What follows belongs to an exercise in optimizing a design on an open flow for small area and a short achievable clock period; a production flow would make more cautious choices. RTL that was checked went through simulation tests only; none was proved equivalent to the original. The series may have gaps, and a smaller design here may also do less where the tests do not look. The RTL of runs 2 and 3 was laid out without a check of its function. Power is estimated from default activity; no workload was simulated.

[flow/constraint.sdc]
create_clock -name core_clock -period 6.0 [get_ports {clk}]
set_input_delay 1.2000 -clock core_clock [delete_from_list [all_inputs] [get_ports {clk}]]
set_output_delay 1.2000 -clock core_clock [all_outputs]
set_load 0.01 [all_outputs]
[flow/design.v]
module RouteCompute(
    input       [16+128-1:0]  control_in, 
    input       [1:0]    addrx,
    input       [1:0]    addry,
    input       [1:0]    addrx_max,
    input       [1:0]    addry_max,
    output      [4-1:0]  rmatrix);
    wire                valid;
    wire    [1:0]    destx;
    wire    [1:0]    desty;
    assign valid = control_in[11];
    assign destx = control_in[3:2];
    assign desty = control_in[1:0];
    assign rmatrix = 
        valid ? 
        {destx < addrx, destx > addrx, desty > addry, desty < addry} :
        4'b0000;
endmodule
module ejector
(
    input [4-1:0] addr,
    input [(16+128+0)-1:0] c0,
    input [(16+128+0)-1:0] c1,
    input [(16+128+0)-1:0] c2,
    input [(16+128+0)-1:0] c3,
    output [(16+128+0)-1:0] c0_o,
    output [(16+128+0)-1:0] c1_o,
    output [(16+128+0)-1:0] c2_o,
    output [(16+128+0)-1:0] c3_o,
    output [(16+128+0)-1:0] c_out
);
    wire ej_0 = c0[11] && (c0[3:0] == addr);
    wire ej_1 = c1[11] && (c1[3:0] == addr);
    wire ej_2 = c2[11] && (c2[3:0] == addr);
    wire ej_3 = c3[11] && (c3[3:0] == addr);
    wire ej0 = ej_0;
    wire ej1 = ~ej_0 && ej_1;
    wire ej2 = ~ej_0 && ~ej_1 && ej_2;
    wire ej3 = ~ej_0  && ~ej_1 && ~ej_2 && ej_3;
    assign c0_o = ej0 ? 0 : c0;
    assign c1_o = ej1 ? 0 : c1;
    assign c2_o = ej2 ? 0 : c2;
    assign c3_o = ej3 ? 0 : c3;
    assign c_out =
        ej_0 ? c0 :
        (ej_1 ? c1 :
         (ej_2 ? c2 :
          (ej_3 ? c3 : 0)));
endmodule
module injector
(
    input [(16+128+0)-1:0] c0,
    input [(16+128+0)-1:0] c1,
    input [(16+128+0)-1:0] c2,
    input [(16+128+0)-1:0] c3,
    output [(16+128+0)-1:0] c0_o,
    output [(16+128+0)-1:0] c1_o,
    output [(16+128+0)-1:0] c2_o,
    output [(16+128+0)-1:0] c3_o,
    input [(16+128+0)-1:0] c_in,
    output used,
    output ready
);
    wire
        valid0 = c0[11], valid1 = c1[11],
        valid2 = c2[11], valid3 = c3[11],
        valid_inj = c_in[11];
    wire inj_0 = valid_inj && ~valid0;
    wire inj_1 = valid_inj && valid0 && ~valid1;
    wire inj_2 = valid_inj && valid0 && valid1 && ~valid2;
    wire inj_3 = valid_inj && valid0 && valid1 && valid2 && ~valid3;
    assign ready = ~valid0 || ~valid1 || ~valid2 || ~valid3;
    assign used = valid_inj & ready;
    assign c0_o = inj_0 ? c_in : c0;
    assign c1_o = inj_1 ? c_in : c1;
    assign c2_o = inj_2 ? c_in : c2;
    assign c3_o = inj_3 ? c_in : c3;
endmodule
module sortnet
(
    input clk,
    input rst,
    input [4-1:0] rmatrix0,
    input [4-1:0] rmatrix1,
    input [4-1:0] rmatrix2,
    input [4-1:0] rmatrix3,
    input [(16+128+0)-1:0] control0_in,
    input [(16+128+0)-1:0] control1_in,
    input [(16+128+0)-1:0] control2_in,
    input [(16+128+0)-1:0] control3_in,
    output [(16+128+0)-1:0] control0_out,
    output [(16+128+0)-1:0] control1_out,
    output [(16+128+0)-1:0] control2_out,
    output [(16+128+0)-1:0] control3_out
);
    wire [7:0] gold_sel;
    wire [15:0] prand;
    golden_counter gc(.clk(clk), .rst(rst), .gold_sel(gold_sel));
    pseudorandom ps(.clk(clk), .rst(rst), .pseudorand(prand));
    wire [(16+128+0)-1:0] inter0, inter1, inter2, inter3;
    wire [4-1:0] inter0_rm, inter1_rm, inter2_rm, inter3_rm;
    arbiter_block arb0(
            .gold_sel(gold_sel),
            .pseudorand(prand[3]),
            .in0(control0_in),
            .in1(control2_in),
            .rmatrix0(rmatrix0),
            .rmatrix1(rmatrix2),
            .out0(inter0),
            .out1(inter2),
            .rmout0(inter0_rm),
            .rmout1(inter2_rm),
            .route_0(4'b1100),
            .route_1(4'b0011));
    arbiter_block arb1(
            .gold_sel(gold_sel),
            .pseudorand(prand[3]),
            .in0(control1_in),
            .in1(control3_in),
            .rmatrix0(rmatrix1),
            .rmatrix1(rmatrix3),
            .out0(inter1),
            .out1(inter3),
            .rmout0(inter1_rm),
            .rmout1(inter3_rm),
            .route_0(4'b1100),
            .route_1(4'b0011));
    wire [4-1:0] dummy0_rm, dummy1_rm, dummy2_rm, dummy3_rm;
    arbiter_block arb2(
            .gold_sel(gold_sel),
            .pseudorand(prand[3]),
            .in0(inter0),
            .in1(inter1),
            .rmatrix0(inter0_rm),
            .rmatrix1(inter1_rm),
            .out0(control0_out),
            .out1(control1_out),
            .rmout0(dummy0_rm),
            .rmout1(dummy1_rm),
            .route_0(4'b1000),
            .route_1(4'b0100));
    arbiter_block arb3(
            .gold_sel(gold_sel),
            .pseudorand(prand[3]),
            .in0(inter2),
            .in1(inter3),
            .rmatrix0(inter2_rm),
            .rmatrix1(inter3_rm),
            .out0(control2_out),
            .out1(control3_out),
            .rmout0(dummy2_rm),
            .rmout1(dummy3_rm),
            .route_0(4'b0010),
            .route_1(4'b0001));
endmodule
module arbiter_block
(
    input pseudorand,
    input [7:0] gold_sel,
    input [(16+128+0)-1:0] in0,
    input [(16+128+0)-1:0] in1,
    output [(16+128+0)-1:0] out0,
    output [(16+128+0)-1:0] out1,
    input [4-1:0] rmatrix0,
    input [4-1:0] rmatrix1,
    output [4-1:0] rmout0,
    output [4-1:0] rmout1,
    input [4-1:0] route_0,
    input [4-1:0] route_1
);
    wire desired0 = (rmatrix0 & route_1) != 0 ? 1 : 0;
    wire desired1 = (rmatrix1 & route_1) != 0 ? 1 : 0;
    wire valid0 = in0[11], valid1 = in1[11];
    wire [7:0] goldnum0 = { in0[15:12], in0[7:4] }, goldnum1 = { in1[15:12], in1[7:4] };
    wire gold0 = (goldnum0 == gold_sel), gold1 = (goldnum1 == gold_sel);
    wire [3-1:0] seq0 = in0[10:8], seq1 = in1[10:8];
    wire winner = ( 
            (valid0 && valid1) && (gold0 && gold1) && (seq1 > seq0) ||
            (valid0 && valid1) && (~gold0 && gold1) ||
            (valid0 && valid1) && (~gold0 && ~gold1) && pseudorand ||
            (~valid0 && valid1)
            );
    wire swap =
        winner ? ~desired1 : desired0;
    assign rmout0 = swap ? rmatrix1 : rmatrix0;
    assign rmout1 = swap ? rmatrix0 : rmatrix1;
    assign out0 = swap ? in1 : in0;
    assign out1 = swap ? in0 : in1;
endmodule
module golden_counter
(
    input clk,
    input rst,
    output reg [7:0] gold_sel
);
    always @(posedge clk)
        if (rst) gold_sel <= 0;
        else gold_sel <= gold_sel + 1;
endmodule
module pseudorandom
(
    input clk,
    input rst,
    output reg [15:0] pseudorand
);
    always @(posedge clk)
        if (rst) pseudorand <= 16'h0001;
        else pseudorand <= { pseudorand[14:0], pseudorand[7] ^ pseudorand[3] };
endmodule
module brouter
#(parameter     addr = 4'b0101)
(   
    input       [16+128-1:0]  port0_ci,
    input       [16+128-1:0]  port1_ci,
    input       [16+128-1:0]  port2_ci,
    input       [16+128-1:0]  port3_ci,
    input       [16+128-1:0]  port4_ci,
    output                  port4_ack,
    input                   clk,
    input                   rst,
    output      [16+128-1:0]  port0_co,
    output      [16+128-1:0]  port1_co,
    output      [16+128-1:0]  port2_co,
    output      [16+128-1:0]  port3_co,
    output      [16+128-1:0]  port4_co,
    output                  port4_ready);
    wire    [1:0]    addrx, max_addrx;
    wire    [1:0]    addry, max_addry;
    assign addrx = addr[3:2];    
    assign addry = addr[1:0];    
    assign max_addrx = 2'b11;
    assign max_addry = 2'b11;
    wire [16+128-1:0] port0_c_0, port1_c_0, port2_c_0, port3_c_0, port4_c_0;
    assign port0_c_0 = (rst) ? {16+128{1'b0}} : port0_ci;
    assign port1_c_0 = (rst) ? {16+128{1'b0}} : port1_ci;
    assign port2_c_0 = (rst) ? {16+128{1'b0}} : port2_ci;
    assign port3_c_0 = (rst) ? {16+128{1'b0}} : port3_ci;
    assign port4_c_0 = (rst) ? {16+128{1'b0}} : port4_ci;
    reg [16+128-1:0] port0_c_0_r, port1_c_0_r, port2_c_0_r, port3_c_0_r;
    always @(posedge clk) begin
        port0_c_0_r <= port0_c_0;
        port1_c_0_r <= port1_c_0;
        port2_c_0_r <= port2_c_0;
        port3_c_0_r <= port3_c_0;
    end
    wire [(16+128+0)-1:0] port0_c_1, port1_c_1, port2_c_1, port3_c_1;
    wire [(16+128+0)-1:0] port0_c_2, port1_c_2, port2_c_2, port3_c_2;
    wire [(16+128+0)-1:0] port4_c_2;
    ejector ej(
            .addr(addr),
            .c0(port0_c_0_r),
            .c1(port1_c_0_r),
            .c2(port2_c_0_r),
            .c3(port3_c_0_r),
            .c0_o(port0_c_1),
            .c1_o(port1_c_1),
            .c2_o(port2_c_1),
            .c3_o(port3_c_1),
            .c_out(port4_c_2));
    injector ij(
            .c0(port0_c_1),
            .c1(port1_c_1),
            .c2(port2_c_1),
            .c3(port3_c_1),
            .c0_o(port0_c_2),
            .c1_o(port1_c_2),
            .c2_o(port2_c_2),
            .c3_o(port3_c_2),
            .c_in(port4_c_0),
            .used(port4_ack),
            .ready(port4_ready));
    reg [(16+128+0)-1:0] port0_c_2_r, port1_c_2_r, port2_c_2_r, port3_c_2_r;
    always @(posedge clk) begin
        port0_c_2_r <= port0_c_2;
        port1_c_2_r <= port1_c_2;
        port2_c_2_r <= port2_c_2;
        port3_c_2_r <= port3_c_2;
    end
    wire [(16+128+0)-1:0] port0_c_3, port1_c_3, port2_c_3, port3_c_3;
    wire [4-1:0] rmatrix0, rmatrix1, rmatrix2, rmatrix3;
    RouteCompute rc0(.control_in(port0_c_2_r [16+128-1:0] ),
                     .addrx(addrx),
                     .addry(addry),
                     .addrx_max(max_addrx),
                     .addry_max(max_addry),
                     .rmatrix(rmatrix0));
    RouteCompute rc1(.control_in(port1_c_2_r [16+128-1:0] ),
                     .addrx(addrx),
                     .addry(addry),
                     .addrx_max(max_addrx),
                     .addry_max(max_addry),
                     .rmatrix(rmatrix1));
    RouteCompute rc2(.control_in(port2_c_2_r [16+128-1:0] ),
                     .addrx(addrx),
                     .addry(addry),
                     .addrx_max(max_addrx),
                     .addry_max(max_addry),
                     .rmatrix(rmatrix2));
    RouteCompute rc3(.control_in(port3_c_2_r [16+128-1:0] ),
                     .addrx(addrx),
                     .addry(addry),
                     .addrx_max(max_addrx),
                     .addry_max(max_addry),
                     .rmatrix(rmatrix3));
    sortnet sn(
            .clk(clk),
            .rst(rst),
            .rmatrix0(rmatrix0),
            .rmatrix1(rmatrix1),
            .rmatrix2(rmatrix2),
            .rmatrix3(rmatrix3),
            .control0_in(port0_c_2_r),
            .control1_in(port1_c_2_r),
            .control2_in(port2_c_2_r),
            .control3_in(port3_c_2_r),
            .control0_out(port0_c_3),
            .control1_out(port1_c_3),
            .control2_out(port2_c_3),
            .control3_out(port3_c_3));
    reg [(16+128+0)-1:0] port0_c_3_r, port1_c_3_r, port2_c_3_r, port3_c_3_r;
    always @(posedge clk) begin
        port0_c_3_r <= port0_c_3;
        port1_c_3_r <= port1_c_3;
        port2_c_3_r <= port2_c_3;
        port3_c_3_r <= port3_c_3;
    end
    assign port0_co = port0_c_3_r;
    assign port1_co = port1_c_3_r;
    assign port2_co = port2_c_3_r;
    assign port3_co = port3_c_3_r;
    assign port4_co = port4_c_2;
endmodule
[flow/config.mk]
export PLATFORM = sky130hd
export DESIGN_NAME = brouter
export DESIGN_NICKNAME = brouter
export VERILOG_FILES = /design/flow/design.v
export SDC_FILE = /design/flow/constraint.sdc
export NUM_CORES = 4
export LEC_CHECK = 0
export CAP_MARGIN = 20
export CORE_AREA = 5 5 515 515
export DIE_AREA = 0 0 520 520
export SLEW_MARGIN = 20
[flow/run.sh]
#!/bin/bash
# synth_recipe.tcl (not shown) runs the flow's synth.tcl, then flattens the netlist and writes it again
# the make line also repeats each setting of config.mk as NAME=value (left out here)
make -C /OpenROAD-flow-scripts/flow DESIGN_CONFIG=/design/flow/config.mk WORK_HOME=/design/flow/orfs CLKGATE_MAP_FILE= SYNTH_SCRIPT=/design/flow/synth_recipe.tcl finish
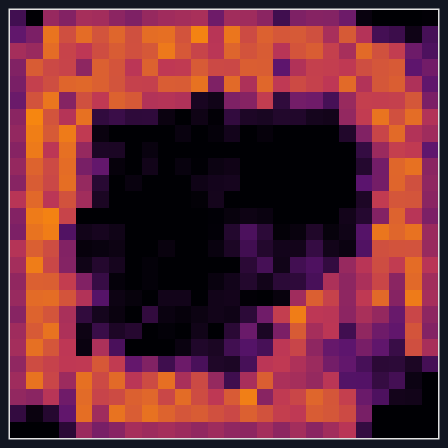
run_1/cell_density.png
26 x 26 tiles, from black (low) to pale yellow (high), 0 to 100% covered.
The densest ninth of the die: top left. 20% of the tiles are nearly empty. The mean over all tiles is 31%. The emptiest ninth of the die: middle. The fullest tile reaches 73%.
Core Util, Final: 0.3446
Initial Utilization: 0.2494
core area: 259200 sq um

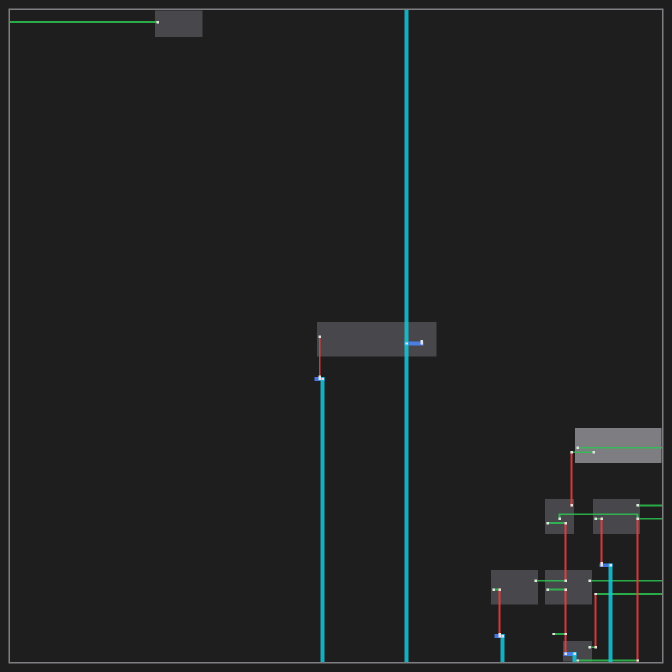
run_1/detail.png
Region (235, 235) to (285, 285) um. Cells in gray, sequential cells in the stronger gray; small squares are vias.
Green stands for metal 1. Blue stands for metal 3. Red stands for metal 2. Cyan stands for metal 4.
8 logic cells have their middle in the window. Netlist names of flops here include port1_c_0_r (1). Most frequent: clkdlybuf4s50_1 (4), nor2b_1 (2). Sequential cells in the window: 1.

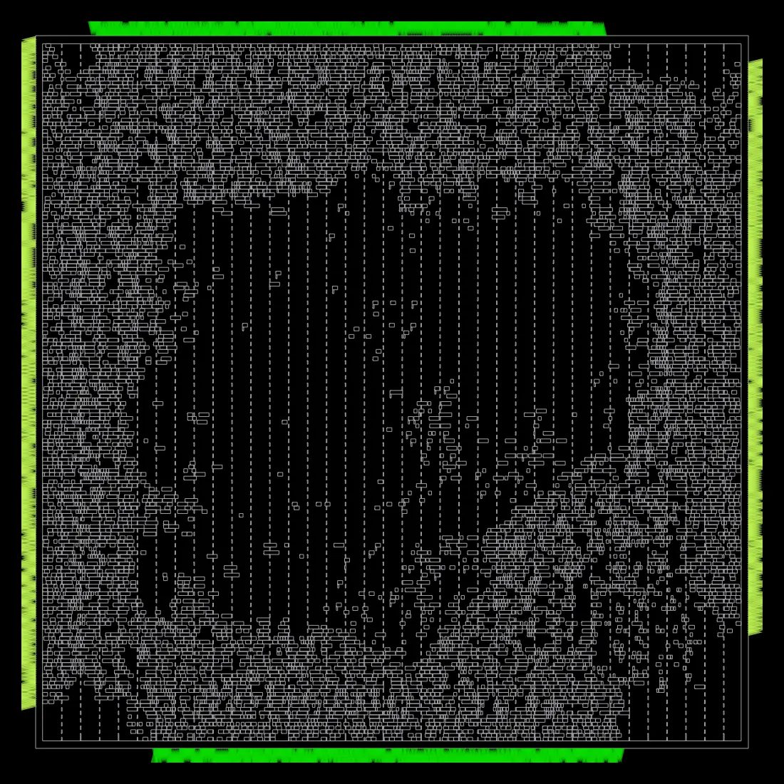
run_1/placement.png
Seq Cell Count: 1744
# Taps: 3402

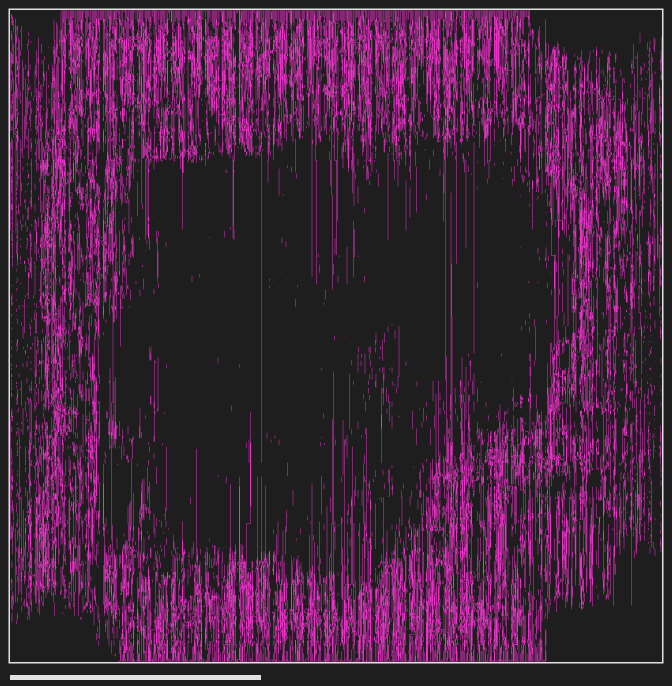
run_1/layer_met2.png
Bar = 200 um.
The wires run mostly vertical. 7279 nets have wire on it. The longest straight run is 248 um.

==> results by group, run 1 <==
Critical path
  • Worst-path maximum fanout: 45
  • Crit Path Category: flip-flop to output port
  • Critical Path AT: about 4.5 ns
  • Critical-path top delay cell: o21ai_0
  • Worst setup path start: port0_c_0_r[2]

Detailed routing
  • Via count: about 55000
  • Drt first pass iters: 6
  • Via density: 4.858
  • DRT iter0 DRCs: 5123
  • Antenna Nets Post-Route: 0

Placed design
  • Placed cells: 10845
  • Port buffer count: about 1400

CTS
  • Clock sink count: 1744
  • Post-CTS Setup Repair Bufs: 0
  • Worst skew pair latency: approximately 0.86 ns
  • Resized cells post-CTS: 0
  • CTS tree: done
  • # hold bufs at CTS: 0
  • H-tree depth: 4

Global route
  • Grt met2 use: 0.3285
  • Grt total ovfl: 0
  • Global-route wire length before repair: 439.9 mm
  • GR peak layer: met2
  • Initial antenna violation count: roughly 150

Final layout
  • NumNets Final: 8367
  • Final instance area: a little under 90000 sq um
  • Most common cell after layout, fill and taps aside: dfxtp_1
  • Post-layout instance count excluding filler cells: ~11000
  • Most frequent cells in the layout: 1744 x dfxtp_1, 1440 x clkdlybuf4s50_1, 1133 x mux2i_1

Power
  • Leak: roughly 37 nW
  • Psw: 8.673 mW
  • Total power: 30.76 mW
  • Sw Ratio: 0.2820
  • Internal Pwr Total: 22.09 mW
  • Top power group: sequential cells
  • Gate power share: 0.179
  • Clock group total power: between 10 and 15 mW
  • VDD IR-drop max: 315.7 uV

Flow run
  • Max-cap check violation count: 0

Synthesis
  • Syn_area_per_cell: 10.21 sq um
  • Asr flop ratio synth: 0
  • Simple-gate share of the synthesized area: 0.1507
  • Synth Warn #: 3
  • Largest family of logic cells by synthesized area: multiplexers
  • Seq cells post-synth: roughly 1700
  • Number of flops mapped to enable cells by yosys: 0
  • Top_reg_cell synth: dfxtp_1
  • Synth unique cells: 66
  • Synth Area in Compound Gates: 0.08546
  • Seq/Total Area, Yosys: 0.5400
  • Post-synth design cell area: 64660 sq um
  • Post-Syn Instances: between 6000 and 7000
  • Adder-cell share of the synthesized area: 0.002516
  • Synth Area in XOR/XNOR: 0.004741

STA
  • Max Freq: approximately 0.18 GHz
  • Setup TNS Final: 0 ns
  • PnR worst setup slack: about 0.34 ns
  • RSZ-0062 raised after global routing: no
  • Pins over their slew limit: 0
  • Hold_ws: between 0.4 and 0.5 ns
  • Min cycle time layout: 5.663 ns
  • Clock skew after layout: around 0.093 ns
  • Hold Fails Final Rpt: 0
  • Period utilisation layout: 0.9438

Run status
  • Status: no timing/DRC/antenna violations

Die
  • Die height: roughly 520 um
  • Cell Rows: around 190
  • Die X: about 520 um
  • Die area: 270400 sq um

Min path
  • Worst Hold Launch: port3_c_0_r[108]
  • Hold Path Class: flip-flop to flip-flop
## run 1: critical path: cells and delay by family, from the launching register on
family,cells,cell delay [ns]
AOI/OAI and AO/OA,2,1.05
buffers and inverters,2,0.98
DFF,1,0.39
and+or+nand+nor,2,0.98
## run 1: area by class of cell
cell class / instances / area (sq um)
fillers: 25960 / 169900
well taps: 3402 / 4257
repair buffers: 1606 / 16230
flip-flops and latches: 1744 / 34910
multi-input cells: 4053 / 27390
clock inverters: 65 / 925.9
clock buffers: 264 / 5290
diodes: 73 / 182.7
inverters: 40 / 150.1
## run 1: metal layers
metal,part of all wire,vias to the layer above,routed length [um]
li1,-,24431,-
met1,0.43,26626,139400
met2,0.41,2918,133500
met3,0.094,629,30210
met4,0.058,36,18820
met5,0.00071,-,230
## run 1: sequential cells by signal, indices dropped and copies added, names as in the netlist, 144 cells and up
signal,cells
port1_c_0_r,144
port2_c_0_r,144
port0_c_0_r,144
port3_c_2_r,144
port2_c_3_r,144
port3_c_3_r,144
port0_c_3_r,144
port0_c_2_r,144
port2_c_2_r,144
port1_c_3_r,144
port3_c_0_r,144
port1_c_2_r,144
## run 1: synthesized netlist by cell type, types with 3 or more instances
master    number  share of area
nor3b_1        3        0.00035
o211ai_1       3        0.00035
nor3_1         5        0.00039
a31oi_1        3        0.00029
xnor2_1       20         0.0027
nor2_1       189          0.011
buf_4         14         0.0016
and2_1         4        0.00039
inv_1         39         0.0023
dfxtp_1     1744           0.54
nor4_1         4        0.00039
nand3_1      443          0.034
xor2_1        15         0.0020
buf_1         31         0.0018
ha_1          13         0.0025
mux2i_1     1137           0.18
buf_8         12         0.0028
nor2b_1      602          0.058
o31ai_1        3        0.00035
nand2b_1     158          0.015
clkbuf_1     384          0.022
a41oi_1        3        0.00041
a22oi_1        3        0.00035
a21oi_1       34         0.0026
a221oi_1     142          0.019
nand2_1      465          0.027
o21ai_0      727          0.056
nor4_2         3        0.00058
buf_2         13         0.0010
nand4_1       12         0.0012
and4_1         3        0.00041
a221o_1        3        0.00046
mux2_2         7         0.0012
o21a_1         3        0.00035
o22ai_1        5        0.00048
buf_6         41         0.0071
## run 1: worst paths after layout
kind | to | slack [ns] | cells past startpoint
hold reg to reg | port3_c_2_r[108] | 0.42 | 2
hold / removal | port3_c_2_r[108] | 0.42 | 2
setup / recovery | port4_co[100] | 0.34 | 6
setup reg to reg | port2_c_3_r[58] | 0.54 | 19
## Run 2: files that changed since run 1, shown whole
==> flow/design.v <==
module brouter
#(parameter     addr = 4'b0101)
(
    input       [143:0]     port0_ci,
    input       [143:0]     port1_ci,
    input       [143:0]     port2_ci,
    input       [143:0]     port3_ci,
    input       [143:0]     port4_ci,
    output                  port4_ack,
    input                   clk,
    input                   rst,
    output      [143:0]     port0_co,
    output      [143:0]     port1_co,
    output      [143:0]     port2_co,
    output      [143:0]     port3_co,
    output      [143:0]     port4_co,
    output                  port4_ready);
    localparam [1:0] ax = addr[3:2];
    localparam [1:0] ay = addr[1:0];
    reg [7:0]  gold_sel;
    reg [15:0] prand;
    always @(posedge clk) begin
        if (rst) gold_sel <= 8'd0;
        else gold_sel <= gold_sel + 8'd1;
        if (rst) prand <= 16'h0001;
        else prand <= {prand[14:0], prand[7] ^ prand[3]};
    end
    wire [7:0] gold_nxt = rst ? 8'd0 : gold_sel + 8'd1;
    wire [143:0] ci [0:3];
    assign ci[0] = port0_ci;
    assign ci[1] = port1_ci;
    assign ci[2] = port2_ci;
    assign ci[3] = port3_ci;
    wire [3:0] vin, ejin;
    genvar k;
    generate for (k = 0; k < 4; k = k + 1) begin : g_in
        assign vin[k] = ci[k][11] & ~rst;
        assign ejin[k] = vin[k] & (ci[k][3:0] == addr);
    end endgenerate
    wire [3:0] eoh = {ejin[3] & ~|ejin[2:0], ejin[2] & ~|ejin[1:0], ejin[1] & ~ejin[0], ejin[0]};
    wire [3:0] pvin = vin & ~eoh;    
    reg [143:0] d1 [0:3];    
    reg [3:0]   e1;          
    reg         ejv1;        
    reg         rdy1;        
    generate for (k = 0; k < 4; k = k + 1) begin : g_r1
        always @(posedge clk)
            d1[k] <= {ci[k][143:12], pvin[k], ci[k][10:0]};
    end endgenerate
    always @(posedge clk) begin
        e1   <= eoh;
        ejv1 <= |ejin;
        rdy1 <= ~&pvin;
    end
    wire [143:0] ej_data;
    pick5 pe(.s({1'b0, e1}), .a(d1[0]), .b(d1[1]), .c(d1[2]), .d(d1[3]), .e(144'd0), .y(ej_data));
    assign port4_co = {ej_data[143:12], ejv1, ej_data[10:0]};
    assign port4_ready = rdy1;
    wire vi = port4_ci[11] & ~rst;
    assign port4_ack = vi & rdy1;
    wire [3:0] pv1 = {d1[3][11], d1[2][11], d1[1][11], d1[0][11]};
    wire [3:0] inj = {vi & &pv1[2:0] & ~pv1[3], vi & &pv1[1:0] & ~pv1[2], vi & pv1[0] & ~pv1[1], vi & ~pv1[0]};
    function [7:0] fields(input [143:0] f, input v, input [7:0] gs);
        reg [3:0] rm;
        begin
            rm = v ? {f[3:2] < ax, f[3:2] > ax, f[1:0] > ay, f[1:0] < ay} : 4'b0000;
            fields = {v, {f[15:12], f[7:4]} == gs, f[10:8], rm[1] | rm[0], rm[2], rm[0]};
        end
    endfunction
    wire [7:0] fi = fields(port4_ci, vi, gold_nxt);
    reg [143:0] d2 [0:3];
    reg [143:0] di2;
    reg [3:0]   is2;
    reg [7:0]   c2 [0:3];
    generate for (k = 0; k < 4; k = k + 1) begin : g_r2
        always @(posedge clk) begin
            d2[k] <= d1[k];
            c2[k] <= inj[k] ? fi : fields(d1[k], pv1[k], gold_nxt);
        end
    end endgenerate
    always @(posedge clk) begin
        di2 <= port4_ci;
        is2 <= inj;
    end
    wire pr = prand[3];
    function win1(input [7:0] a, input [7:0] b, input p);
        reg va, vb, ga, gb;
        begin
            va = a[7]; vb = b[7]; ga = a[6]; gb = b[6];
            win1 = (va & vb & ga & gb & (b[5:3] > a[5:3])) |
                   (va & vb & ~ga & gb) |
                   (va & vb & ~ga & ~gb & p) |
                   (~va & vb);
        end
    endfunction
    wire swA = win1(c2[0], c2[2], pr) ? ~c2[2][2] : c2[0][2];
    wire swB = win1(c2[1], c2[3], pr) ? ~c2[3][2] : c2[1][2];
    wire [7:0] i0 = swA ? c2[2] : c2[0];
    wire [7:0] i2 = swA ? c2[0] : c2[2];
    wire [7:0] i1 = swB ? c2[3] : c2[1];
    wire [7:0] i3 = swB ? c2[1] : c2[3];
    wire swC = win1(i0, i1, pr) ? ~i1[1] : i0[1];
    wire swD = win1(i2, i3, pr) ? ~i3[0] : i2[0];
    wire [3:0] s0 = swC ? (swB ? 4'b1000 : 4'b0010) : (swA ? 4'b0100 : 4'b0001);
    wire [3:0] s1 = swC ? (swA ? 4'b0100 : 4'b0001) : (swB ? 4'b1000 : 4'b0010);
    wire [3:0] s2 = swD ? (swB ? 4'b0010 : 4'b1000) : (swA ? 4'b0001 : 4'b0100);
    wire [3:0] s3 = swD ? (swA ? 4'b0001 : 4'b0100) : (swB ? 4'b0010 : 4'b1000);
    wire [3:0] v2 = {c2[3][7], c2[2][7], c2[1][7], c2[0][7]};
    wire [4:0] q0 = {|(s0 & is2), s0 & ~is2};
    wire [4:0] q1 = {|(s1 & is2), s1 & ~is2};
    wire [4:0] q2 = {|(s2 & is2), s2 & ~is2};
    wire [4:0] q3 = {|(s3 & is2), s3 & ~is2};
    wire [143:0] o0, o1, o2, o3;
    pick5 p0(.s(q0), .a(d2[0]), .b(d2[1]), .c(d2[2]), .d(d2[3]), .e(di2), .y(o0));
    pick5 p1(.s(q1), .a(d2[0]), .b(d2[1]), .c(d2[2]), .d(d2[3]), .e(di2), .y(o1));
    pick5 p2(.s(q2), .a(d2[0]), .b(d2[1]), .c(d2[2]), .d(d2[3]), .e(di2), .y(o2));
    pick5 p3(.s(q3), .a(d2[0]), .b(d2[1]), .c(d2[2]), .d(d2[3]), .e(di2), .y(o3));
    reg [143:0] d3 [0:3];
    always @(posedge clk) begin
        d3[0] <= {o0[143:12], |(s0 & v2), o0[10:0]};
        d3[1] <= {o1[143:12], |(s1 & v2), o1[10:0]};
        d3[2] <= {o2[143:12], |(s2 & v2), o2[10:0]};
        d3[3] <= {o3[143:12], |(s3 & v2), o3[10:0]};
    end
    assign port0_co = d3[0];
    assign port1_co = d3[1];
    assign port2_co = d3[2];
    assign port3_co = d3[3];
endmodule
module pick5
(
    input  [4:0]   s,
    input  [143:0] a,
    input  [143:0] b,
    input  [143:0] c,
    input  [143:0] d,
    input  [143:0] e,
    output [143:0] y
);
    assign y = ({144{s[0]}} & a) | ({144{s[1]}} & b) | ({144{s[2]}} & c) |
               ({144{s[3]}} & d) | ({144{s[4]}} & e);
endmodule
==> flow/config.mk <==
export PLATFORM = sky130hd
export DESIGN_NAME = brouter
export DESIGN_NICKNAME = brouter
export VERILOG_FILES = /design/flow/design.v
export SDC_FILE = /design/flow/constraint.sdc
export NUM_CORES = 4
export LEC_CHECK = 0
export CAP_MARGIN = 20
export CORE_AREA = 5 5 515 515
export DIE_AREA = 0 0 520 520
export SETUP_SLACK_MARGIN = 3.0
export SLEW_MARGIN = 20
export SYNTH_HIERARCHICAL = 1
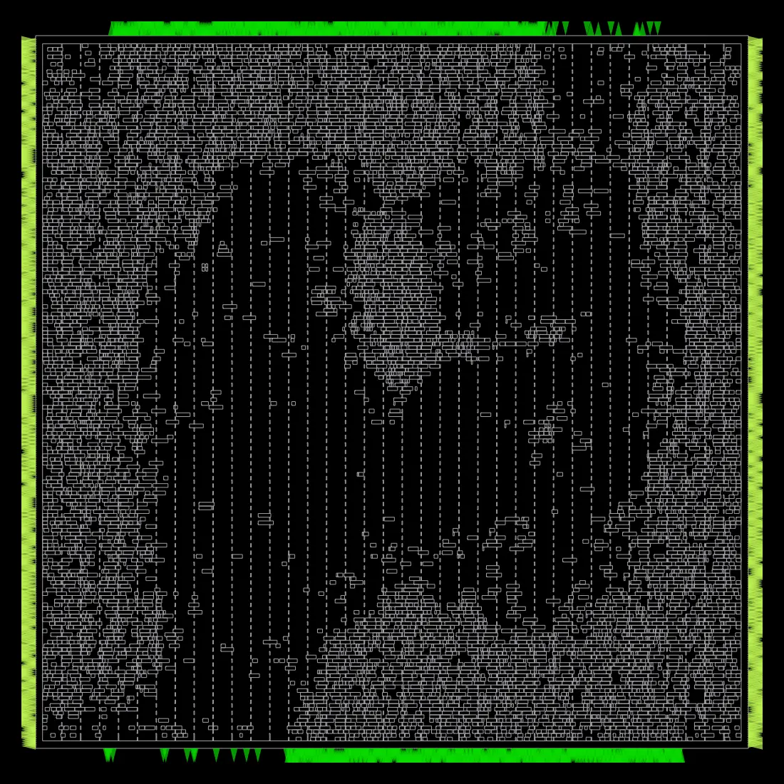
run_2/placement.png
fillers: 24835
Seq Cell Count: 1925
Core Util, Final: 0.3722
post-layout instance count excluding filler cells: 10543
Cell Rows: 187

==> run 2 against run 1 <==
Against the previous run:
- sequential power grew 13%
- combinational power rose by 61%
- first-iteration DRC count rose to 2.7 times the previous value
- cell count decreased by 6.3%
- synthesized cell count fell by 24%
- clock power increased by 17%
- core utilization increased by 2.8 points
- power up 23%
- clock skew up 0.0082 ns
- via count rose by 8.7%
- count of clock-buffer cells in the layout rose by 2
- hold slack got worse by 0.11 ns
- highest routed layer unchanged
==> results by group, run 2 <==
Detailed routing
  • Drt first pass iters: 15
  • Via density: approximately 5.6
  • DRT iter0 DRCs: approximately 14000
  • Routed wire length: 445.4 mm
  • Antenna Nets Post-Route: 0
  • WL/cell: between 40 and 50 um
  • Via count: about 60000
  • DRC viols: 0

Synthesis
  • Syn_area_per_cell: 12.13 sq um
  • Synth Warn #: 15
  • Post-Syn Instances: between 4000 and 5000
  • Post-synth design cell area: just under 60000 sq um

Critical path
  • Worst-path maximum fanout: 55
  • Critical R2R Capture: d3[3][139]
  • Crit end category: flip-flop
  • CP delay by family, top: compound AO/OA/AOI/OAI gates
  • Cell Chain, Critical Path: inv_2 -> ha_4 -> and3_4 -> a211o_1 -> and3_4 -> nor2_4 -> mux2i_1 -> ha_1 -> nor2b_1 -> o21a_1 -> o211a_1 -> a221oi_4 -> buf_4 -> a2111oi_4 -> buf_4 -> nor2_4 -> buf_4 -> nor3_4 -> buf_12 -> buf_4 -> a22oi_1 -> nand2_1
  • Startpoint types: flip-flop
  • CP Capture Point: d3[3][139]
  • Worst setup path start: c2[0][5]
  • Critical Path AT: between 5 and 6 ns
  • Crit path largest cell delay: 0.38 ns
  • Crit path top cell by count: buf_4
  • CP required: roughly 6.7 ns
  • Crit Path Category: flip-flop to flip-flop
  • Register-to-Register Path Depth: 22
  • Worst r2r src: c2[0][5]
  • Buf/Inv on CP: 6
  • Critical-path top delay cell: buf_4
  • Crit path depth: 22
  • Register-to-register setup slack: approximately 1.2 ns

Final layout
  • Final instance area: 96480 sq um
  • Multi-input gate area: 18720 sq um
  • FF+latch area: 38640 sq um
  • NumNets Final: around 7600
  • Layout area overhead: 65.44%
  • Share of layout cells above drive strength 1: 0.2011
  • Most common cell after layout, fill and taps aside: dfxtp_1
  • Most frequent cells in the layout: 1865 x dfxtp_1, 830 x clkdlybuf4s50_1, 729 x nand2_1
  • Largest regs: d1 x576, d3 x576, d2 x572

STA
  • Hold_ws: 0.3056 ns
  • Setup TNS Final: 0 ns
  • Period utilisation layout: 0.8057
  • Slew HR: 0.4512
  • Max Freq: slightly above 0.2 GHz
  • Pins over their slew limit: 0
  • Slew @ Worst Pin: 0.8232 ns
  • RSZ-0062 raised after global routing: yes
  • # setup viols final: 0
  • PnR worst setup slack: approximately 1.2 ns
  • Clock skew after layout: roughly 0.10 ns
  • Min cycle time layout: just under 5 ns
  • Hold Fails Final Rpt: 0

Run status
  • Status: no timing/DRC/antenna violations

Power
  • Cell area power density: about 400 nW/um^2
  • Total power: approximately 38 mW
  • Leak: between 40 and 50 nW
  • VDD IR-drop max: 321.9 uV

Flow run
  • Max-cap check violation count: 0

Placed design
  • Pre-CTS WS: around 0.74 ns
  • Cell Area, Placed: a little under 80000 sq um
  • Post-DP HPWL: 256.1 mm
  • Gpl congestion: around 0.94
  • Port buffer count: 1443
  • Placed cells: 9553

Die
  • Die X: 520 um
  • Core area: 259200 sq um
  • Initial Utilization: 0.2250
  • Die area: between 200000 and 300000 sq um
  • Ports: 1444
  • Die height: 520 um

CTS
  • Cts bufs inserted: approximately 200
  • CTS tree: done
  • H-tree depth: 4
  • Clk buf depth: 3
  • Worst skew pair latency: 0.90 ns
  • # hold bufs at CTS: 0
  • Clock Pin Slew Worst Setup and Hold Paths: approximately 0.060 ns
  • CTS Root Cell: clkbuf_16
  • Clock sink count: roughly 1900

Global route
  • Global-route wire length before repair: 549.1 mm
  • Grt total ovfl: 0
  • Vias in the first global route: between 50000 and 60000
  • Global Route Usage Sum: 0.2994
  • Initial antenna violation count: 136
  • Largest net degree at the start of global routing: between 100 and 150

Min path
  • Worst Hold Launch: d1[3][25]
  • Hold Path Class: flip-flop to flip-flop
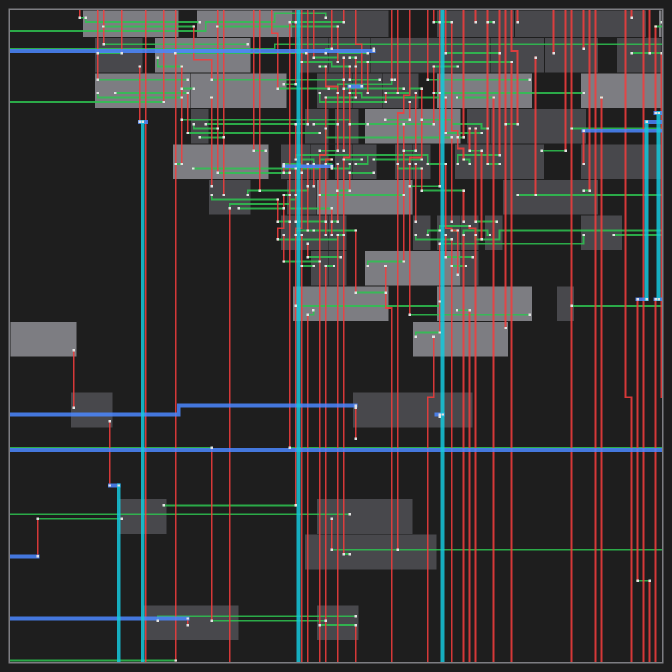
run_2/detail.png
Region (235, 235) to (285, 285) um. Cells in gray, sequential cells in the stronger gray; small squares are vias.
Cyan stands for metal 4. Green stands for metal 1. Blue stands for metal 3. Red stands for metal 2.
62 logic cells have their middle in the window. Most frequent: dfxtp_1 (15), nand2_1 (6), buf_12 (5). Sequential cells in the window: 15. Netlist names of flops here include c2 (8), d1 (6).

run 2: area by class of cell:
cell class,instances,area share
multi-input cells,2591,0.1940
clock buffers,266,0.05959
inverters,21,0.0008559
diodes,84,0.002179
well taps,3402,0.04412
flip-flops and latches,1925,0.4005
repair buffers,2142,0.2825
clock inverters,112,0.01621
run 2: repair_timing:
| action | CTS | global route |
|---|---|---|
| gates resized for setup | 1819 | 248 |
| gates cloned | 173 | 43 |
| buffers inserted | 230 | 82 |
| setup endpoints to repair | 1183 | 743 |
| pin swaps | 646 | 498 |
run 2: worst reg2reg max path, delay by kind of cell (launching register included):
kind	cells	cell delay, ns
buffers and inverters	6	1.42
AOI/OAI and AO/OA	6	1.32
adders and majority gates	2	0.47
DFF	1	0.33
and+or+nand+nor	7	0.94
muxes	1	0.23
run 2: worst min-delay path by stage:
| stage | end | depth (start not counted) |
|---|---|---|
| finish | d2[3][25] | 0 |
| floorplan | d2[0][142] | 0 |
| global placement | d2[3][141] | 0 |
| CTS | d2[2][41] | 0 |
| global route | d2[2][25] | 0 |
| detailed placement | d2[0][63] | 0 |
run 2: power by group:
part,switching [mW],internal [mW],leakage (nW)
Combinational,4.95,3.90,20.4
Clock,5.87,7.83,3.57
Sequential,1.13,14.2,16.2
Total,11.9,25.9,40.2
run 2: layer usage:
metal	share of wire	global-route usage	vias to the layer above
met3	0.13	0.1092	1728
met1	0.34	0.3415	28542
met5	0.00042	0	-
met2	0.43	0.4615	5990
li1	-	-	23087
met4	0.093	0.2174	30
--- run 3 (diff from run 2) ---
--- a/flow/config.mk
+++ b/flow/config.mk
@@ -8,4 +8,4 @@
 export CAP_MARGIN = 20
-export CORE_AREA = 5 5 515 515
-export DIE_AREA = 0 0 520 520
+export CORE_AREA = 5 5 335 335
+export DIE_AREA = 0 0 340 340
 export SETUP_SLACK_MARGIN = 3.0
==> run 3 against run 2 <==
Against the previous run:
- the run now fails in I/O pin placement
- synthesized area unchanged
- synthesized cell count unchanged
==> results by group, run 3 <==
Run status
  • Status: stopped before the end
  • Stop stage: I/O pin placement
  • Error msg: [ERROR PPL-0024] Number of IO pins (1444) exceeds maximum number of available positions (1228). Increase the die perimeter from 1360.00um to 1963.84um.

Die
  • Initial Utilization: 0.5372
  • Cell Rows: about 120
  • Die height: about 340 um
  • Die X: approximately 340 um

Synthesis
  • Post-synth design cell area: 58320 sq um
  • Post-Syn Instances: 4806
  • Syn_area_per_cell: ~12 sq um
  • Synth Warn #: 15
--- run 4 (diff from run 3) ---
--- a/flow/design.v
+++ b/flow/design.v
@@ -54,4 +54,4 @@
     end
-    wire [143:0] ej_data;
-    pick5 pe(.s({1'b0, e1}), .a(d1[0]), .b(d1[1]), .c(d1[2]), .d(d1[3]), .e(144'd0), .y(ej_data));
+    wire [143:0] ej_data = ({144{e1[0]}} & d1[0]) | ({144{e1[1]}} & d1[1]) |
+                           ({144{e1[2]}} & d1[2]) | ({144{e1[3]}} & d1[3]);
     assign port4_co = {ej_data[143:12], ejv1, ej_data[10:0]};
@@ -108,17 +108,18 @@
     wire [3:0] v2 = {c2[3][7], c2[2][7], c2[1][7], c2[0][7]};
-    wire [4:0] q0 = {|(s0 & is2), s0 & ~is2};
-    wire [4:0] q1 = {|(s1 & is2), s1 & ~is2};
-    wire [4:0] q2 = {|(s2 & is2), s2 & ~is2};
-    wire [4:0] q3 = {|(s3 & is2), s3 & ~is2};
-    wire [143:0] o0, o1, o2, o3;
-    pick5 p0(.s(q0), .a(d2[0]), .b(d2[1]), .c(d2[2]), .d(d2[3]), .e(di2), .y(o0));
-    pick5 p1(.s(q1), .a(d2[0]), .b(d2[1]), .c(d2[2]), .d(d2[3]), .e(di2), .y(o1));
-    pick5 p2(.s(q2), .a(d2[0]), .b(d2[1]), .c(d2[2]), .d(d2[3]), .e(di2), .y(o2));
-    pick5 p3(.s(q3), .a(d2[0]), .b(d2[1]), .c(d2[2]), .d(d2[3]), .e(di2), .y(o3));
+    function [143:0] pick(input [3:0] s);
+        reg [3:0] sd;
+        begin
+            sd = s & ~is2;
+            pick = ({144{sd[0]}} & d2[0]) | ({144{sd[1]}} & d2[1]) |
+                   ({144{sd[2]}} & d2[2]) | ({144{sd[3]}} & d2[3]) |
+                   ({144{|(s & is2)}} & di2);
+            pick[11] = |(s & v2);
+        end
+    endfunction
     reg [143:0] d3 [0:3];
     always @(posedge clk) begin
-        d3[0] <= {o0[143:12], |(s0 & v2), o0[10:0]};
-        d3[1] <= {o1[143:12], |(s1 & v2), o1[10:0]};
-        d3[2] <= {o2[143:12], |(s2 & v2), o2[10:0]};
-        d3[3] <= {o3[143:12], |(s3 & v2), o3[10:0]};
+        d3[0] <= pick(s0);
+        d3[1] <= pick(s1);
+        d3[2] <= pick(s2);
+        d3[3] <= pick(s3);
     end
@@ -129,14 +130 @@
 endmodule
-module pick5
-(
-    input  [4:0]   s,
-    input  [143:0] a,
-    input  [143:0] b,
-    input  [143:0] c,
-    input  [143:0] d,
-    input  [143:0] e,
-    output [143:0] y
-);
-    assign y = ({144{s[0]}} & a) | ({144{s[1]}} & b) | ({144{s[2]}} & c) |
-               ({144{s[3]}} & d) | ({144{s[4]}} & e);
-endmodule
--- a/flow/config.mk
+++ b/flow/config.mk
@@ -8,6 +8,4 @@
 export CAP_MARGIN = 20
-export CORE_AREA = 5 5 335 335
-export DIE_AREA = 0 0 340 340
-export SETUP_SLACK_MARGIN = 3.0
+export CORE_AREA = 5 5 515 515
+export DIE_AREA = 0 0 520 520
 export SLEW_MARGIN = 20
-export SYNTH_HIERARCHICAL = 1
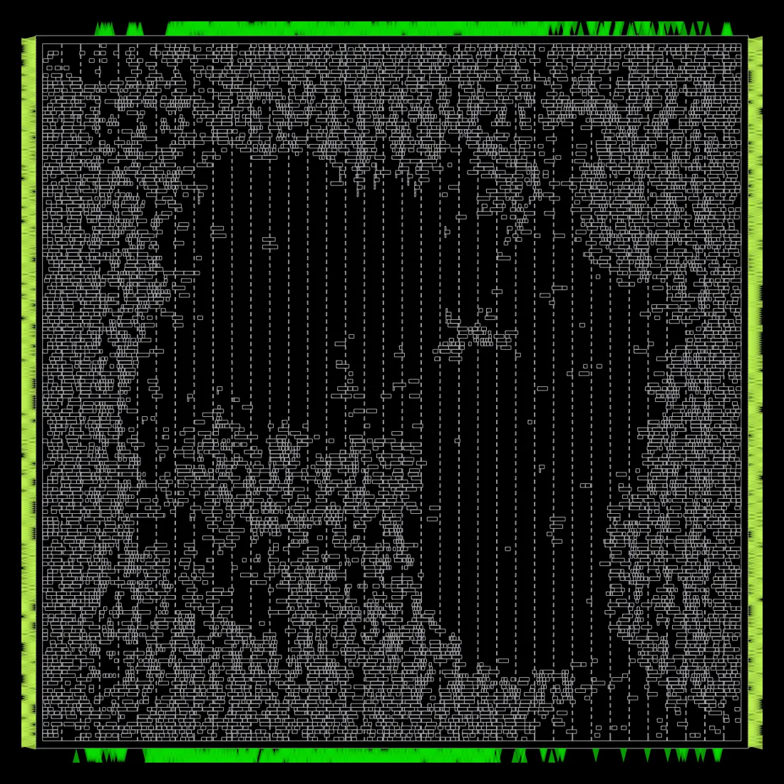
run_4/placement.png
Core Util, Final: 0.3522
fillers: 25545
post-layout instance count excluding filler cells: 11288
Seq area share: 0.4223

==> run 4 against run 3 <==
Against the previous run:
- the run now finishes clean
- synthesized cell count rose by 35%
- synthesized area is 12% higher
==> results by group, run 4 <==
Synthesis
  • Asr flop ratio synth: 0
  • Seq/Total Area, Yosys: 0.5887
  • Synth Warn #: 5
  • Post-synth design cell area: approximately 65000 sq um
  • Top_reg_cell synth: dfxtp_1
  • Post-Syn Instances: 6476
  • Seq cells post-synth: between 1500 and 2000
  • Top-area cell type share of the netlist area: 0.5887
  • Most instantiated cells after synthesis: 1925 x dfxtp_1, 604 x o21ai_0, 587 x a21oi_1, 577 x nor3_1, 573 x o22ai_1
  • Top-count cell post-synth: dfxtp_1
  • Synth unique cells: 56
  • Area leader, netlist: dfxtp_1
  • Syn_area_per_cell: a little over 10 sq um
  • Ranking of synthesized cells by area: dfxtp_1 59%, o22ai_1 5.5%, o21ai_0 4.6%, a21oi_1 4.5%, mux2i_1 4.5%
  • Number of flops mapped to enable cells by yosys: 0

Critical path
  • Crit path top cell by count: o21ai_0
  • Worst-path maximum fanout: a little over 90
  • CP required: between 6 and 7 ns
  • Cell Chain, Critical Path: inv_1 -> ha_1 -> a21oi_1 -> o21ai_0 -> a32oi_1 -> nand2_1 -> o21ai_0 -> ha_1 -> nor2b_1 -> o21ai_0 -> a32oi_1 -> and4_1 -> nor3_1 -> o21a_4 -> buf_12 -> buf_4 -> o21ai_0 -> o22ai_1
  • CP delay by family, top: compound AO/OA/AOI/OAI gates
  • Crit Path Category: flip-flop to flip-flop
  • Crit end category: flip-flop
  • Crit path largest cell delay: slightly above 0.5 ns
  • Critical Path AT: between 6 and 7 ns
  • Critical-path top delay cell: a32oi_1
  • Startpoint types: flip-flop
  • Buf/Inv on CP: 3

Flow run
  • Max-cap check violation count: 0

STA
  • Max Freq: about 0.18 GHz
  • Hold_ws: ~0.31 ns
  • RSZ-0062 raised after global routing: no
  • Setup TNS Final: 0 ns
  • Hold Fails Final Rpt: 0
  • Slew HR: 0.2552
  • Slew @ Worst Pin: 1.117 ns
  • Period utilisation layout: 0.9042
  • PnR worst setup slack: roughly 0.57 ns
  • Pins over their slew limit: 0
  • # setup viols final: 0
  • Min cycle time layout: roughly 5.4 ns
  • Clock skew after layout: between 0.09 and 0.1 ns

Power
  • Leak: 35.17 nW
  • Cell area power density: 404.0 nW/um^2
  • VDD IR-drop max: 390.1 uV

Die
  • Cell Rows: 187
  • Initial Utilization: 0.2525
  • Die X: between 500 and 600 um
  • Die area: approximately 270000 sq um
  • Die height: between 500 and 600 um
  • Core area: 259200 sq um

CTS
  • Clock sink count: between 1500 and 2000
  • Worst skew pair latency: 0.87 ns
  • Cts bufs inserted: 204
  • H-tree depth: 4
  • Post-CTS Setup Repair Bufs: 0
  • Resized cells post-CTS: 0
  • Clk buf depth: 3
  • # hold bufs at CTS: 0
  • CTS tree: done
  • CTS Root Cell: clkbuf_16

Placed design
  • Gpl congestion: around 0.95
  • Post-DP HPWL: 270.0 mm
  • Port buffer count: 1443
  • Pre-CTS WS: ~0.59 ns

Final layout
  • Layout area overhead: 39.49%
  • Most frequent cells in the layout: 1919 x dfxtp_1, 1443 x clkdlybuf4s50_1, 601 x o21ai_0
  • Share of layout cells above drive strength 1: 0.06888
  • NumNets Final: 8374
  • Largest regs: d1 x576, d3 x576, d2 x572
  • Most common cell after layout, fill and taps aside: dfxtp_1

Detailed routing
  • WL/cell: 33.17 um
  • Via density: approximately 5.4
  • Routed wire length: roughly 370 mm
  • DRC viols: 0
  • Antenna Nets Post-Route: 0
  • Drt first pass iters: 8
  • DRT iter0 DRCs: between 8000 and 9000

Global route
  • Largest net degree at the start of global routing: ~110
  • Global-route wire length before repair: roughly 500 mm
  • Grt total ovfl: 0
  • Vias in the first global route: between 50000 and 60000
  • Initial antenna violation count: 110

Run status
  • Status: no timing/DRC/antenna violations

Min path
  • Hold Path Class: flip-flop to flip-flop
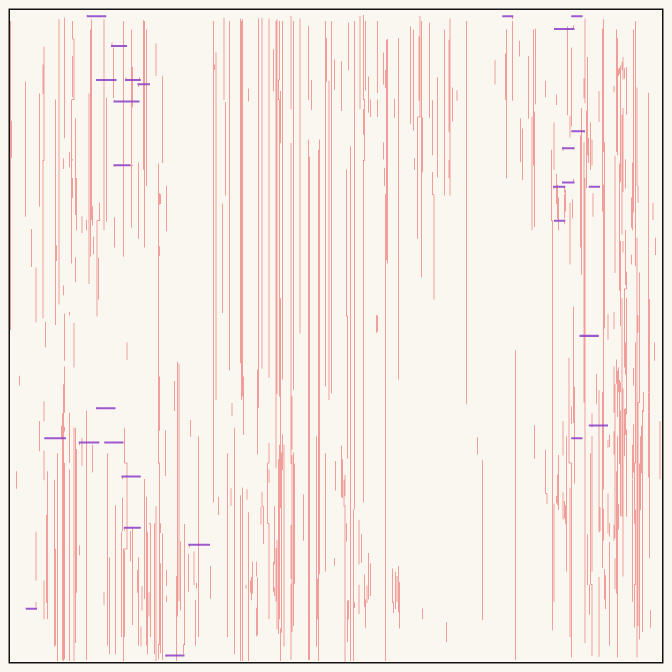
run_4/wires.png
Two of the layers only.
Red stands for metal 4, wire length 35.9 mm. Purple stands for metal 5, wire length 324 um.
Global Route Usage Sum: 0.2628
via count: 61446

run 4: kinds of logic after synthesis:
| family | after synthesis | share of synthesized area |
|---|---|---|
| simple gates | 1156 | 0.09238 |
| flops | 1925 | 0.5887 |
| mux | 305 | 0.04689 |
| fa+ha+maj | 13 | 0.002485 |
| compound gates | 2376 | 0.2223 |
| buf+inv | 656 | 0.04121 |
| xor+xnor | 45 | 0.006021 |
run 4: power by group:
part | total [mW] | leakage [nW] | switching [mW] | internal (mW)
Clock | 13.5 | 3.49 | 5.71 | 7.76
Sequential | 15.4 | 16.2 | 1.15 | 14.2
Combinational | 8.03 | 15.4 | 4.58 | 3.45
Total | 36.9 | 35.2 | 11.4 | 25.5
run 4: worst paths after layout:
| kind | from | to | slack [ns] | depth (start not counted) |
|---|---|---|---|---|
| max | c2[1][5] | d3[1][116] | 0.57 | 18 |
| min | d1[0][90] | d2[0][90] | 0.31 | 0 |
| max reg2reg | c2[1][5] | d3[1][116] | 0.57 | 18 |
| min reg2reg | d1[0][90] | d2[0][90] | 0.31 | 0 |
run 4: metrics by stage:
stage                     power [mW]  std cells  instance area (sq um)  utilization
after floorplan                18.24       6476                  65460            -
after global routing           38.08      11263                  91240       0.3520
after detailed placement       23.59      10834                  83830       0.3234
after global placement         23.56      10833                  83800       0.3233
final                          36.89      11288                  91300       0.3522
after CTS                      37.10      11212                  91090       0.3514
run 4: final cells by class:
cell class / instances / area [sq um] / share of cell area
sequential: 1925 / 38560 / 0.4223
multi-input combinational: 3895 / 24400 / 0.2672
timing repair buffer: 1595 / 16580 / 0.1815
clock buffer: 286 / 5896 / 0.06457
tap: 3402 / 4257 / 0.04662
clock inverter: 92 / 1364 / 0.01494
antenna: 75 / 187.7 / 0.002056
inverter: 18 / 67.56 / 0.0007400
run 4: metal layers:
layer | track usage | part of all wire | vias to the layer above
met3 | 0.06981 | 0.092 | 1005
met1 | 0.2862 | 0.35 | 30028
met5 | 0 | 0.00087 | -
met2 | 0.4334 | 0.46 | 4227
li1 | - | - | 26130
met4 | 0.2079 | 0.096 | 56
## Run 5: files that changed since run 4, shown whole
removed: flow/run.sh
==> flow/design.v <==
module brouter
#(parameter     addr = 4'b0101)
(
    input       [143:0]     port0_ci,
    input       [143:0]     port1_ci,
    input       [143:0]     port2_ci,
    input       [143:0]     port3_ci,
    input       [143:0]     port4_ci,
    output                  port4_ack,
    input                   clk,
    input                   rst,
    output      [143:0]     port0_co,
    output      [143:0]     port1_co,
    output      [143:0]     port2_co,
    output      [143:0]     port3_co,
    output      [143:0]     port4_co,
    output                  port4_ready);
    localparam [1:0] ax = addr[3:2];
    localparam [1:0] ay = addr[1:0];
    reg [7:0]  gold_sel;
    reg [15:0] prand;
    always @(posedge clk) begin
        if (rst) gold_sel <= 8'd0;
        else gold_sel <= gold_sel + 8'd1;
        if (rst) prand <= 16'h0001;
        else prand <= {prand[14:0], prand[7] ^ prand[3]};
    end
    wire [7:0] gold_nxt = rst ? 8'd0 : gold_sel + 8'd1;
    wire [143:0] ci [0:3];
    assign ci[0] = port0_ci;
    assign ci[1] = port1_ci;
    assign ci[2] = port2_ci;
    assign ci[3] = port3_ci;
    wire [3:0] vin, ejin;
    genvar k;
    generate for (k = 0; k < 4; k = k + 1) begin : g_in
        assign vin[k] = ci[k][11] & ~rst;
        assign ejin[k] = vin[k] & (ci[k][3:0] == addr);
    end endgenerate
    wire [3:0] eoh = {ejin[3] & ~|ejin[2:0], ejin[2] & ~|ejin[1:0], ejin[1] & ~ejin[0], ejin[0]};
    wire [3:0] pvin = vin & ~eoh;    
    reg [143:0] d1 [0:3];    
    reg [3:0]   e1;          
    reg         ejv1;        
    reg         rdy1;        
    generate for (k = 0; k < 4; k = k + 1) begin : g_r1
        always @(posedge clk)
            d1[k] <= {ci[k][143:12], pvin[k], ci[k][10:0]};
    end endgenerate
    always @(posedge clk) begin
        e1   <= eoh;
        ejv1 <= |ejin;
        rdy1 <= ~&pvin;
    end
    wire [143:0] ej_data;
    pick4 pe(.s(e1), .a(d1[0]), .b(d1[1]), .c(d1[2]), .d(d1[3]), .y(ej_data));
    assign port4_co = {ej_data[143:12], ejv1, ej_data[10:0]};
    assign port4_ready = rdy1;
    wire vi = port4_ci[11] & ~rst;
    assign port4_ack = vi & rdy1;
    wire [3:0] pv1 = {d1[3][11], d1[2][11], d1[1][11], d1[0][11]};
    wire [3:0] inj = {vi & &pv1[2:0] & ~pv1[3], vi & &pv1[1:0] & ~pv1[2], vi & pv1[0] & ~pv1[1], vi & ~pv1[0]};
    function [4:0] dirs(input [143:0] f, input v);
        reg [3:0] rm;
        begin
            rm = v ? {f[3:2] < ax, f[3:2] > ax, f[1:0] > ay, f[1:0] < ay} : 4'b0000;
            dirs = {rm[1] | rm[0], rm[2], rm[0]};
        end
    endfunction
    wire pr_nxt = rst ? 1'b0 : prand[2];
    wire [3:0] sv;               
    wire [3:0] sg;               
    wire [2:0] sq [0:3];         
    wire [2:0] sd [0:3];         
    wire gi = {port4_ci[15:12], port4_ci[7:4]} == gold_nxt;
    wire [2:0] di = dirs(port4_ci, vi);
    generate for (k = 0; k < 4; k = k + 1) begin : g_slot
        assign sv[k] = pv1[k] | inj[k];
        assign sg[k] = inj[k] ? gi : ({d1[k][15:12], d1[k][7:4]} == gold_nxt);
        assign sq[k] = inj[k] ? port4_ci[10:8] : d1[k][10:8];
        assign sd[k] = inj[k] ? di : dirs(d1[k], pv1[k]);
    end endgenerate
    function beats(input integer a, input integer b);
        beats = (sv[a] & sv[b] & sg[a] & sg[b] & (sq[b] > sq[a])) |
                (sv[a] & sv[b] & ~sg[a] & sg[b]) |
                (sv[a] & sv[b] & ~sg[a] & ~sg[b] & pr_nxt) |
                (~sv[a] & sv[b]);
    endfunction
    reg [143:0] d2 [0:3];
    reg [143:0] di2;
    reg [3:0]   is2;
    reg [3:0]   v2;
    reg [2:0]   w2 [0:3];        
    reg         w02, w13, w01, w03, w21, w23;
    generate for (k = 0; k < 4; k = k + 1) begin : g_r2
        always @(posedge clk) begin
            d2[k] <= d1[k];
            w2[k] <= sd[k];
        end
    end endgenerate
    always @(posedge clk) begin
        di2 <= port4_ci;
        is2 <= inj;
        v2  <= sv;
        w02 <= beats(0, 2);
        w13 <= beats(1, 3);
        w01 <= beats(0, 1);
        w03 <= beats(0, 3);
        w21 <= beats(2, 1);
        w23 <= beats(2, 3);
    end
    wire swA = w02 ? ~w2[2][2] : w2[0][2];
    wire swB = w13 ? ~w2[3][2] : w2[1][2];
    wire winC = swA ? (swB ? w23 : w21) : (swB ? w03 : w01);
    wire swC = winC ? ~(swB ? w2[3][1] : w2[1][1]) : (swA ? w2[2][1] : w2[0][1]);
    wire winD = swA ? (swB ? w01 : w03) : (swB ? w21 : w23);
    wire swD = winD ? ~(swB ? w2[1][0] : w2[3][0]) : (swA ? w2[0][0] : w2[2][0]);
    wire [3:0] s0 = swC ? (swB ? 4'b1000 : 4'b0010) : (swA ? 4'b0100 : 4'b0001);
    wire [3:0] s1 = swC ? (swA ? 4'b0100 : 4'b0001) : (swB ? 4'b1000 : 4'b0010);
    wire [3:0] s2 = swD ? (swB ? 4'b0010 : 4'b1000) : (swA ? 4'b0001 : 4'b0100);
    wire [3:0] s3 = swD ? (swA ? 4'b0001 : 4'b0100) : (swB ? 4'b0010 : 4'b1000);
    wire [4:0] q0 = {|(s0 & is2), s0 & ~is2};
    wire [4:0] q1 = {|(s1 & is2), s1 & ~is2};
    wire [4:0] q2 = {|(s2 & is2), s2 & ~is2};
    wire [4:0] q3 = {|(s3 & is2), s3 & ~is2};
    wire [143:0] o0, o1, o2, o3;
    pick5 p0(.s(q0), .a(d2[0]), .b(d2[1]), .c(d2[2]), .d(d2[3]), .e(di2), .y(o0));
    pick5 p1(.s(q1), .a(d2[0]), .b(d2[1]), .c(d2[2]), .d(d2[3]), .e(di2), .y(o1));
    pick5 p2(.s(q2), .a(d2[0]), .b(d2[1]), .c(d2[2]), .d(d2[3]), .e(di2), .y(o2));
    pick5 p3(.s(q3), .a(d2[0]), .b(d2[1]), .c(d2[2]), .d(d2[3]), .e(di2), .y(o3));
    reg [143:0] d3 [0:3];
    always @(posedge clk) begin
        d3[0] <= {o0[143:12], |(s0 & v2), o0[10:0]};
        d3[1] <= {o1[143:12], |(s1 & v2), o1[10:0]};
        d3[2] <= {o2[143:12], |(s2 & v2), o2[10:0]};
        d3[3] <= {o3[143:12], |(s3 & v2), o3[10:0]};
    end
    assign port0_co = d3[0];
    assign port1_co = d3[1];
    assign port2_co = d3[2];
    assign port3_co = d3[3];
endmodule
module pick5
(
    input  [4:0]   s,
    input  [143:0] a,
    input  [143:0] b,
    input  [143:0] c,
    input  [143:0] d,
    input  [143:0] e,
    output [143:0] y
);
    assign y = ({144{s[0]}} & a) | ({144{s[1]}} & b) | ({144{s[2]}} & c) |
               ({144{s[3]}} & d) | ({144{s[4]}} & e);
endmodule
module pick4
(
    input  [3:0]   s,
    input  [143:0] a,
    input  [143:0] b,
    input  [143:0] c,
    input  [143:0] d,
    output [143:0] y
);
    assign y = ({144{s[0]}} & a) | ({144{s[1]}} & b) | ({144{s[2]}} & c) |
               ({144{s[3]}} & d);
endmodule
==> flow/flow/run.sh <==
#!/bin/bash
set -euo pipefail
export BUFFER_PORTS_ARGS="-buffer_cell sky130_fd_sc_hd__buf_1"
export CTS_ARGS="-sink_clustering_enable -repair_clock_nets -sink_clustering_size 30 -sink_clustering_max_diameter 120 -dont_use_dummy_load"
bash standard.sh finish > standard_flow.log 2>&1
==> flow/standard.sh <==
#!/bin/bash
# synth_recipe.tcl (not shown) runs the flow's synth.tcl, then flattens the netlist and writes it again
# the make line also repeats each setting of config.mk as NAME=value (left out here)
make -C /OpenROAD-flow-scripts/flow DESIGN_CONFIG=/design/flow/config.mk WORK_HOME=/design/flow/orfs CLKGATE_MAP_FILE= SYNTH_SCRIPT=/design/flow/synth_recipe.tcl "${@:-finish}"
==> flow/config.mk <==
export PLATFORM = sky130hd
export DESIGN_NAME = brouter
export DESIGN_NICKNAME = brouter
export VERILOG_FILES = /design/flow/design.v
export SDC_FILE = /design/flow/constraint.sdc
export NUM_CORES = 4
export LEC_CHECK = 0
export CAP_MARGIN = 20
export CORE_AREA = 5 5 515 515
export DIE_AREA = 0 0 520 520
export SETUP_SLACK_MARGIN = 3.2
export SLEW_MARGIN = 20
export SYNTH_HIERARCHICAL = 1
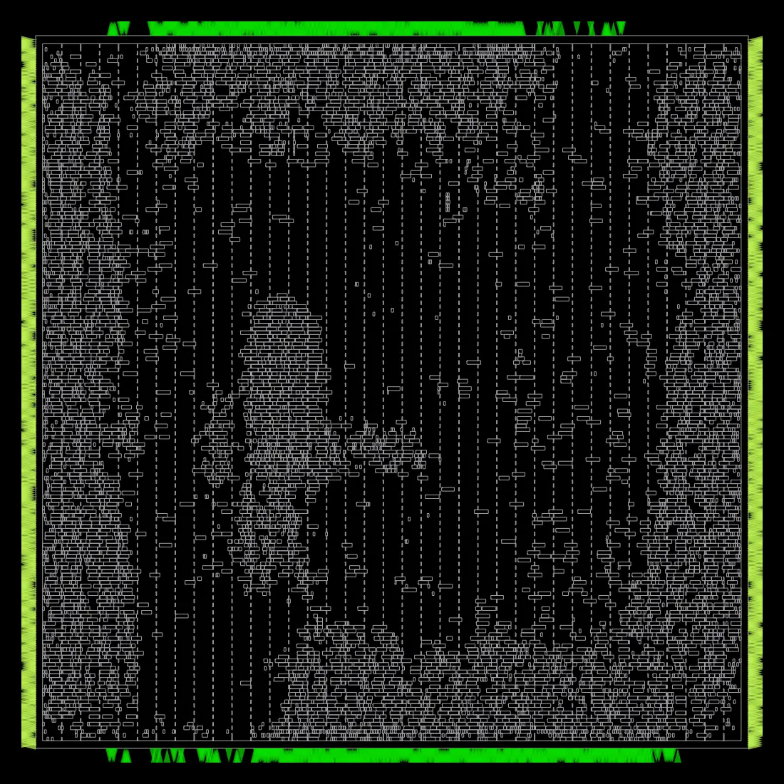
run_5/placement.png
Seq area share: 0.4654
Core Util, Final: 0.3180

==> run 5 against run 4 <==
Against the previous run:
- critical path type is now flip-flop to output port
- power is 18% lower
- clock power decreased by 51%
- global-route usage rose by 3.4 points
- clock skew fell by 0.013 ns
- highest routed layer unchanged
- setup slack gained 2.0 ns
- wire length rose by 32%
- critical endpoint is now port4_co[114]
- core utilization fell by 3.4 points
- largest cell class unchanged
==> results by group, run 5 <==
Final layout
  • Largest regs: d1 x576, d3 x576, d2 x572
  • Final instance area: a little over 80000 sq um
  • Share of layout cells above drive strength 1: 0.1946
  • Multi-input gate area: 19440 sq um
  • NumNets Final: just over 7000
  • Fillers: between 20000 and 30000
  • FF+latch area: between 30000 and 40000 sq um
  • Post-layout instance count excluding filler cells: between 10000 and 15000
  • Layout area overhead: 41.30%
  • Most frequent cells in the layout: 1903 x dfxtp_1, 1288 x buf_1, 637 x nand2_1
  • Most common cell after layout, fill and taps aside: dfxtp_1

Detailed routing
  • WL/cell: approximately 49 um
  • Drt first pass iters: 15
  • Routed wire length: a little under 500 mm
  • DRC viols: 0
  • Via count: between 50000 and 60000
  • DRT iter0 DRCs: between 10000 and 15000
  • Antenna Nets Post-Route: 0
  • Via density: 5.873

Placed design
  • Port buffer count: roughly 1400
  • Gpl congestion: roughly 0.95
  • Post-DP HPWL: roughly 240 mm
  • Cell Area, Placed: 66780 sq um
  • Pre-CTS WS: roughly 1.8 ns
  • Placed cells: between 9000 and 10000

CTS
  • CTS tree: done
  • Clk buf depth: 3
  • # hold bufs at CTS: 0
  • Worst skew pair latency: ~0.79 ns
  • Clock Pin Slew Worst Setup and Hold Paths: between 0.1 and 0.15 ns
  • H-tree depth: 3
  • Cts bufs inserted: 81
  • CTS Root Cell: clkbuf_16
  • Clock sink count: ~1900

Synthesis
  • Post-synth design cell area: 58350 sq um
  • Synth Warn #: 15
  • Post-Syn Instances: about 4800
  • Syn_area_per_cell: 12.15 sq um

Critical path
  • Critical-path top delay cell: dfxtp_4
  • Startpoint types: flip-flop
  • Critical Path AT: ~2.2 ns
  • CP required: around 4.8 ns
  • Worst-path maximum fanout: 8
  • Crit Path Category: flip-flop to output port
  • Crit path largest cell delay: 0.49 ns
  • Crit end category: output port
  • Cell Chain, Critical Path: buf_12 -> buf_16 -> a22oi_2 -> nand2_2 -> buf_6

Die
  • Ports: between 1000 and 1500
  • Cell Rows: ~190
  • Die height: approximately 520 um
  • Core area: between 200000 and 300000 sq um
  • Die X: 520 um
  • Die area: approximately 270000 sq um
  • Initial Utilization: 0.2251

Min path
  • Hold Path Class: flip-flop to flip-flop

Global route
  • Vias in the first global route: between 50000 and 60000
  • Met1 usage: 0.3446
  • Global Route Usage Sum: 0.2972
  • Grt total ovfl: 0
  • Initial antenna violation count: 180
  • Met3 global-route usage: 0.08936
  • Largest net degree at the start of global routing: 54
  • Grt met2 use: 0.4638
  • Global-route wire length before repair: between 500 and 600 mm
  • GR peak layer: met2

STA
  • Min cycle time layout: about 3.4 ns
  • Pins over their slew limit: 0
  • Period utilisation layout: 0.5644
  • Setup TNS Final: 0 ns
  • Slew @ Worst Pin: slightly below 0.9 ns
  • Max Freq: 0.2953 GHz
  • RSZ-0062 raised after global routing: yes
  • Hold Fails Final Rpt: 0
  • Hold_ws: roughly 0.29 ns
  • PnR worst setup slack: 2.613 ns
  • Slew HR: 0.4178
  • Clock skew after layout: 0.08692 ns
  • # setup viols final: 0

Power
  • VDD IR-drop max: 291.4 uV
  • Cell area power density: roughly 370 nW/um^2
  • Total power: 30.32 mW
  • Leak: about 32 nW

Run status
  • Status: no timing/DRC/antenna violations

Flow run
  • Max-cap check violation count: 0
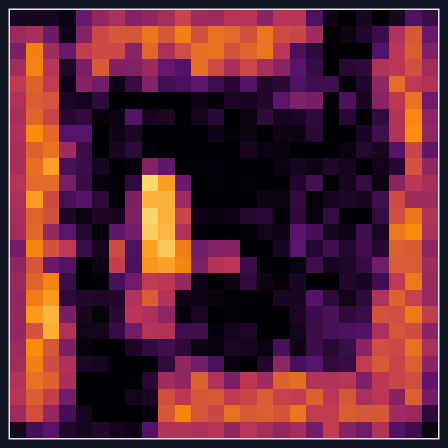
run_5/cell_density.png
26 x 26 tiles, from black (low) to pale yellow (high), 0 to 100% covered.
The mean over all tiles is 29%. The densest ninth of the die: bottom right. The fullest tile reaches 91%. The emptiest ninth of the die: middle. 2.8% of the tiles are over 75% full. 16% of the tiles are nearly empty.

## run 5: final cells by class
| class | count | share of cell area |
|---|---|---|
| antenna | 129 | 0.003915 |
| clock buffer | 81 | 0.02458 |
| inverter | 30 | 0.001381 |
| multi-input combinational | 2461 | 0.2358 |
| sequential | 1915 | 0.4654 |
| tap | 3402 | 0.05163 |
| timing repair buffer | 2007 | 0.2173 |
## run 5: routing by layer
| layer | wire length [um] | vias up |
|---|---|---|
| li1 | - | 22075 |
| met1 | 170000 | 28705 |
| met2 | 214200 | 6279 |
| met3 | 57760 | 1750 |
| met4 | 49730 | 66 |
| met5 | 783 | - |
## run 5: worst paths after layout
| check | start | to | slack [ns] | depth (start not counted) |
|---|---|---|---|---|
| worst max-delay path | e1[2] | port4_co[114] | 2.61 | 5 |
| worst min-delay path | d1[1][108] | d2[1][108] | 0.29 | 0 |
| worst max register to register | w13 | d3[2][97] | 2.86 | 11 |
| worst min register to register | d1[1][108] | d2[1][108] | 0.29 | 0 |
## run 5: repair_timing
| item | 4_1_cts | 5_1_grt |
|---|---|---|
| gates resized for setup | 784 | 433 |
| setup endpoints to repair | 748 | 723 |
| pin swaps | 211 | 866 |
| buffers inserted | 127 | 100 |
| endpoints found under the hold margin | 0 | 0 |
| cloned | 118 | 150 |
## run 5: critical path, delay by kind of cell (launching register included)
kind | cells | cell delay (ns)
buffers and inverters | 3 | 0.59
AO/OA/AOI/OAI | 1 | 0.09
AND/OR/NAND/NOR | 1 | 0.23
flip-flops | 1 | 0.49
## run 5: power by group
group	switching [mW]	total [mW]	internal [mW]
combinational	5.48	8.38	2.90
sequential	1.21	15.4	14.2
clock	4.13	6.56	2.43
--- run 6 (diff from run 5) ---
--- a/flow/design.v
+++ b/flow/design.v
@@ -42,5 +42,6 @@
     reg [143:0] d1 [0:3];    
-    reg [3:0]   e1;          
-    reg         ejv1;        
     reg         rdy1;        
+    reg [143:0] ej1;         
+    wire [143:0] ej_data;
+    pick4 pe(.s(eoh), .a(ci[0]), .b(ci[1]), .c(ci[2]), .d(ci[3]), .y(ej_data));
     generate for (k = 0; k < 4; k = k + 1) begin : g_r1
@@ -50,9 +51,6 @@
     always @(posedge clk) begin
-        e1   <= eoh;
-        ejv1 <= |ejin;
         rdy1 <= ~&pvin;
+        ej1  <= {ej_data[143:12], |ejin, ej_data[10:0]};
     end
-    wire [143:0] ej_data;
-    pick4 pe(.s(e1), .a(d1[0]), .b(d1[1]), .c(d1[2]), .d(d1[3]), .y(ej_data));
-    assign port4_co = {ej_data[143:12], ejv1, ej_data[10:0]};
+    assign port4_co = ej1;
     assign port4_ready = rdy1;
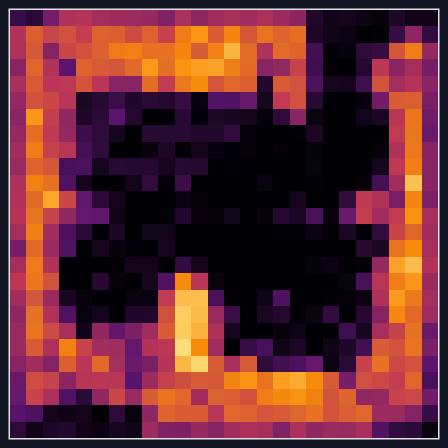
run_6/cell_density.png
26 x 26 tiles, from black (low) to pale yellow (high), 0 to 100% covered.
22% of the tiles are nearly empty. The densest ninth of the die: bottom middle. The mean over all tiles is 30%. The emptiest ninth of the die: middle.
Initial Utilization: 0.2361
Core Util, Final: 0.3342

==> run 6 against run 5 <==
Against the previous run:
- register-to-register slack worse by 0.27 ns
- clock power increased by 6.4%
- largest power group unchanged
- critical path depth up 8
- sequential power rose by 5%
- still clean on timing, DRC and antenna
- synthesized cell count increased by 3.3%
- synthesized area up 4.9%
- first-iteration DRC count decreased by 4.9%
==> results by group, run 6 <==
STA
  • Hold_ws: 0.2396 ns
  • Clock skew after layout: roughly 0.14 ns
  • Slew HR: 0.2361
  • Pins over their slew limit: 0
  • # setup viols final: 0
  • Hold Fails Final Rpt: 0
  • Period utilisation layout: 0.5676
  • Min cycle time layout: 3.406 ns
  • Slew @ Worst Pin: around 1.1 ns
  • PnR worst setup slack: between 2 and 3 ns
  • Max Freq: approximately 0.29 GHz
  • RSZ-0062 raised after global routing: yes
  • Setup TNS Final: 0 ns

Critical path
  • CP Capture Point: d3[3][80]
  • Register-to-Register Path Depth: 13
  • Critical R2R Capture: d3[3][80]
  • Critical Path AT: 3.89 ns
  • Worst setup path start: w13
  • Worst r2r src: w13
  • Startpoint types: flip-flop
  • CP required: roughly 6.5 ns
  • Worst-path maximum fanout: 7
  • Crit end category: flip-flop
  • Register-to-register setup slack: 2.59 ns
  • Crit Path Category: flip-flop to flip-flop

Die
  • Ports: between 1000 and 1500
  • Core area: 259200 sq um
  • Die area: about 270000 sq um
  • Die X: approximately 520 um
  • Die height: around 520 um
  • Cell Rows: ~190

Placed design
  • Pre-CTS WS: ~1.8 ns
  • Placed cells: about 9500
  • Port buffer count: between 1000 and 1500
  • Post-DP HPWL: between 200 and 250 mm
  • Gpl congestion: between 0.9 and 1
  • Cell Area, Placed: about 70000 sq um

Power
  • Total power: ~33 mW
  • Cell area power density: around 380 nW/um^2
  • Leak: between 30 and 40 nW
  • VDD IR-drop max: about 270 uV

Final layout
  • Share of layout cells above drive strength 1: 0.1823
  • Most common cell after layout, fill and taps aside: dfxtp_1
  • Most frequent cells in the layout: 2040 x dfxtp_1, 1403 x buf_1, 711 x nand2_1
  • NumNets Final: 7497
  • Post-layout instance count excluding filler cells: a little over 10000
  • Layout area overhead: 41.52%
  • Largest regs: d1 x576, d3 x576, d2 x572
  • Final instance area: roughly 87000 sq um

Detailed routing
  • DRC viols: 0
  • Antenna Nets Post-Route: 0
  • Drt first pass iters: 17
  • WL/cell: approximately 45 um
  • DRT iter0 DRCs: approximately 12000
  • Via density: between 5 and 6

Run status
  • Status: no timing/DRC/antenna violations

Synthesis
  • Post-Syn Instances: roughly 5000
  • Synth Warn #: 15
  • Syn_area_per_cell: 12.33 sq um
  • Post-synth design cell area: roughly 61000 sq um

CTS
  • Worst skew pair latency: 0.80 ns
  • Clock sink count: 2054
  • Clk buf depth: 3
  • Clock Pin Slew Worst Setup and Hold Paths: 0.12 ns
  • CTS tree: done
  • H-tree depth: 3
  • CTS Root Cell: clkbuf_16
  • Cts bufs inserted: 87

Global route
  • Grt total ovfl: 0
  • Initial antenna violation count: approximately 140
  • Global Route Usage Sum: 0.2910
  • Vias in the first global route: ~55000
  • Global-route wire length before repair: 533.2 mm
  • Largest net degree at the start of global routing: 84

Flow run
  • Max-cap check violation count: 0

Min path
  • Hold Path Class: flip-flop to flip-flop
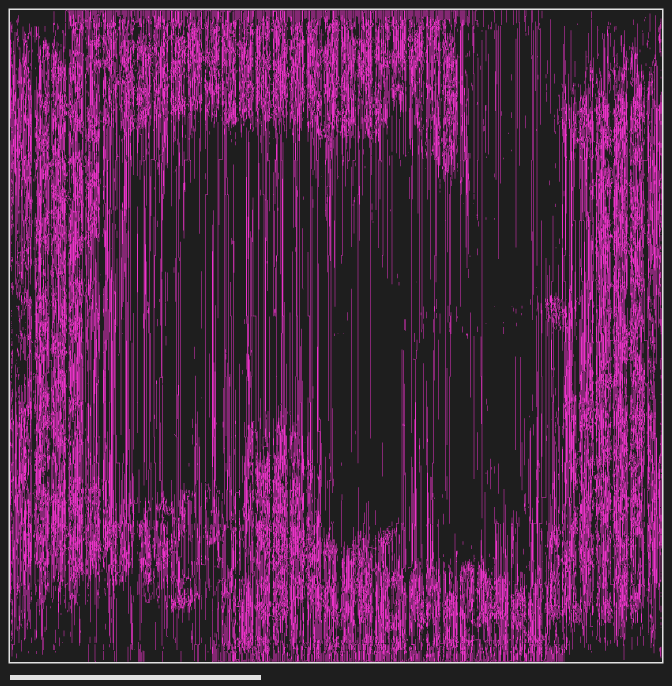
run_6/layer_met2.png
Bar = 200 um.
The longest straight run is 381 um. The layer carries 194 mm of wire.
routed wire length: 457.6 mm
via count: 59609

## run 6: how the worst min path moves through the flow
stage / startpoint / end / slack (ns) / depth (start not counted)
after CTS: d1[3][54] / d2[3][54] / 0.24 / 0
after detailed placement: d1[0][23] / d2[0][23] / 0.31 / 0
after global placement: d1[0][114] / d2[0][114] / 0.31 / 0
after global routing: d1[3][54] / d2[3][54] / 0.24 / 0
final: d1[3][54] / d2[3][54] / 0.24 / 0
after floorplan: d1[0][100] / d2[0][100] / 0.31 / 0
## run 6: final cells by class
class                      instances  area (sq um)
tap                             3402          4257
clock buffer                      87          2177
multi-input combinational       2481         19560
timing repair buffer            2103         19100
fill                           25599        172600
inverter                          29         117.6
sequential                      2054         41140
antenna                          113         282.8
## run 6: per-layer routing
metal	global-route usage	part of all wire	up-vias
met5	0	0.0012	-
li1	-	-	22773
met4	0.2100	0.10	60
met2	0.4436	0.42	6047
met3	0.1077	0.13	1861
met1	0.3359	0.34	28868
## run 6: power breakdown
| group | switching [mW] | internal [mW] |
|---|---|---|
| combinational | 5.91 | 3.71 |
| sequential | 1.08 | 15.1 |
| clock | 4.37 | 2.61 |
## run 6: worst max-delay path, stage by stage, from the launching register on
cell      delay [ns]
dfxtp_4         0.40
nor2_4          0.12
a21o_4          0.11
mux4_2          0.55
buf_6           0.16
mux2i_4         0.31
buf_6           0.15
buf_6           0.09
nor3_4          0.04
buf_12          0.18
buf_6           0.12
buf_16          0.16
a222oi_1        0.46
nand2_1         0.24
## run 6: repair_timing
item / in CTS / in global routing
gates resized for setup: 717 / 279
setup endpoints to repair: 746 / 654
gates cloned: 187 / 104
pin swaps: 512 / 541
buffers inserted: 219 / 92
hold buffers: 0 / 0
--- run 7 (diff from run 6) ---
--- a/flow/design.v
+++ b/flow/design.v
@@ -19,7 +19,12 @@
     localparam [1:0] ay = addr[1:0];
-    reg [7:0]  gold_sel;
+    reg [7:0]  gold_sel, gold_p1;
     reg [15:0] prand;
     always @(posedge clk) begin
-        if (rst) gold_sel <= 8'd0;
-        else gold_sel <= gold_sel + 8'd1;
+        if (rst) begin
+            gold_sel <= 8'd0;
+            gold_p1  <= 8'd1;
+        end else begin
+            gold_sel <= gold_sel + 8'd1;
+            gold_p1  <= gold_p1 + 8'd1;
+        end
         if (rst) prand <= 16'h0001;
@@ -27,3 +32,4 @@
     end
-    wire [7:0] gold_nxt = rst ? 8'd0 : gold_sel + 8'd1;
+    wire [7:0] gold_nxt = gold_p1;
+    wire       pr_nxt = prand[2];
     wire [143:0] ci [0:3];
@@ -57,3 +63,3 @@
     wire vi = port4_ci[11] & ~rst;
-    assign port4_ack = vi & rdy1;
+    ackgate ag(.v(port4_ci[11]), .rst(rst), .ready(rdy1), .ack(port4_ack));
     wire [3:0] pv1 = {d1[3][11], d1[2][11], d1[1][11], d1[0][11]};
@@ -67,3 +73,2 @@
     endfunction
-    wire pr_nxt = rst ? 1'b0 : prand[2];
     wire [3:0] sv;               
@@ -90,4 +95,5 @@
     reg [3:0]   v2;
-    reg [2:0]   w2 [0:3];        
-    reg         w02, w13, w01, w03, w21, w23;
+    reg [1:0]   w2 [0:3];        
+    reg         w01, w03, w21, w23;
+    reg         swA, swB;
     generate for (k = 0; k < 4; k = k + 1) begin : g_r2
@@ -95,3 +101,3 @@
             d2[k] <= d1[k];
-            w2[k] <= sd[k];
+            w2[k] <= sd[k][1:0];
         end
@@ -102,4 +108,2 @@
         v2  <= sv;
-        w02 <= beats(0, 2);
-        w13 <= beats(1, 3);
         w01 <= beats(0, 1);
@@ -108,5 +112,5 @@
         w23 <= beats(2, 3);
+        swA <= beats(0, 2) ? ~sd[2][2] : sd[0][2];
+        swB <= beats(1, 3) ? ~sd[3][2] : sd[1][2];
     end
-    wire swA = w02 ? ~w2[2][2] : w2[0][2];
-    wire swB = w13 ? ~w2[3][2] : w2[1][2];
     wire winC = swA ? (swB ? w23 : w21) : (swB ? w03 : w01);
@@ -165 +169,10 @@
 endmodule
+module ackgate
+(
+    input  v,
+    input  rst,
+    input  ready,
+    output ack
+);
+    assign ack = v & ~rst & ready;
+endmodule
==> flow/flow/run.sh (replaced) <==
#!/bin/bash
set -euo pipefail
export BUFFER_PORTS_ARGS="-buffer_cell sky130_fd_sc_hd__buf_1"
export CTS_ARGS="-sink_clustering_enable -repair_clock_nets -sink_clustering_size 24 -sink_clustering_max_diameter 100 -dont_use_dummy_load"
bash standard.sh finish > standard_flow.log 2>&1
--- a/flow/config.mk
+++ b/flow/config.mk
@@ -10,3 +10,3 @@
 export DIE_AREA = 0 0 520 520
-export SETUP_SLACK_MARGIN = 3.2
+export SETUP_SLACK_MARGIN = 3.0
 export SLEW_MARGIN = 20
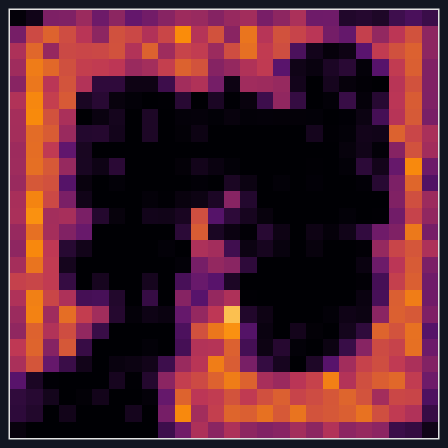
run_7/cell_density.png
26 x 26 tiles, from black (low) to pale yellow (high), 0 to 100% covered.
30% of the tiles are nearly empty. 0.40% of the tiles are over 75% full. The fullest tile reaches 86%. The emptiest ninth of the die: middle. The mean over all tiles is 25%.

==> run 7 against run 6 <==
Against the previous run:
- still clean on timing, DRC and antenna
- sequential power about the same
- cell count decreased by 6.1%
- wire length shrank 25%
- register-to-register slack improved by 0.38 ns
- clock skew up 0.011 ns
- core utilization fell by 5.2 points
- via count is 11% lower
- clock power increased by about 10%
- count of clock-buffer cells in the layout grew 24
- fmax rose by 11%
- non-clock buffer count is 562 lower
- highest routed layer unchanged
==> results by group, run 7 <==
STA
  • Clock skew after layout: about 0.15 ns
  • # setup viols final: 0
  • Period utilisation layout: 0.5120
  • Hold_ws: roughly 0.24 ns
  • Pins over their slew limit: 0
  • Min cycle time layout: 3.072 ns
  • RSZ-0062 raised after global routing: no
  • Slew HR: 0.1215
  • Hold Fails Final Rpt: 0
  • Setup TNS Final: 0 ns
  • Slew @ Worst Pin: around 1.3 ns
  • Max Freq: about 0.33 GHz

Placed design
  • Post-DP HPWL: 240.3 mm
  • Gpl congestion: around 0.98
  • Port buffer count: about 1400
  • Placed cells: ~9400

Critical path
  • Crit path top cell by count: buf_12
  • Cell Chain, Critical Path: buf_1 -> nor4bb_4 -> and3b_4 -> buf_12 -> nor2_4 -> buf_12 -> a22oi_1 -> nand2_1
  • Critical-path top delay cell: nor4bb_4
  • Critical Path AT: 3.70 ns
  • CP Capture Point: ej1[64]
  • Worst setup path start: port0_ci[2]
  • Startpoint types: primary input
  • Crit path largest cell delay: roughly 0.6 ns
  • Crit path depth: 8
  • Crit end category: flip-flop
  • Worst r2r src: swB
  • Worst-path maximum fanout: 70
  • CP required: 6.62 ns
  • Crit Path Category: primary input to flip-flop
  • Register-to-Register Path Depth: 6
  • Buf/Inv on CP: 3
  • CP delay by family, top: simple AND/OR/NAND/NOR gates
  • Register-to-register setup slack: 2.97 ns
  • Critical R2R Capture: d3[0][98]

Final layout
  • Share of layout cells above drive strength 1: 0.06134
  • Fillers: around 27000
  • Most common cell after layout, fill and taps aside: dfxtp_1
  • NumNets Final: approximately 6900
  • Core Util, Final: 0.2823
  • Most frequent cells in the layout: 2046 x dfxtp_1, 1426 x buf_1, 797 x a22oi_1
  • Layout area overhead: 20.15%
  • Largest regs: d1 x576, d3 x576, d2 x572
  • Post-layout instance count excluding filler cells: approximately 9600

Detailed routing
  • Routed wire length: 343.3 mm
  • DRT iter0 DRCs: 10694
  • Via density: about 5.5
  • WL/cell: between 30 and 40 um
  • Drt first pass iters: 14
  • DRC viols: 0
  • Via count: 53141
  • Antenna Nets Post-Route: 0

CTS
  • Clock Pin Slew Worst Setup and Hold Paths: ~0.09 ns
  • Clk buf depth: 3
  • CTS tree: done
  • CTS Root Cell: clkbuf_16
  • H-tree depth: 3
  • Cts bufs inserted: approximately 110
  • Clock sink count: slightly above 2000
  • Worst skew pair latency: approximately 0.84 ns

Synthesis
  • Post-Syn Instances: approximately 5000
  • Synth Warn #: 15
  • Syn_area_per_cell: between 10 and 15 sq um
  • Post-synth design cell area: just over 60000 sq um

Global route
  • Largest net degree at the start of global routing: 86
  • Initial antenna violation count: around 140
  • Global-route wire length before repair: 445.7 mm
  • Grt total ovfl: 0
  • Global Route Usage Sum: 0.2360
  • Vias in the first global route: between 40000 and 50000

Die
  • Die height: roughly 520 um
  • Core area: ~260000 sq um
  • Initial Utilization: 0.2350
  • Die area: between 200000 and 300000 sq um
  • Ports: approximately 1400
  • Cell Rows: approximately 190
  • Die X: between 500 and 600 um

Min path
  • Hold Path Class: flip-flop to flip-flop

Power
  • VDD IR-drop max: between 200 and 300 uV
  • Cell area power density: 403.7 nW/um^2
  • Leak: 27.94 nW

Flow run
  • Max-cap check violation count: 0

Run status
  • Status: no timing/DRC/antenna violations
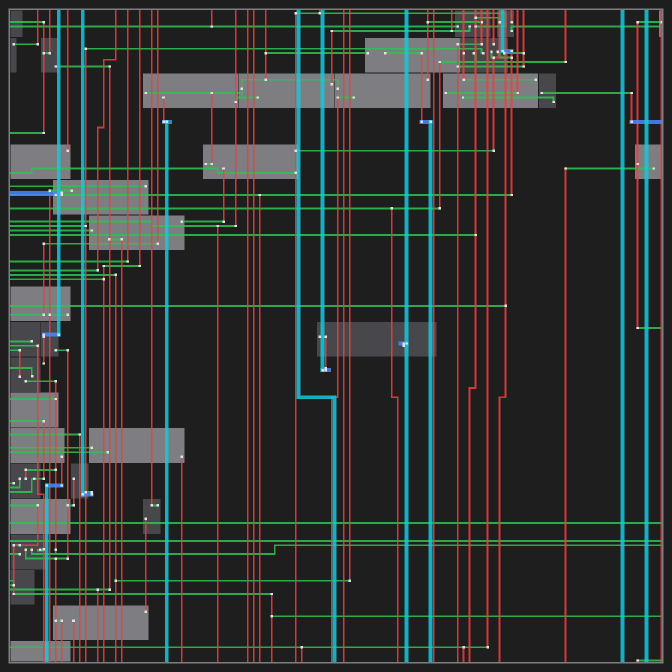
run_7/detail.png
Region (235, 235) to (285, 285) um. Cells in gray, sequential cells in the stronger gray; small squares are vias.
Blue stands for metal 3. Red stands for metal 2. Cyan stands for metal 4. Green stands for metal 1.
Sequential cells in the window: 16. 31 logic cells have their middle in the window. Most frequent: dfxtp_1 (16), buf_1 (6), a22oi_1 (4). Netlist names of flops here include d1 (5), d2 (5), d3 (3).

-- run 7: worst min path at each step --
| stage | startpoint | endpoint | cells after the start |
|---|---|---|---|
| floorplan | d1[0][100] | d2[0][100] | 0 |
| global placement | d1[0][106] | d2[0][106] | 0 |
| detailed placement | d1[0][105] | d2[0][105] | 0 |
| CTS | d1[0][87] | d2[0][87] | 0 |
| global route | d1[0][87] | d2[0][87] | 0 |
| finish | d1[0][87] | d2[0][87] | 0 |
-- run 7: final cells by class --
cell class	count	area, sq um	share of cell area
well taps	3402	4257	0.05816
flip-flops and latches	2050	41050	0.5609
clock buffers	111	2778	0.03795
diodes	99	247.7	0.003385
multi-input cells	2421	17780	0.2430
inverters	23	86.33	0.001180
repair buffers	1541	6985	0.09545
-- run 7: per-layer routing --
layer / GRT usage / wire length (um) / up-vias
met3: 0.08481 / 45100 / 1121
met5: 0 / 524 / -
met2: 0.3672 / 149900 / 5044
li1: - / - / 21203
met4: 0.1557 / 28260 / 68
met1: 0.2735 / 119500 / 25705
-- run 7: what timing repair did --
item	CTS	global route
gates resized for setup	69	22
hold buffers	0	0
buffers inserted	20	7
gates cloned	4	2
endpoints found under the setup margin	724	125
pin swaps	5	8
-- run 7: metrics by stage --
step                power [mW]  setup slack, ns  cell area, sq um
floorplan                18.52            2.833             61070
global placement         21.82            1.937             69430
detailed placement       21.86            1.873             69450
CTS                      29.54            3.000             72760
global route             30.44            2.998             73080
finish                   29.55            2.928             73190
-- run 7: power by group --
part / internal, mW / leakage [nW] / switching [mW] / total (mW)
clock network: 3.26 / 1.37 / 4.43 / 7.69
logic: 1.65 / 9.33 / 4.18 / 5.83
registers: 15.1 / 17.2 / 0.935 / 16.0
total: 20.0 / 27.9 / 9.55 / 29.5
-- run 7: worst reg2reg max path: stages (launching register included) --
cell and delay [ns]:
dfxtp_4 0.39, mux4_2 0.58, mux2_4 0.36, nor2_4 0.07, buf_12 0.20, a222oi_1 1.13, nand2_1 0.23
--- run 8 (diff from run 7) ---
--- a/flow/config.mk
+++ b/flow/config.mk
@@ -10,3 +10,3 @@
 export DIE_AREA = 0 0 520 520
-export SETUP_SLACK_MARGIN = 3.0
+export SETUP_SLACK_MARGIN = 3.3
 export SLEW_MARGIN = 20
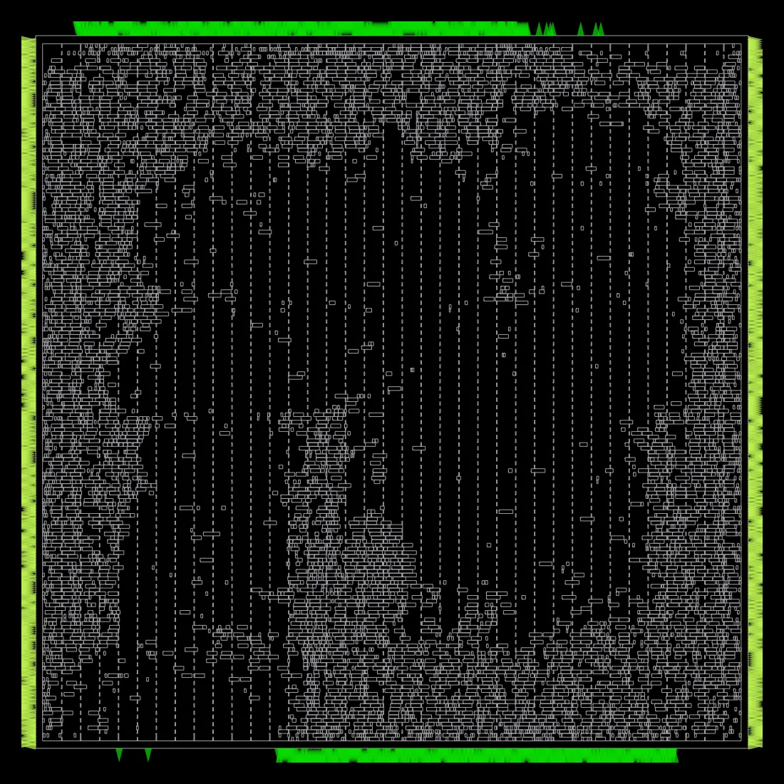
run_8/placement.png
Seq Cell Count: 2050
Core Util, Final: 0.2915
post-layout instance count excluding filler cells: 9752
fillers: 26634

==> run 8 against run 7 <==
Against the previous run:
- first-iteration DRC count up 7.8%
- synthesized area unchanged
- sequential cell count stayed put
- cell area rose by 3.2%
- critical path depth shrank 4
- highest routed layer unchanged
- setup slack better by 0.077 ns
- register-to-register slack better by 0.19 ns
- combinational power is 9.8% higher
- via count rose by 2.2%
- sequential share of layout area decreased by 1.7 points
- wire length increased by 9.5%
- power grew 1.3%
==> results by group, run 8 <==
Final layout
  • Largest regs: d1 x576, d3 x576, d2 x572
  • Most common cell after layout, fill and taps aside: dfxtp_1
  • Most frequent cells in the layout: 2006 x dfxtp_1, 1292 x buf_1, 779 x a22oi_1
  • Final instance area: between 70000 and 80000 sq um
  • Layout area overhead: 24.05%
  • Share of layout cells above drive strength 1: 0.1107
  • Multi-input gate area: roughly 18000 sq um
  • NumNets Final: 6995
  • FF+latch area: roughly 41000 sq um

Power
  • Sw Ratio: 0.3273
  • Seq pwr share: 0.536
  • Gate power share: 0.214
  • Internal Pwr Total: slightly above 20 mW
  • Psw: 9.794 mW
  • VDD IR-drop max: 308.2 uV
  • Leak: between 20 and 30 nW
  • Total power: approximately 30 mW
  • Cell area power density: between 300 and 400 nW/um^2
  • Clock network fraction of design power: 0.250

Critical path
  • Crit end category: output port
  • Register-to-register setup slack: 3.16 ns
  • Worst-path maximum fanout: 2
  • Critical Path AT: 1.79 ns
  • Crit Path Category: primary input to output port
  • CP required: about 4.8 ns
  • Register-to-Register Path Depth: 8
  • Startpoint types: primary input

Placed design
  • Pre-CTS WS: 2.045 ns
  • Cell Area, Placed: roughly 70000 sq um
  • Post-DP HPWL: around 240 mm
  • Gpl congestion: about 0.96
  • Placed cells: about 9400
  • Port buffer count: between 1000 and 1500

Run status
  • Status: no timing/DRC/antenna violations

STA
  • Pins over their slew limit: 0
  • Max Freq: approximately 0.33 GHz
  • RSZ-0062 raised after global routing: yes
  • Slew HR: 0.3599
  • PnR worst setup slack: roughly 3.0 ns
  • Setup TNS Final: 0 ns
  • Period utilisation layout: 0.4991
  • # setup viols final: 0
  • Slew @ Worst Pin: slightly below 1 ns
  • Hold Fails Final Rpt: 0
  • Min cycle time layout: between 2 and 3 ns
  • Clock skew after layout: approximately 0.11 ns

Flow run
  • Max-cap check violation count: 0

Die
  • Die area: ~270000 sq um
  • Cell Rows: approximately 190
  • Ports: about 1400
  • Core area: about 260000 sq um
  • Die height: approximately 520 um
  • Die X: roughly 520 um

Global route
  • Initial antenna violation count: between 150 and 200
  • Met1 usage: 0.2847
  • Met3 global-route usage: 0.08692
  • Global Route Usage Sum: 0.2427
  • Grt met2 use: 0.3727
  • Grt total ovfl: 0
  • Global-route wire length before repair: 456.6 mm
  • Vias in the first global route: roughly 50000
  • Largest net degree at the start of global routing: between 80 and 90
  • GR peak layer: met2

CTS
  • Clock Pin Slew Worst Setup and Hold Paths: 0.10 ns
  • Worst skew pair latency: between 0.8 and 0.9 ns
  • Cts bufs inserted: approximately 110
  • H-tree depth: 3
  • CTS Root Cell: clkbuf_16
  • CTS tree: done
  • # hold bufs at CTS: 0
  • Clk buf depth: 3
  • Clock sink count: 2050

Detailed routing
  • DRC viols: 0
  • Antenna Nets Post-Route: 0
  • Routed wire length: between 300 and 400 mm
  • Drt first pass iters: 15
  • DRT iter0 DRCs: ~12000
  • Via density: 5.569
  • Via count: between 50000 and 60000
  • WL/cell: ~39 um

Synthesis
  • Syn_area_per_cell: about 12 sq um
  • Synth Warn #: 15
  • Post-synth design cell area: between 60000 and 70000 sq um
  • Post-Syn Instances: between 4000 and 5000

Min path
  • Hold Path Class: flip-flop to flip-flop
  • Worst hold path depth: 0
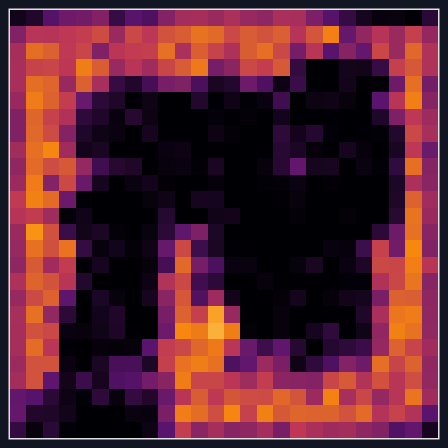
run_8/cell_density.png
26 x 26 tiles, from black (low) to pale yellow (high), 0 to 100% covered.
The fullest tile reaches 83%. 27% of the tiles are nearly empty. The mean over all tiles is 26%. The densest ninth of the die: bottom middle. The emptiest ninth of the die: middle. 0.40% of the tiles are over 75% full.
Initial Utilization: 0.2350

[run 8: final timing paths]
kind / to / startpoint
hold reg to reg: d2[2][128] / d1[2][128]
hold / removal: d2[2][128] / d1[2][128]
setup / recovery: port4_ack / rst
setup reg to reg: d3[1][82] / swB
[run 8: through the flow]
| step | utilization | hold WS, ns |
|---|---|---|
| 2_1_floorplan | - | 0.3096 |
| 5_1_grt | 0.2910 | 0.2845 |
| 4_1_cts | 0.2847 | 0.2485 |
| 3_3_place_gp | 0.2681 | 0.3099 |
| 6_report | 0.2915 | 0.2515 |
| 3_5_place_dp | 0.2681 | 0.3121 |
[run 8: power by group through the flow]
stage | clock [mW] | sequential (mW) | combinational (mW)
floorplan | 0 | 16.4 | 2.12
global placement | 0 | 16.3 | 5.53
detailed placement | 0 | 16.3 | 5.53
CTS | 7.58 | 16.0 | 5.90
global route | 8.06 | 16.1 | 6.58
finish | 7.49 | 16.0 | 6.40
[run 8: layer usage]
layer / vias up / routed length, um
li1: 21450 / -
met1: 26169 / 131800
met2: 5363 / 161800
met3: 1251 / 50250
met4: 80 / 31580
met5: - / 556
[run 8: what timing repair did]
action / in CTS / in global routing
gates resized for setup: 328 / 111
pin swaps: 25 / 85
cloned: 17 / 36
buffers inserted: 48 / 44
setup endpoints to repair: 891 / 340
endpoints found under the hold margin: 0 / 0
[run 8: final cells by class]
type                            count  area share
Sequential cell                  2050      0.5440
Inverter                           23    0.001242
Clock buffer                      105     0.03477
Timing Repair Buffer             1654      0.1221
Tap cell                         3402     0.05633
Antenna cell                       98    0.003246
Multi-Input combinational cell   2420      0.2383
[run 8: critical path, cell delays in order]
cell	delay, ns
buf_12	0.11
buf_12	0.13
and3b_1	0.22
buf_6	0.13
--- run 9 (diff from run 8) ---
--- a/flow/config.mk
+++ b/flow/config.mk
@@ -10,3 +10,3 @@
 export DIE_AREA = 0 0 520 520
-export SETUP_SLACK_MARGIN = 3.3
+export SETUP_SLACK_MARGIN = 3.15
 export SLEW_MARGIN = 20
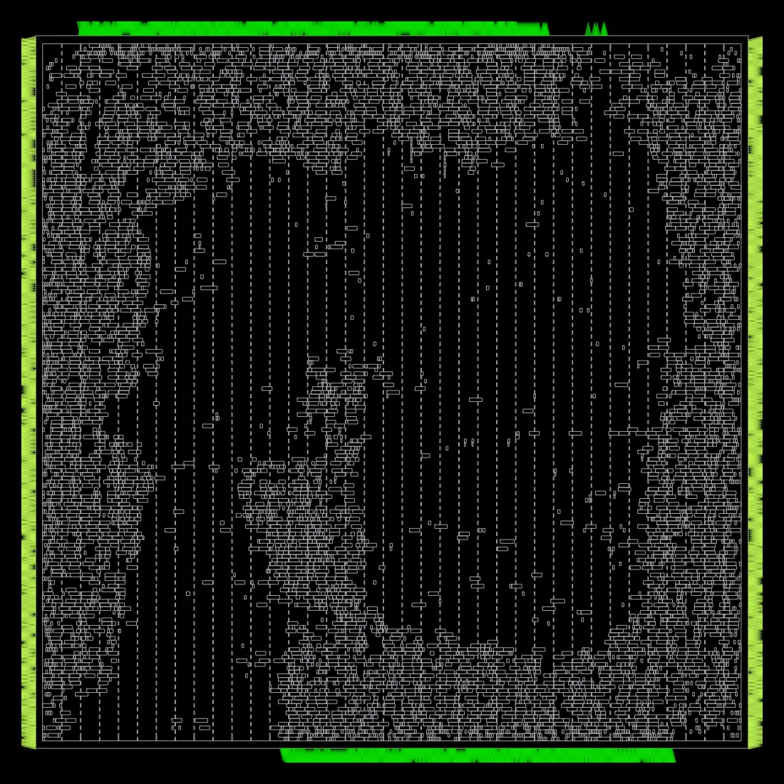
run_9/placement.png
fillers: 26850
post-layout instance count excluding filler cells: 9685
Seq area share: 0.5555
Core Util, Final: 0.2850

==> run 9 against run 8 <==
Against the previous run:
- setup slack improved by 0.020 ns
- via count decreased by 2.4%
- sequential cell count unchanged
==> results by group, run 9 <==
CTS
  • Clock sink count: roughly 2100
  • Cts bufs inserted: 110
  • Clk buf depth: 3
  • CTS Root Cell: clkbuf_16
  • Worst skew pair latency: roughly 0.83 ns
  • Clock Pin Slew Worst Setup and Hold Paths: 0.10 ns
  • CTS tree: done
  • H-tree depth: 3

Global route
  • Largest net degree at the start of global routing: 85
  • Vias in the first global route: about 50000
  • Global Route Usage Sum: 0.2401
  • Initial antenna violation count: between 100 and 150
  • Grt total ovfl: 0
  • Global-route wire length before repair: 452.7 mm

Power
  • Leak: around 28 nW
  • VDD IR-drop max: slightly above 300 uV
  • Psw: roughly 9.7 mW
  • Gate power share: 0.202
  • Cell area power density: ~400 nW/um^2
  • Clock network fraction of design power: 0.258
  • Internal Pwr Total: ~20 mW
  • Seq pwr share: 0.540
  • Sw Ratio: 0.3252

Final layout
  • Share of layout cells above drive strength 1: 0.07671
  • NumNets Final: just under 7000
  • Largest regs: d1 x576, d3 x576, d2 x572
  • Most common cell after layout, fill and taps aside: dfxtp_1
  • Multi-input gate area: between 15000 and 20000 sq um
  • FF+latch area: roughly 40000 sq um
  • Most frequent cells in the layout: 2044 x dfxtp_1, 1380 x buf_1, 797 x a22oi_1
  • Layout area overhead: 21.31%

Placed design
  • Post-DP HPWL: 247.4 mm
  • Port buffer count: about 1400
  • Placed cells: between 9000 and 10000
  • Gpl congestion: about 0.96
  • Pre-CTS WS: roughly 1.9 ns

Die
  • Ports: between 1000 and 1500
  • Die X: 520 um
  • Core area: between 200000 and 300000 sq um
  • Cell Rows: ~190
  • Initial Utilization: 0.2350
  • Die height: 520 um
  • Die area: 270400 sq um

STA
  • Slew HR: 0.3785
  • RSZ-0062 raised after global routing: yes
  • Pins over their slew limit: 0
  • Min cycle time layout: 2.975 ns
  • Clock skew after layout: ~0.13 ns
  • PnR worst setup slack: about 3.0 ns
  • Period utilisation layout: 0.4958
  • Slew @ Worst Pin: between 0.9 and 1 ns
  • Hold Fails Final Rpt: 0
  • Max Freq: 0.3362 GHz
  • # setup viols final: 0
  • Setup TNS Final: 0 ns

Critical path
  • Worst r2r src: swB
  • Crit Path Category: flip-flop to flip-flop
  • Crit path largest cell delay: slightly below 0.6 ns
  • Startpoint types: flip-flop
  • Cell Chain, Critical Path: mux4_2 -> mux2_4 -> buf_4 -> nor2_4 -> buf_12 -> a222oi_1 -> nand2_1
  • Critical R2R Capture: d3[3][50]
  • Buf/Inv on CP: 2
  • Register-to-register setup slack: 3.03 ns
  • Critical Path AT: approximately 3.6 ns
  • Crit end category: flip-flop
  • Register-to-Register Path Depth: 7
  • CP required: 6.61 ns
  • Worst-path maximum fanout: 71
  • CP delay by family, top: multiplexers
  • Critical-path top delay cell: mux4_2

Min path
  • Worst hold path depth: 0
  • Worst Hold Launch: d1[3][83]
  • Hold Path End: d2[3][83]
  • Hold Path Class: flip-flop to flip-flop

Synthesis
  • Synth Warn #: 15
  • Syn_area_per_cell: between 10 and 15 sq um
  • Post-Syn Instances: 4895
  • Post-synth design cell area: 60910 sq um

Detailed routing
  • DRC viols: 0
  • Routed wire length: 350.8 mm
  • Via count: 52988
  • Antenna Nets Post-Route: 0
  • Drt first pass iters: 11
  • Via density: about 5.5
  • WL/cell: 36.22 um
  • DRT iter0 DRCs: 10295

Run status
  • Status: no timing/DRC/antenna violations

Flow run
  • Max-cap check violation count: 0
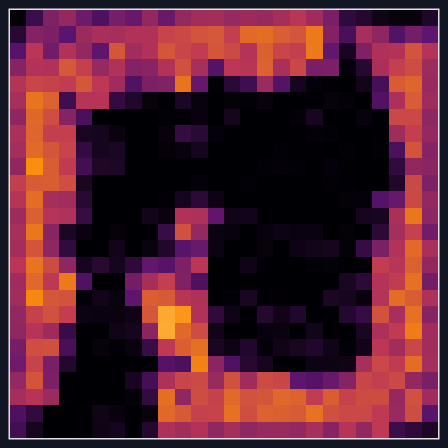
run_9/cell_density.png
26 x 26 tiles, from black (low) to pale yellow (high), 0 to 100% covered.
The mean over all tiles is 26%. The fullest tile reaches 82%. 29% of the tiles are nearly empty. 0.60% of the tiles are over 75% full.

run 9: worst max path at each step:
stage	startpoint	endpoint	slack [ns]	cells past startpoint
6_report	swB	d3[3][50]	3.03	7
5_1_grt	rst	port4_ack	3.03	4
4_1_cts	rst	port4_ack	3.06	4
3_5_place_dp	rst	ej1[85]	1.89	8
3_3_place_gp	rst	ej1[96]	1.90	8
2_1_floorplan	rst	swB	2.83	12
run 9: per-stage QoR:
stage / hold slack, ns / power [mW] / cell area [sq um]
global route: 0.2650 / 30.63 / 73800
CTS: 0.2613 / 29.72 / 73210
finish: 0.2605 / 29.74 / 73890
floorplan: 0.3096 / 18.52 / 61080
detailed placement: 0.3121 / 22.01 / 69690
global placement: 0.3101 / 21.98 / 69620
run 9: per-layer routing:
metal  wire length [um]  GRT usage
met5                546          0
met4              28140     0.1549
met3              44590    0.08503
met2             154300     0.3774
met1             123100     0.2771
run 9: repair_timing:
item                                    in CTS  in global routing
buffers inserted                            27                 18
pin swaps                                   14                 25
gates cloned                                 6                  6
endpoints found under the setup margin     765                189
hold buffers                                 0                  0
gates resized for setup                    120                 47
run 9: layout make-up:
type                            count  share of cell area
Tap cell                         3402             0.05760
Antenna cell                       91            0.003082
Clock buffer                      110             0.03725
Inverter                           23            0.001202
Timing Repair Buffer             1588              0.1042
Sequential cell                  2050              0.5555
Multi-Input combinational cell   2421              0.2411
run 9: power by group through the flow:
stage,Clock [mW],Combinational [mW],Sequential (mW)
final,7.68,6.00,16.1
after floorplan,0,2.12,16.4
after global routing,8.29,6.19,16.2
after global placement,0,5.65,16.3
after detailed placement,0,5.67,16.3
after CTS,7.84,5.83,16.0
run 9: worst reg2reg max path, delay by kind of cell (launching register included):
kind	cells	cell delay, ns
buffers and inverters	2	0.46
muxes	2	0.98
DFF	1	0.39
AOI/OAI and AO/OA	1	0.63
and+or+nand+nor	2	0.39
## Run 10: large edit since run 9, in outline
flow/design.v: 178 -> 180 lines; modules unchanged: 2
  brouter: edited, 144 -> 140 lines
  pick3n: new, 10 lines
  mux2n: new, 9 lines
  removed: pick5
==> module pick3n as of run 10 <==
module pick3n
(
    input  [2:0]   s,
    input  [143:0] a,
    input  [143:0] b,
    input  [143:0] c,
    output [143:0] y
);
    assign y = ~(({144{s[0]}} & a) | ({144{s[1]}} & b) | ({144{s[2]}} & c));
endmodule
==> module mux2n as of run 10 <==
module mux2n
(
    input          s,
    input  [143:0] a,
    input  [143:0] b,
    output [143:0] y
);
    assign y = ~(s ? b : a);
endmodule
==> flow/flow/run.sh (replaced) <==
#!/bin/bash
set -euo pipefail
export BUFFER_PORTS_ARGS="-buffer_cell sky130_fd_sc_hd__buf_1"
export CTS_ARGS="-sink_clustering_enable -repair_clock_nets -sink_clustering_size 30 -sink_clustering_max_diameter 120 -dont_use_dummy_load"
bash standard.sh finish > standard_flow.log 2>&1
--- a/flow/config.mk
+++ b/flow/config.mk
@@ -9,5 +9,5 @@
 export CORE_AREA = 5 5 515 515
 export DIE_AREA = 0 0 520 520
-export SETUP_SLACK_MARGIN = 3.15
+export SETUP_SLACK_MARGIN = 3.2
 export SLEW_MARGIN = 20
 export SYNTH_HIERARCHICAL = 1
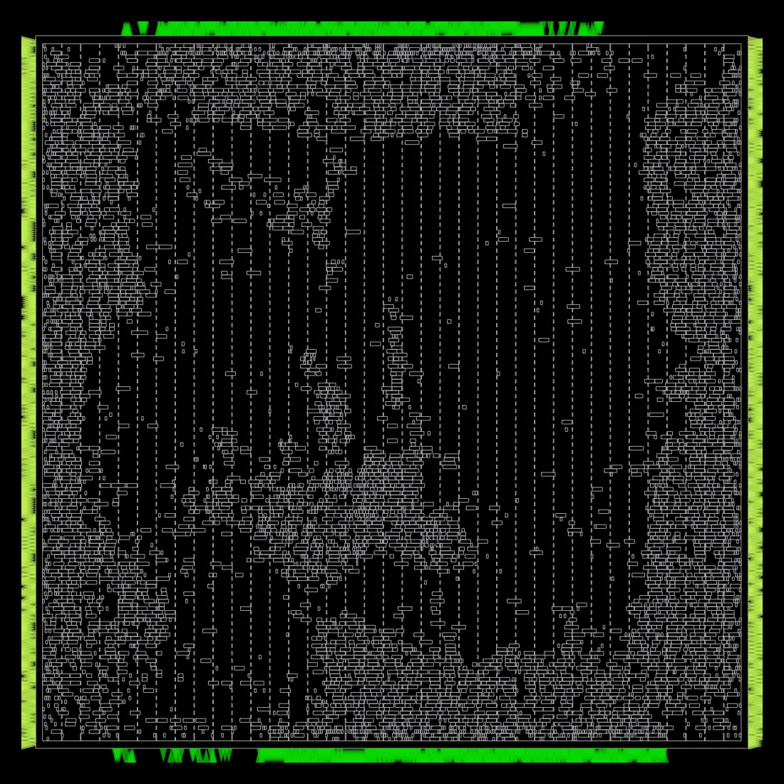
run_10/placement.png
Seq area share: 0.5105
post-layout instance count excluding filler cells: 9176
Seq Cell Count: 1891
Core Util, Final: 0.2863

==> run 10 against run 9 <==
Against the previous run:
- still clean on timing, DRC and antenna
- global-route usage decreased by 0.081 points
- hold slack improved by 0.083 ns
- wire length decreased by 0.58%
- sequential cell count decreased by 159
- clock power decreased by 15%
- clock skew increased by 0.0026 ns
- core utilization increased by 0.13 points
- sequential share of layout area decreased by 4.5 points
- sequential power decreased by 6%
- critical path type is now primary input to flip-flop
- critical endpoint is now n2r[1][80]
==> results by group, run 10 <==
Global route
  • Grt total ovfl: 0
  • Global Route Usage Sum: 0.2393
  • Global-route wire length before repair: between 400 and 500 mm
  • Vias in the first global route: ~46000

Power
  • Clock network fraction of design power: 0.237
  • Gate power share: 0.214
  • Psw: between 8 and 9 mW
  • Leak: roughly 28 nW
  • Seq pwr share: 0.549
  • Internal Pwr Total: 19.02 mW
  • Cell area power density: 373.4 nW/um^2

STA
  • Slew @ Worst Pin: around 0.84 ns
  • RSZ-0062 raised after global routing: yes
  • Pins over their slew limit: 0
  • Hold Fails Final Rpt: 0
  • Clock skew after layout: 0.1332 ns
  • Setup TNS Final: 0 ns
  • Period utilisation layout: 0.6935
  • Min cycle time layout: between 4 and 5 ns

Synthesis
  • Post-synth design cell area: ~57000 sq um
  • Synth Warn #: 13
  • Syn_area_per_cell: approximately 14 sq um
  • Post-Syn Instances: 4156

Detailed routing
  • Drt first pass iters: 13
  • Via density: about 5.2
  • WL/cell: 38.00 um
  • DRT iter0 DRCs: 8344
  • Via count: 47628
  • Antenna Nets Post-Route: 0
  • Routed wire length: 348.7 mm
  • DRC viols: 0

Final layout
  • Share of layout cells above drive strength 1: 0.1169
  • Final instance area: 74220 sq um
  • Largest regs: d1 x576, d3 x576, n2r x572
  • Most common cell after layout, fill and taps aside: dfxtp_1

Critical path
  • Critical Path AT: 4.80 ns
  • Critical-path top delay cell: mux2_4
  • Crit Path Category: primary input to flip-flop
  • Crit end category: flip-flop
  • Cell Chain, Critical Path: clkbuf_16 -> and4b_2 -> nand2_2 -> nor2_4 -> mux2_4 -> ha_4 -> a21o_1 -> a21oi_1 -> a31oi_1 -> a221oi_2 -> a311o_1 -> mux2i_4 -> buf_6 -> a21oi_4 -> nor2_4 -> buf_12 -> buf_16 -> clkbuf_16 -> a222oi_1
  • CP required: between 6 and 7 ns
  • Startpoint types: primary input
  • Crit path largest cell delay: roughly 0.34 ns
  • Worst-path maximum fanout: 7

CTS
  • Cts bufs inserted: just over 80
  • Clock sink count: roughly 1900
  • CTS Root Cell: clkbuf_16
  • Worst skew pair latency: about 0.80 ns
  • Clock Pin Slew Worst Setup and Hold Paths: about 0.11 ns
  • H-tree depth: 3

Die
  • Cell Rows: roughly 190
  • Ports: approximately 1400
  • Die area: between 200000 and 300000 sq um
  • Die height: between 500 and 600 um
  • Core area: around 260000 sq um

Run status
  • Status: no timing/DRC/antenna violations

Placed design
  • Post-DP HPWL: about 230 mm
  • Cell Area, Placed: approximately 66000 sq um
  • Port buffer count: 1443
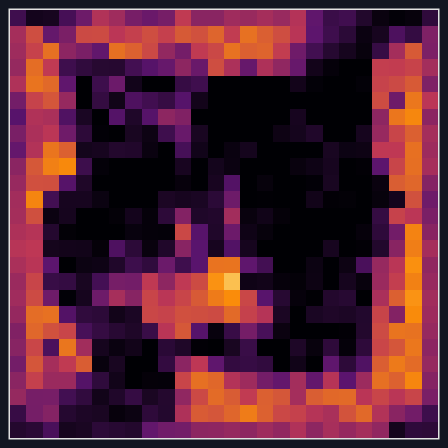
run_10/cell_density.png
26 x 26 tiles, from black (low) to pale yellow (high), 0 to 100% covered.
0.60% of the tiles are over 75% full. 22% of the tiles are nearly empty. The emptiest ninth of the die: middle. The mean over all tiles is 26%.
Initial Utilization: 0.2216

## run 10: repair_timing
action / 4_1_cts / 5_1_grt
setup buffers: 137 / 18
endpoints found under the setup margin: 751 / 696
pin swaps: 350 / 127
resized for setup: 381 / 77
gates cloned: 90 / 17
## run 10: power groups by stage
stage	Clock [mW]	Combinational [mW]	Sequential (mW)
2_1_floorplan	0	2.04	15.5
3_3_place_gp	0	4.70	15.5
3_5_place_dp	0	4.72	15.5
4_1_cts	6.71	5.79	15.2
5_1_grt	7.10	6.14	15.4
6_report	6.56	5.92	15.2
## run 10: layout make-up
type / count / area (sq um)
Sequential cell: 1891 / 37890
Tap cell: 3402 / 4257
Antenna cell: 68 / 170.2
Timing Repair Buffer: 1802 / 12140
Inverter: 19 / 71.32
Clock buffer: 83 / 2077
Fill cell: 26800 / 185000
Multi-Input combinational cell: 1911 / 17620
## run 10: routing by layer
layer | part of all wire | vias up | track usage
li1 | - | 19223 | -
met1 | 0.36 | 23876 | 0.2721
met2 | 0.47 | 3608 | 0.4053
met3 | 0.095 | 829 | 0.06427
met4 | 0.071 | 92 | 0.1356
met5 | 0.0017 | - | 0
## run 10: path summary, 6_finish.rpt
check	from	endpoint	slack [ns]	depth (start not counted)
max	rst	n2r[1][80]	1.84	19
min reg2reg	ov2[0]	d3[0][11]	0.34	0
min	ov2[0]	d3[0][11]	0.34	0
max reg2reg	gold_sel[0]	n2r[1][80]	1.90	16
## run 10: stage by stage
| step | setup slack, ns | std cells | hold WS, ns | total power, mW | utilization |
|---|---|---|---|---|---|
| after global placement | 0.4502 | 8763 | 0.3220 | 20.18 | 0.2546 |
| after CTS | 1.976 | 9073 | 0.3452 | 27.71 | 0.2823 |
| after global routing | 1.810 | 9143 | 0.3603 | 28.60 | 0.2860 |
| after detailed placement | 0.5371 | 8763 | 0.3193 | 20.21 | 0.2546 |
| after floorplan | 1.422 | 4156 | 0.3096 | 17.58 | - |
| final | 1.839 | 9176 | 0.3438 | 27.72 | 0.2863 |
## run 10: critical path, delay by kind of cell
family | cells | cell delay, ns
buf+inv | 5 | 0.79
fa+ha+maj | 1 | 0.27
mux | 2 | 0.57
compound gates | 7 | 1.23
simple gates | 4 | 0.68
--- run 11: outline of the changes from run 10 ---
flow/design.v: 180 -> 213 lines; modules unchanged: 4
  brouter: edited, 140 -> 130 lines
  arbiter: new, 34 lines
  pick2: new, 9 lines
==> module pick2 as of run 11 <==
module pick2
(
    input         s,
    input  [17:0] a,
    input  [17:0] b,
    output [17:0] y
);
    assign y = s ? b : a;
endmodule
==> module arbiter as of run 11 <==
module arbiter
(
    input  [3:0]  sv,            
    input  [3:0]  sg,            
    input  [11:0] sq,            
    input  [11:0] sd,            
    input         pr,            
    output [7:0]  dec
);
    function win(input va, input vb, input ga, input gb, input [2:0] qa, input [2:0] qb, input p);
        win = (va & vb & ga & gb & (qb > qa)) |
              (va & vb & ~ga & gb) |
              (va & vb & ~ga & ~gb & p) |
              (~va & vb);
    endfunction
    wire w02 = win(sv[0], sv[2], sg[0], sg[2], sq[2:0], sq[8:6], pr);
    wire w13 = win(sv[1], sv[3], sg[1], sg[3], sq[5:3], sq[11:9], pr);
    wire w01 = win(sv[0], sv[1], sg[0], sg[1], sq[2:0], sq[5:3], pr);
    wire w03 = win(sv[0], sv[3], sg[0], sg[3], sq[2:0], sq[11:9], pr);
    wire w21 = win(sv[2], sv[1], sg[2], sg[1], sq[8:6], sq[5:3], pr);
    wire w23 = win(sv[2], sv[3], sg[2], sg[3], sq[8:6], sq[11:9], pr);
    wire swA = w02 ? ~sd[8] : sd[2];
    wire swB = w13 ? ~sd[11] : sd[5];
    wire winC = swA ? (swB ? w23 : w21) : (swB ? w03 : w01);
    wire swC = winC ? ~(swB ? sd[10] : sd[4]) : (swA ? sd[7] : sd[1]);
    wire winD = swA ? (swB ? w01 : w03) : (swB ? w21 : w23);
    wire swD = winD ? ~(swB ? sd[3] : sd[9]) : (swA ? sd[0] : sd[6]);
    wire vi0 = swA ? sv[2] : sv[0];
    wire vi2 = swA ? sv[0] : sv[2];
    wire vi1 = swB ? sv[3] : sv[1];
    wire vi3 = swB ? sv[1] : sv[3];
    assign dec = {swD ? vi2 : vi3, swD ? vi3 : vi2, swC ? vi0 : vi1, swC ? vi1 : vi0,
                  swD, swC, swB, swA};
endmodule
==> flow/flow/run.sh (replaced) <==
#!/bin/bash
set -euo pipefail
export BUFFER_PORTS_ARGS="-buffer_cell sky130_fd_sc_hd__buf_1"
export CTS_ARGS="-sink_clustering_enable -repair_clock_nets -sink_clustering_size 24 -sink_clustering_max_diameter 100 -dont_use_dummy_load"
bash standard.sh finish > standard_flow.log 2>&1
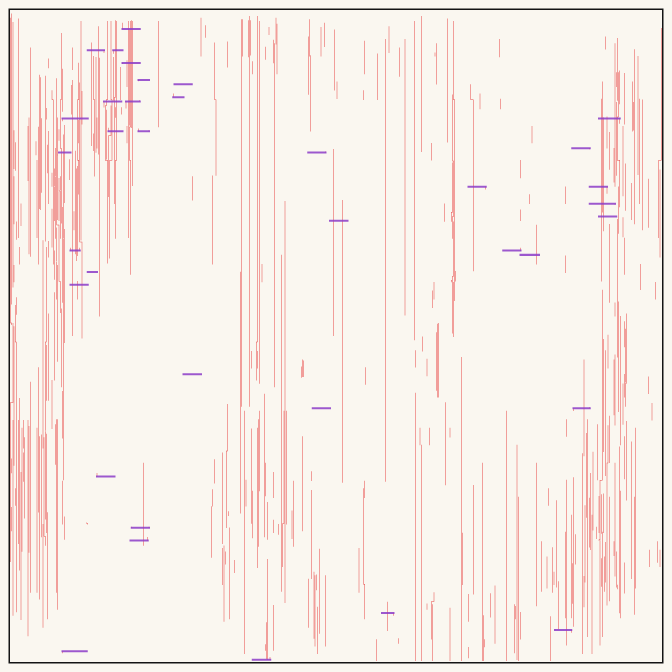
run_11/wires.png
Two of the layers only.
Purple stands for metal 5, wire length 466 um. Red stands for metal 4, wire length 26.7 mm.
via count: 49354
routed wire length: 358.8 mm

==> run 11 against run 10 <==
Against the previous run:
- via count up 3.6%
- highest routed layer unchanged
- non-clock buffer count up 25
- first-iteration DRC count up 8.1%
- clock power up 11%
- critical path type unchanged
- cell count up 2.4%
- still clean
- critical endpoint is now n2r[0][81]
==> results by group, run 11 <==
Die
  • Core area: ~260000 sq um
  • Die X: 520 um
  • Ports: approximately 1400
  • Die area: 270400 sq um

Global route
  • Largest net degree at the start of global routing: 88
  • Global Route Usage Sum: 0.2362
  • Grt total ovfl: 0
  • Initial antenna violation count: 169
  • Global-route wire length before repair: around 440 mm

Power
  • Cell area power density: 383.3 nW/um^2
  • Leak: 29.20 nW
  • VDD IR-drop max: approximately 290 uV

STA
  • Hold Fails Final Rpt: 0
  • RSZ-0062 raised after global routing: yes
  • Max Freq: about 0.21 GHz
  • PnR worst setup slack: ~1.3 ns
  • Pins over their slew limit: 0
  • Period utilisation layout: 0.7818
  • Slew @ Worst Pin: about 1.0 ns
  • Min cycle time layout: 4.691 ns
  • Hold_ws: between 0.3 and 0.4 ns

CTS
  • CTS tree: done
  • Cts bufs inserted: between 100 and 150
  • CTS Root Cell: clkbuf_16
  • Worst skew pair latency: around 0.8 ns
  • # hold bufs at CTS: 0
  • Clk buf depth: 3

Detailed routing
  • Antenna Nets Post-Route: 0
  • DRC viols: 0
  • Drt first pass iters: 14
  • Via density: between 5 and 6
  • WL/cell: ~38 um
  • DRT iter0 DRCs: approximately 9000

Placed design
  • Cell Area, Placed: ~67000 sq um
  • Post-DP HPWL: 232.2 mm
  • Pre-CTS WS: roughly 0.43 ns
  • Gpl congestion: 0.9794

Min path
  • Hold Path Class: flip-flop to flip-flop
  • Worst hold path depth: 0
  • Worst Hold Launch: ov2[1]

Critical path
  • Worst r2r src: gold_sel[0]
  • Crit Path Category: primary input to flip-flop
  • Critical Path AT: around 5.2 ns
  • Startpoint types: primary input
  • Critical R2R Capture: n2r[0][81]

Run status
  • Status: no timing/DRC/antenna violations

Synthesis
  • Post-synth design cell area: a little under 60000 sq um
  • Post-Syn Instances: 4294
  • Syn_area_per_cell: 13.62 sq um

Final layout
  • Final instance area: ~76000 sq um
  • Fillers: between 20000 and 30000
  • Layout area overhead: 30.08%
  • Share of layout cells above drive strength 1: 0.1252

Flow run
  • Max-cap check violation count: 0
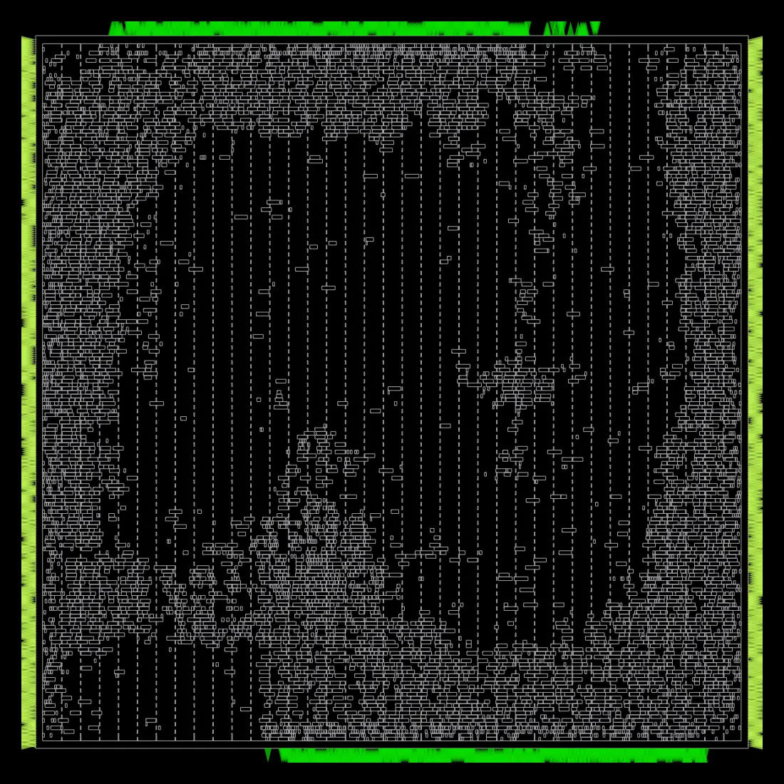
run_11/placement.png
Core Util, Final: 0.2934
post-layout instance count excluding filler cells: 9399

==> run 11: worst max-delay path by stage <==
stage                      from  slack [ns]           to  cells after the start
floorplan           port4_ci[6]        1.57  n2r[3][100]                     17
global placement    port4_ci[6]        0.47   n2r[0][36]                     16
detailed placement  port4_ci[6]        0.43   n2r[0][36]                     16
CTS                 gold_sel[0]        1.61   n2r[0][81]                     17
global route        gold_sel[0]        1.28   n2r[0][81]                     18
finish              port4_ci[6]        1.31   n2r[0][81]                     17
==> run 11: worst max-delay path, cell delays in order <==
cell      delay, ns
buf_1          0.37
xor2_4         0.13
or4_4          0.44
o21ai_2        0.08
a31oi_1        0.06
a2111o_1       0.53
buf_4          0.21
o21ai_2        0.20
o21ai_2        0.10
o21ai_4        0.20
mux2i_4        0.31
inv_4          0.08
nor2b_4        0.16
nor2_4         0.07
mux2_8         0.39
buf_16         0.18
a222oi_1       0.47
==> run 11: what timing repair did <==
item                       4_1_cts  5_1_grt
buffers inserted               128       46
pin swaps                      255      278
setup endpoints to repair      735      637
resized for setup              290      112
cloned                          77       55
==> run 11: per-layer routing <==
metal	share of wire	track usage	vias up
met4	0.074	0.1387	72
met2	0.46	0.3874	3970
met3	0.11	0.07282	925
met1	0.36	0.2713	24562
met5	0.0013	0	-
li1	-	-	19825
==> run 11: power by group <==
part	internal [mW]	total, mW	switching, mW
Sequential	14.3	15.3	1.03
Combinational	2.44	6.51	4.08
Clock	3.15	7.31	4.17
Total	19.9	29.2	9.27
==> run 11: metrics by stage <==
step | total power, mW | cells | utilization
final | 29.16 | 9399 | 0.2934
after global routing | 30.05 | 9371 | 0.2932
after CTS | 28.78 | 9218 | 0.2846
after detailed placement | 20.67 | 8906 | 0.2590
after global placement | 20.63 | 8906 | 0.2590
after floorplan | 17.81 | 4302 | -
==> run 11: final cells by class <==
cell class / count / area (sq um) / area share
antenna: 80 / 200.2 / 0.002632
clock buffer: 107 / 2678 / 0.03520
inverter: 44 / 175.2 / 0.002303
multi-input combinational: 2048 / 18810 / 0.2473
tap: 3402 / 4257 / 0.05596
timing repair buffer: 1827 / 12060 / 0.1586
sequential: 1891 / 37890 / 0.4980

## Gallery

Met3 routing.
picture 1
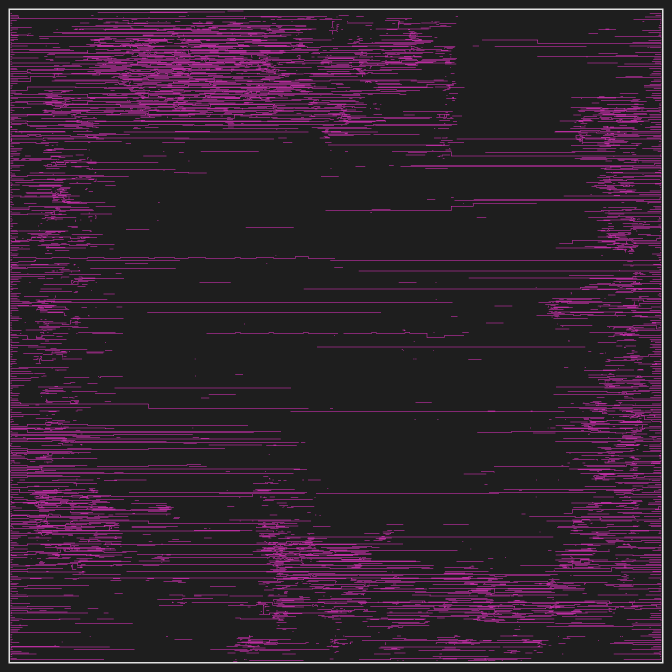
picture 2
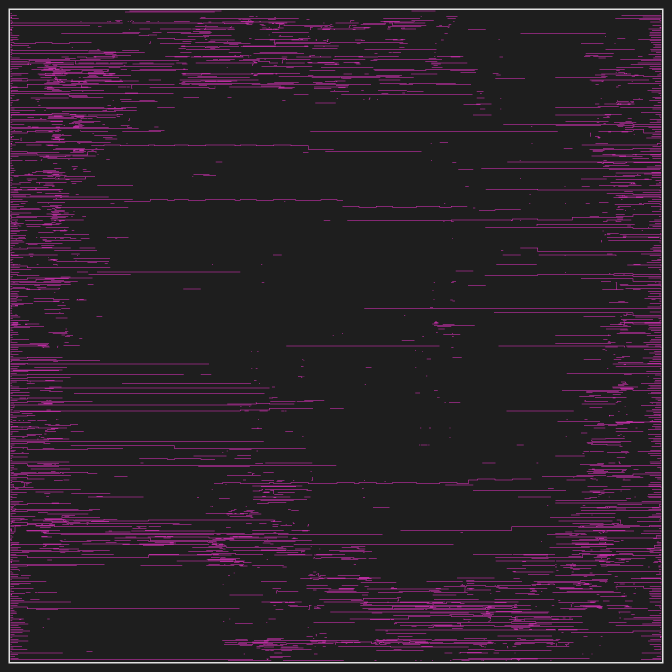
picture 3
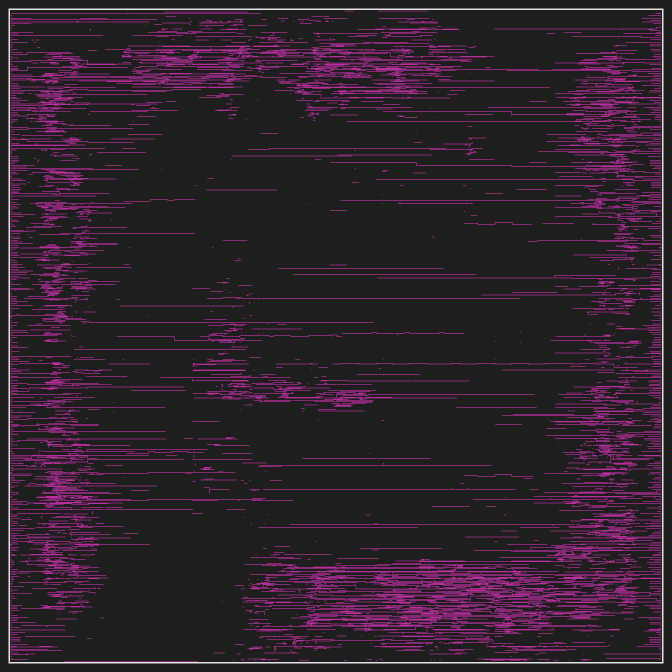
picture 2 -> run 11
picture 1 -> run 6
picture 3 -> run 5


==> screenshots <==
Close-up of the layout.
Region (235, 235) to (285, 285) um. Cells in gray, sequential cells in the stronger gray; small squares are vias.
Plate I
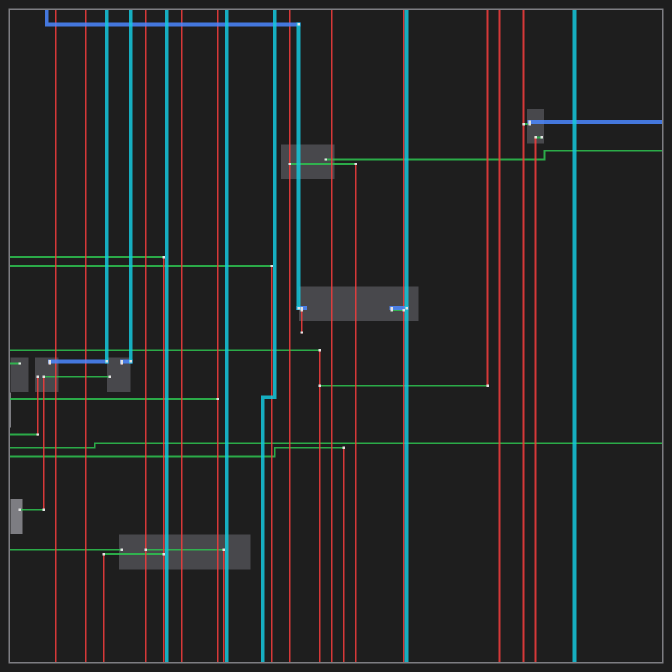
Plate II
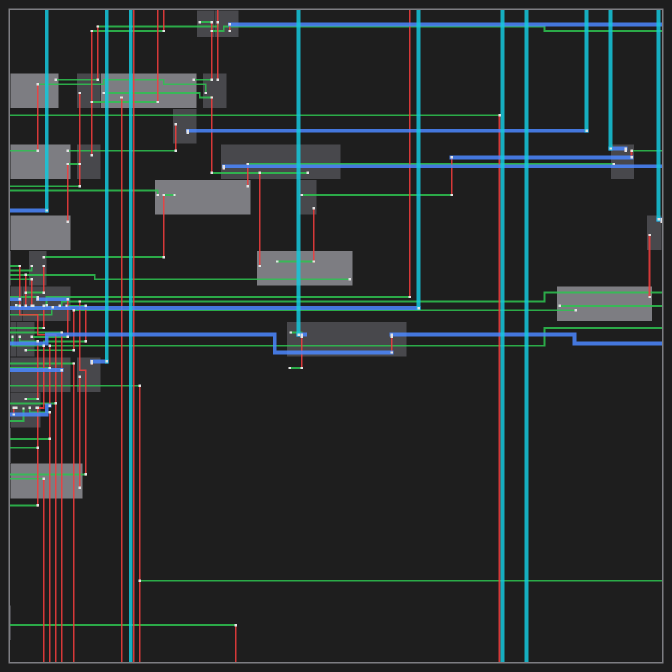
Plate III
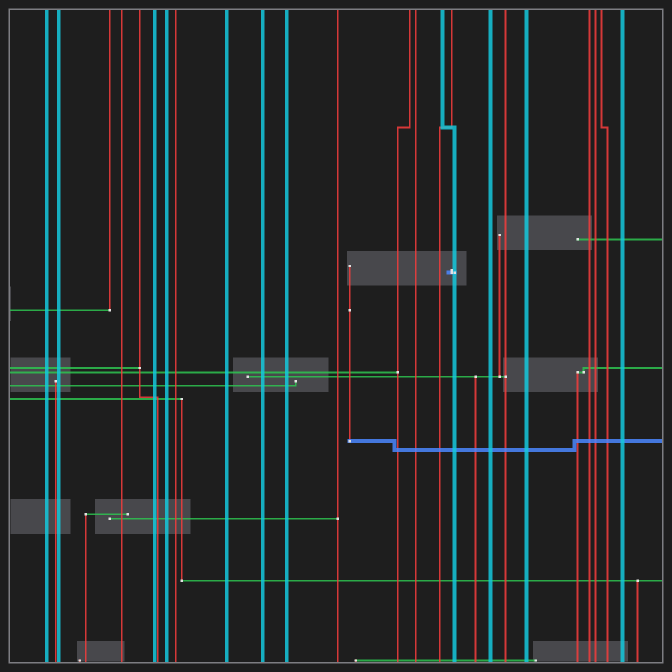
Plate III -> run 4
Plate I -> run 8
Plate II -> run 9

Key to Plate II:
Green stands for metal 1. Red stands for metal 2. Cyan stands for metal 4. Blue stands for metal 3.
24 logic cells have their middle in the window. Sequential cells in the window: 8. Most frequent: dfxtp_1 (8), buf_2 (7), buf_1 (3). Netlist names of flops here include d3 (7), di2 (1).

==> re-timing with driven ports <==
No port has a modelled driver above. Below, the same layouts with a new extraction and two added sets of constraints. Step 1 assumes that a clkbuf_16 drives the clock port and a buf_2 every other input. Step 2 also shifts input and output timing later by t, the mid clock arrival at the registers, as if the neighbouring blocks saw the same clock. Slacks: no drivers / after step 1 / after step 2; pairs: no drivers / after step 1.
| run | t, ns | slack for setup (ns) | worst setup path after step 2 |
|---|---|---|---|
| run 1 | 0.895 | 0.337 / 0.255 / 0.539 | register to register |
| run 2 | 0.952 | 1.166 / 1.166 / 1.166 | register to register |
| run 4 | 0.913 | 0.575 / 0.575 / 0.575 | register to register |
| run 5 | 0.831 | 2.613 / 2.505 / 2.244 | input to register |
| run 6 | 0.834 | 2.594 / 2.566 / 2.034 | input to register |
| run 7 | 0.850 | 2.928 / 2.963 / 2.117 | input to register |
| run 8 | 0.857 | 3.005 / 2.957 / 2.276 | input to register |
| run 9 | 0.863 | 3.025 / 2.980 / 2.355 | input to register |
| run 10 | 0.823 | 1.839 / 1.850 / 1.027 | input to register |
| run 11 | 0.834 | 1.309 / 1.271 / 0.437 | input to register |
After both steps every run listed still meets setup and hold. For run 11, which loses most, drivers alone change the setup slack by -0.038 ns; drivers and shift together by -0.872 ns.
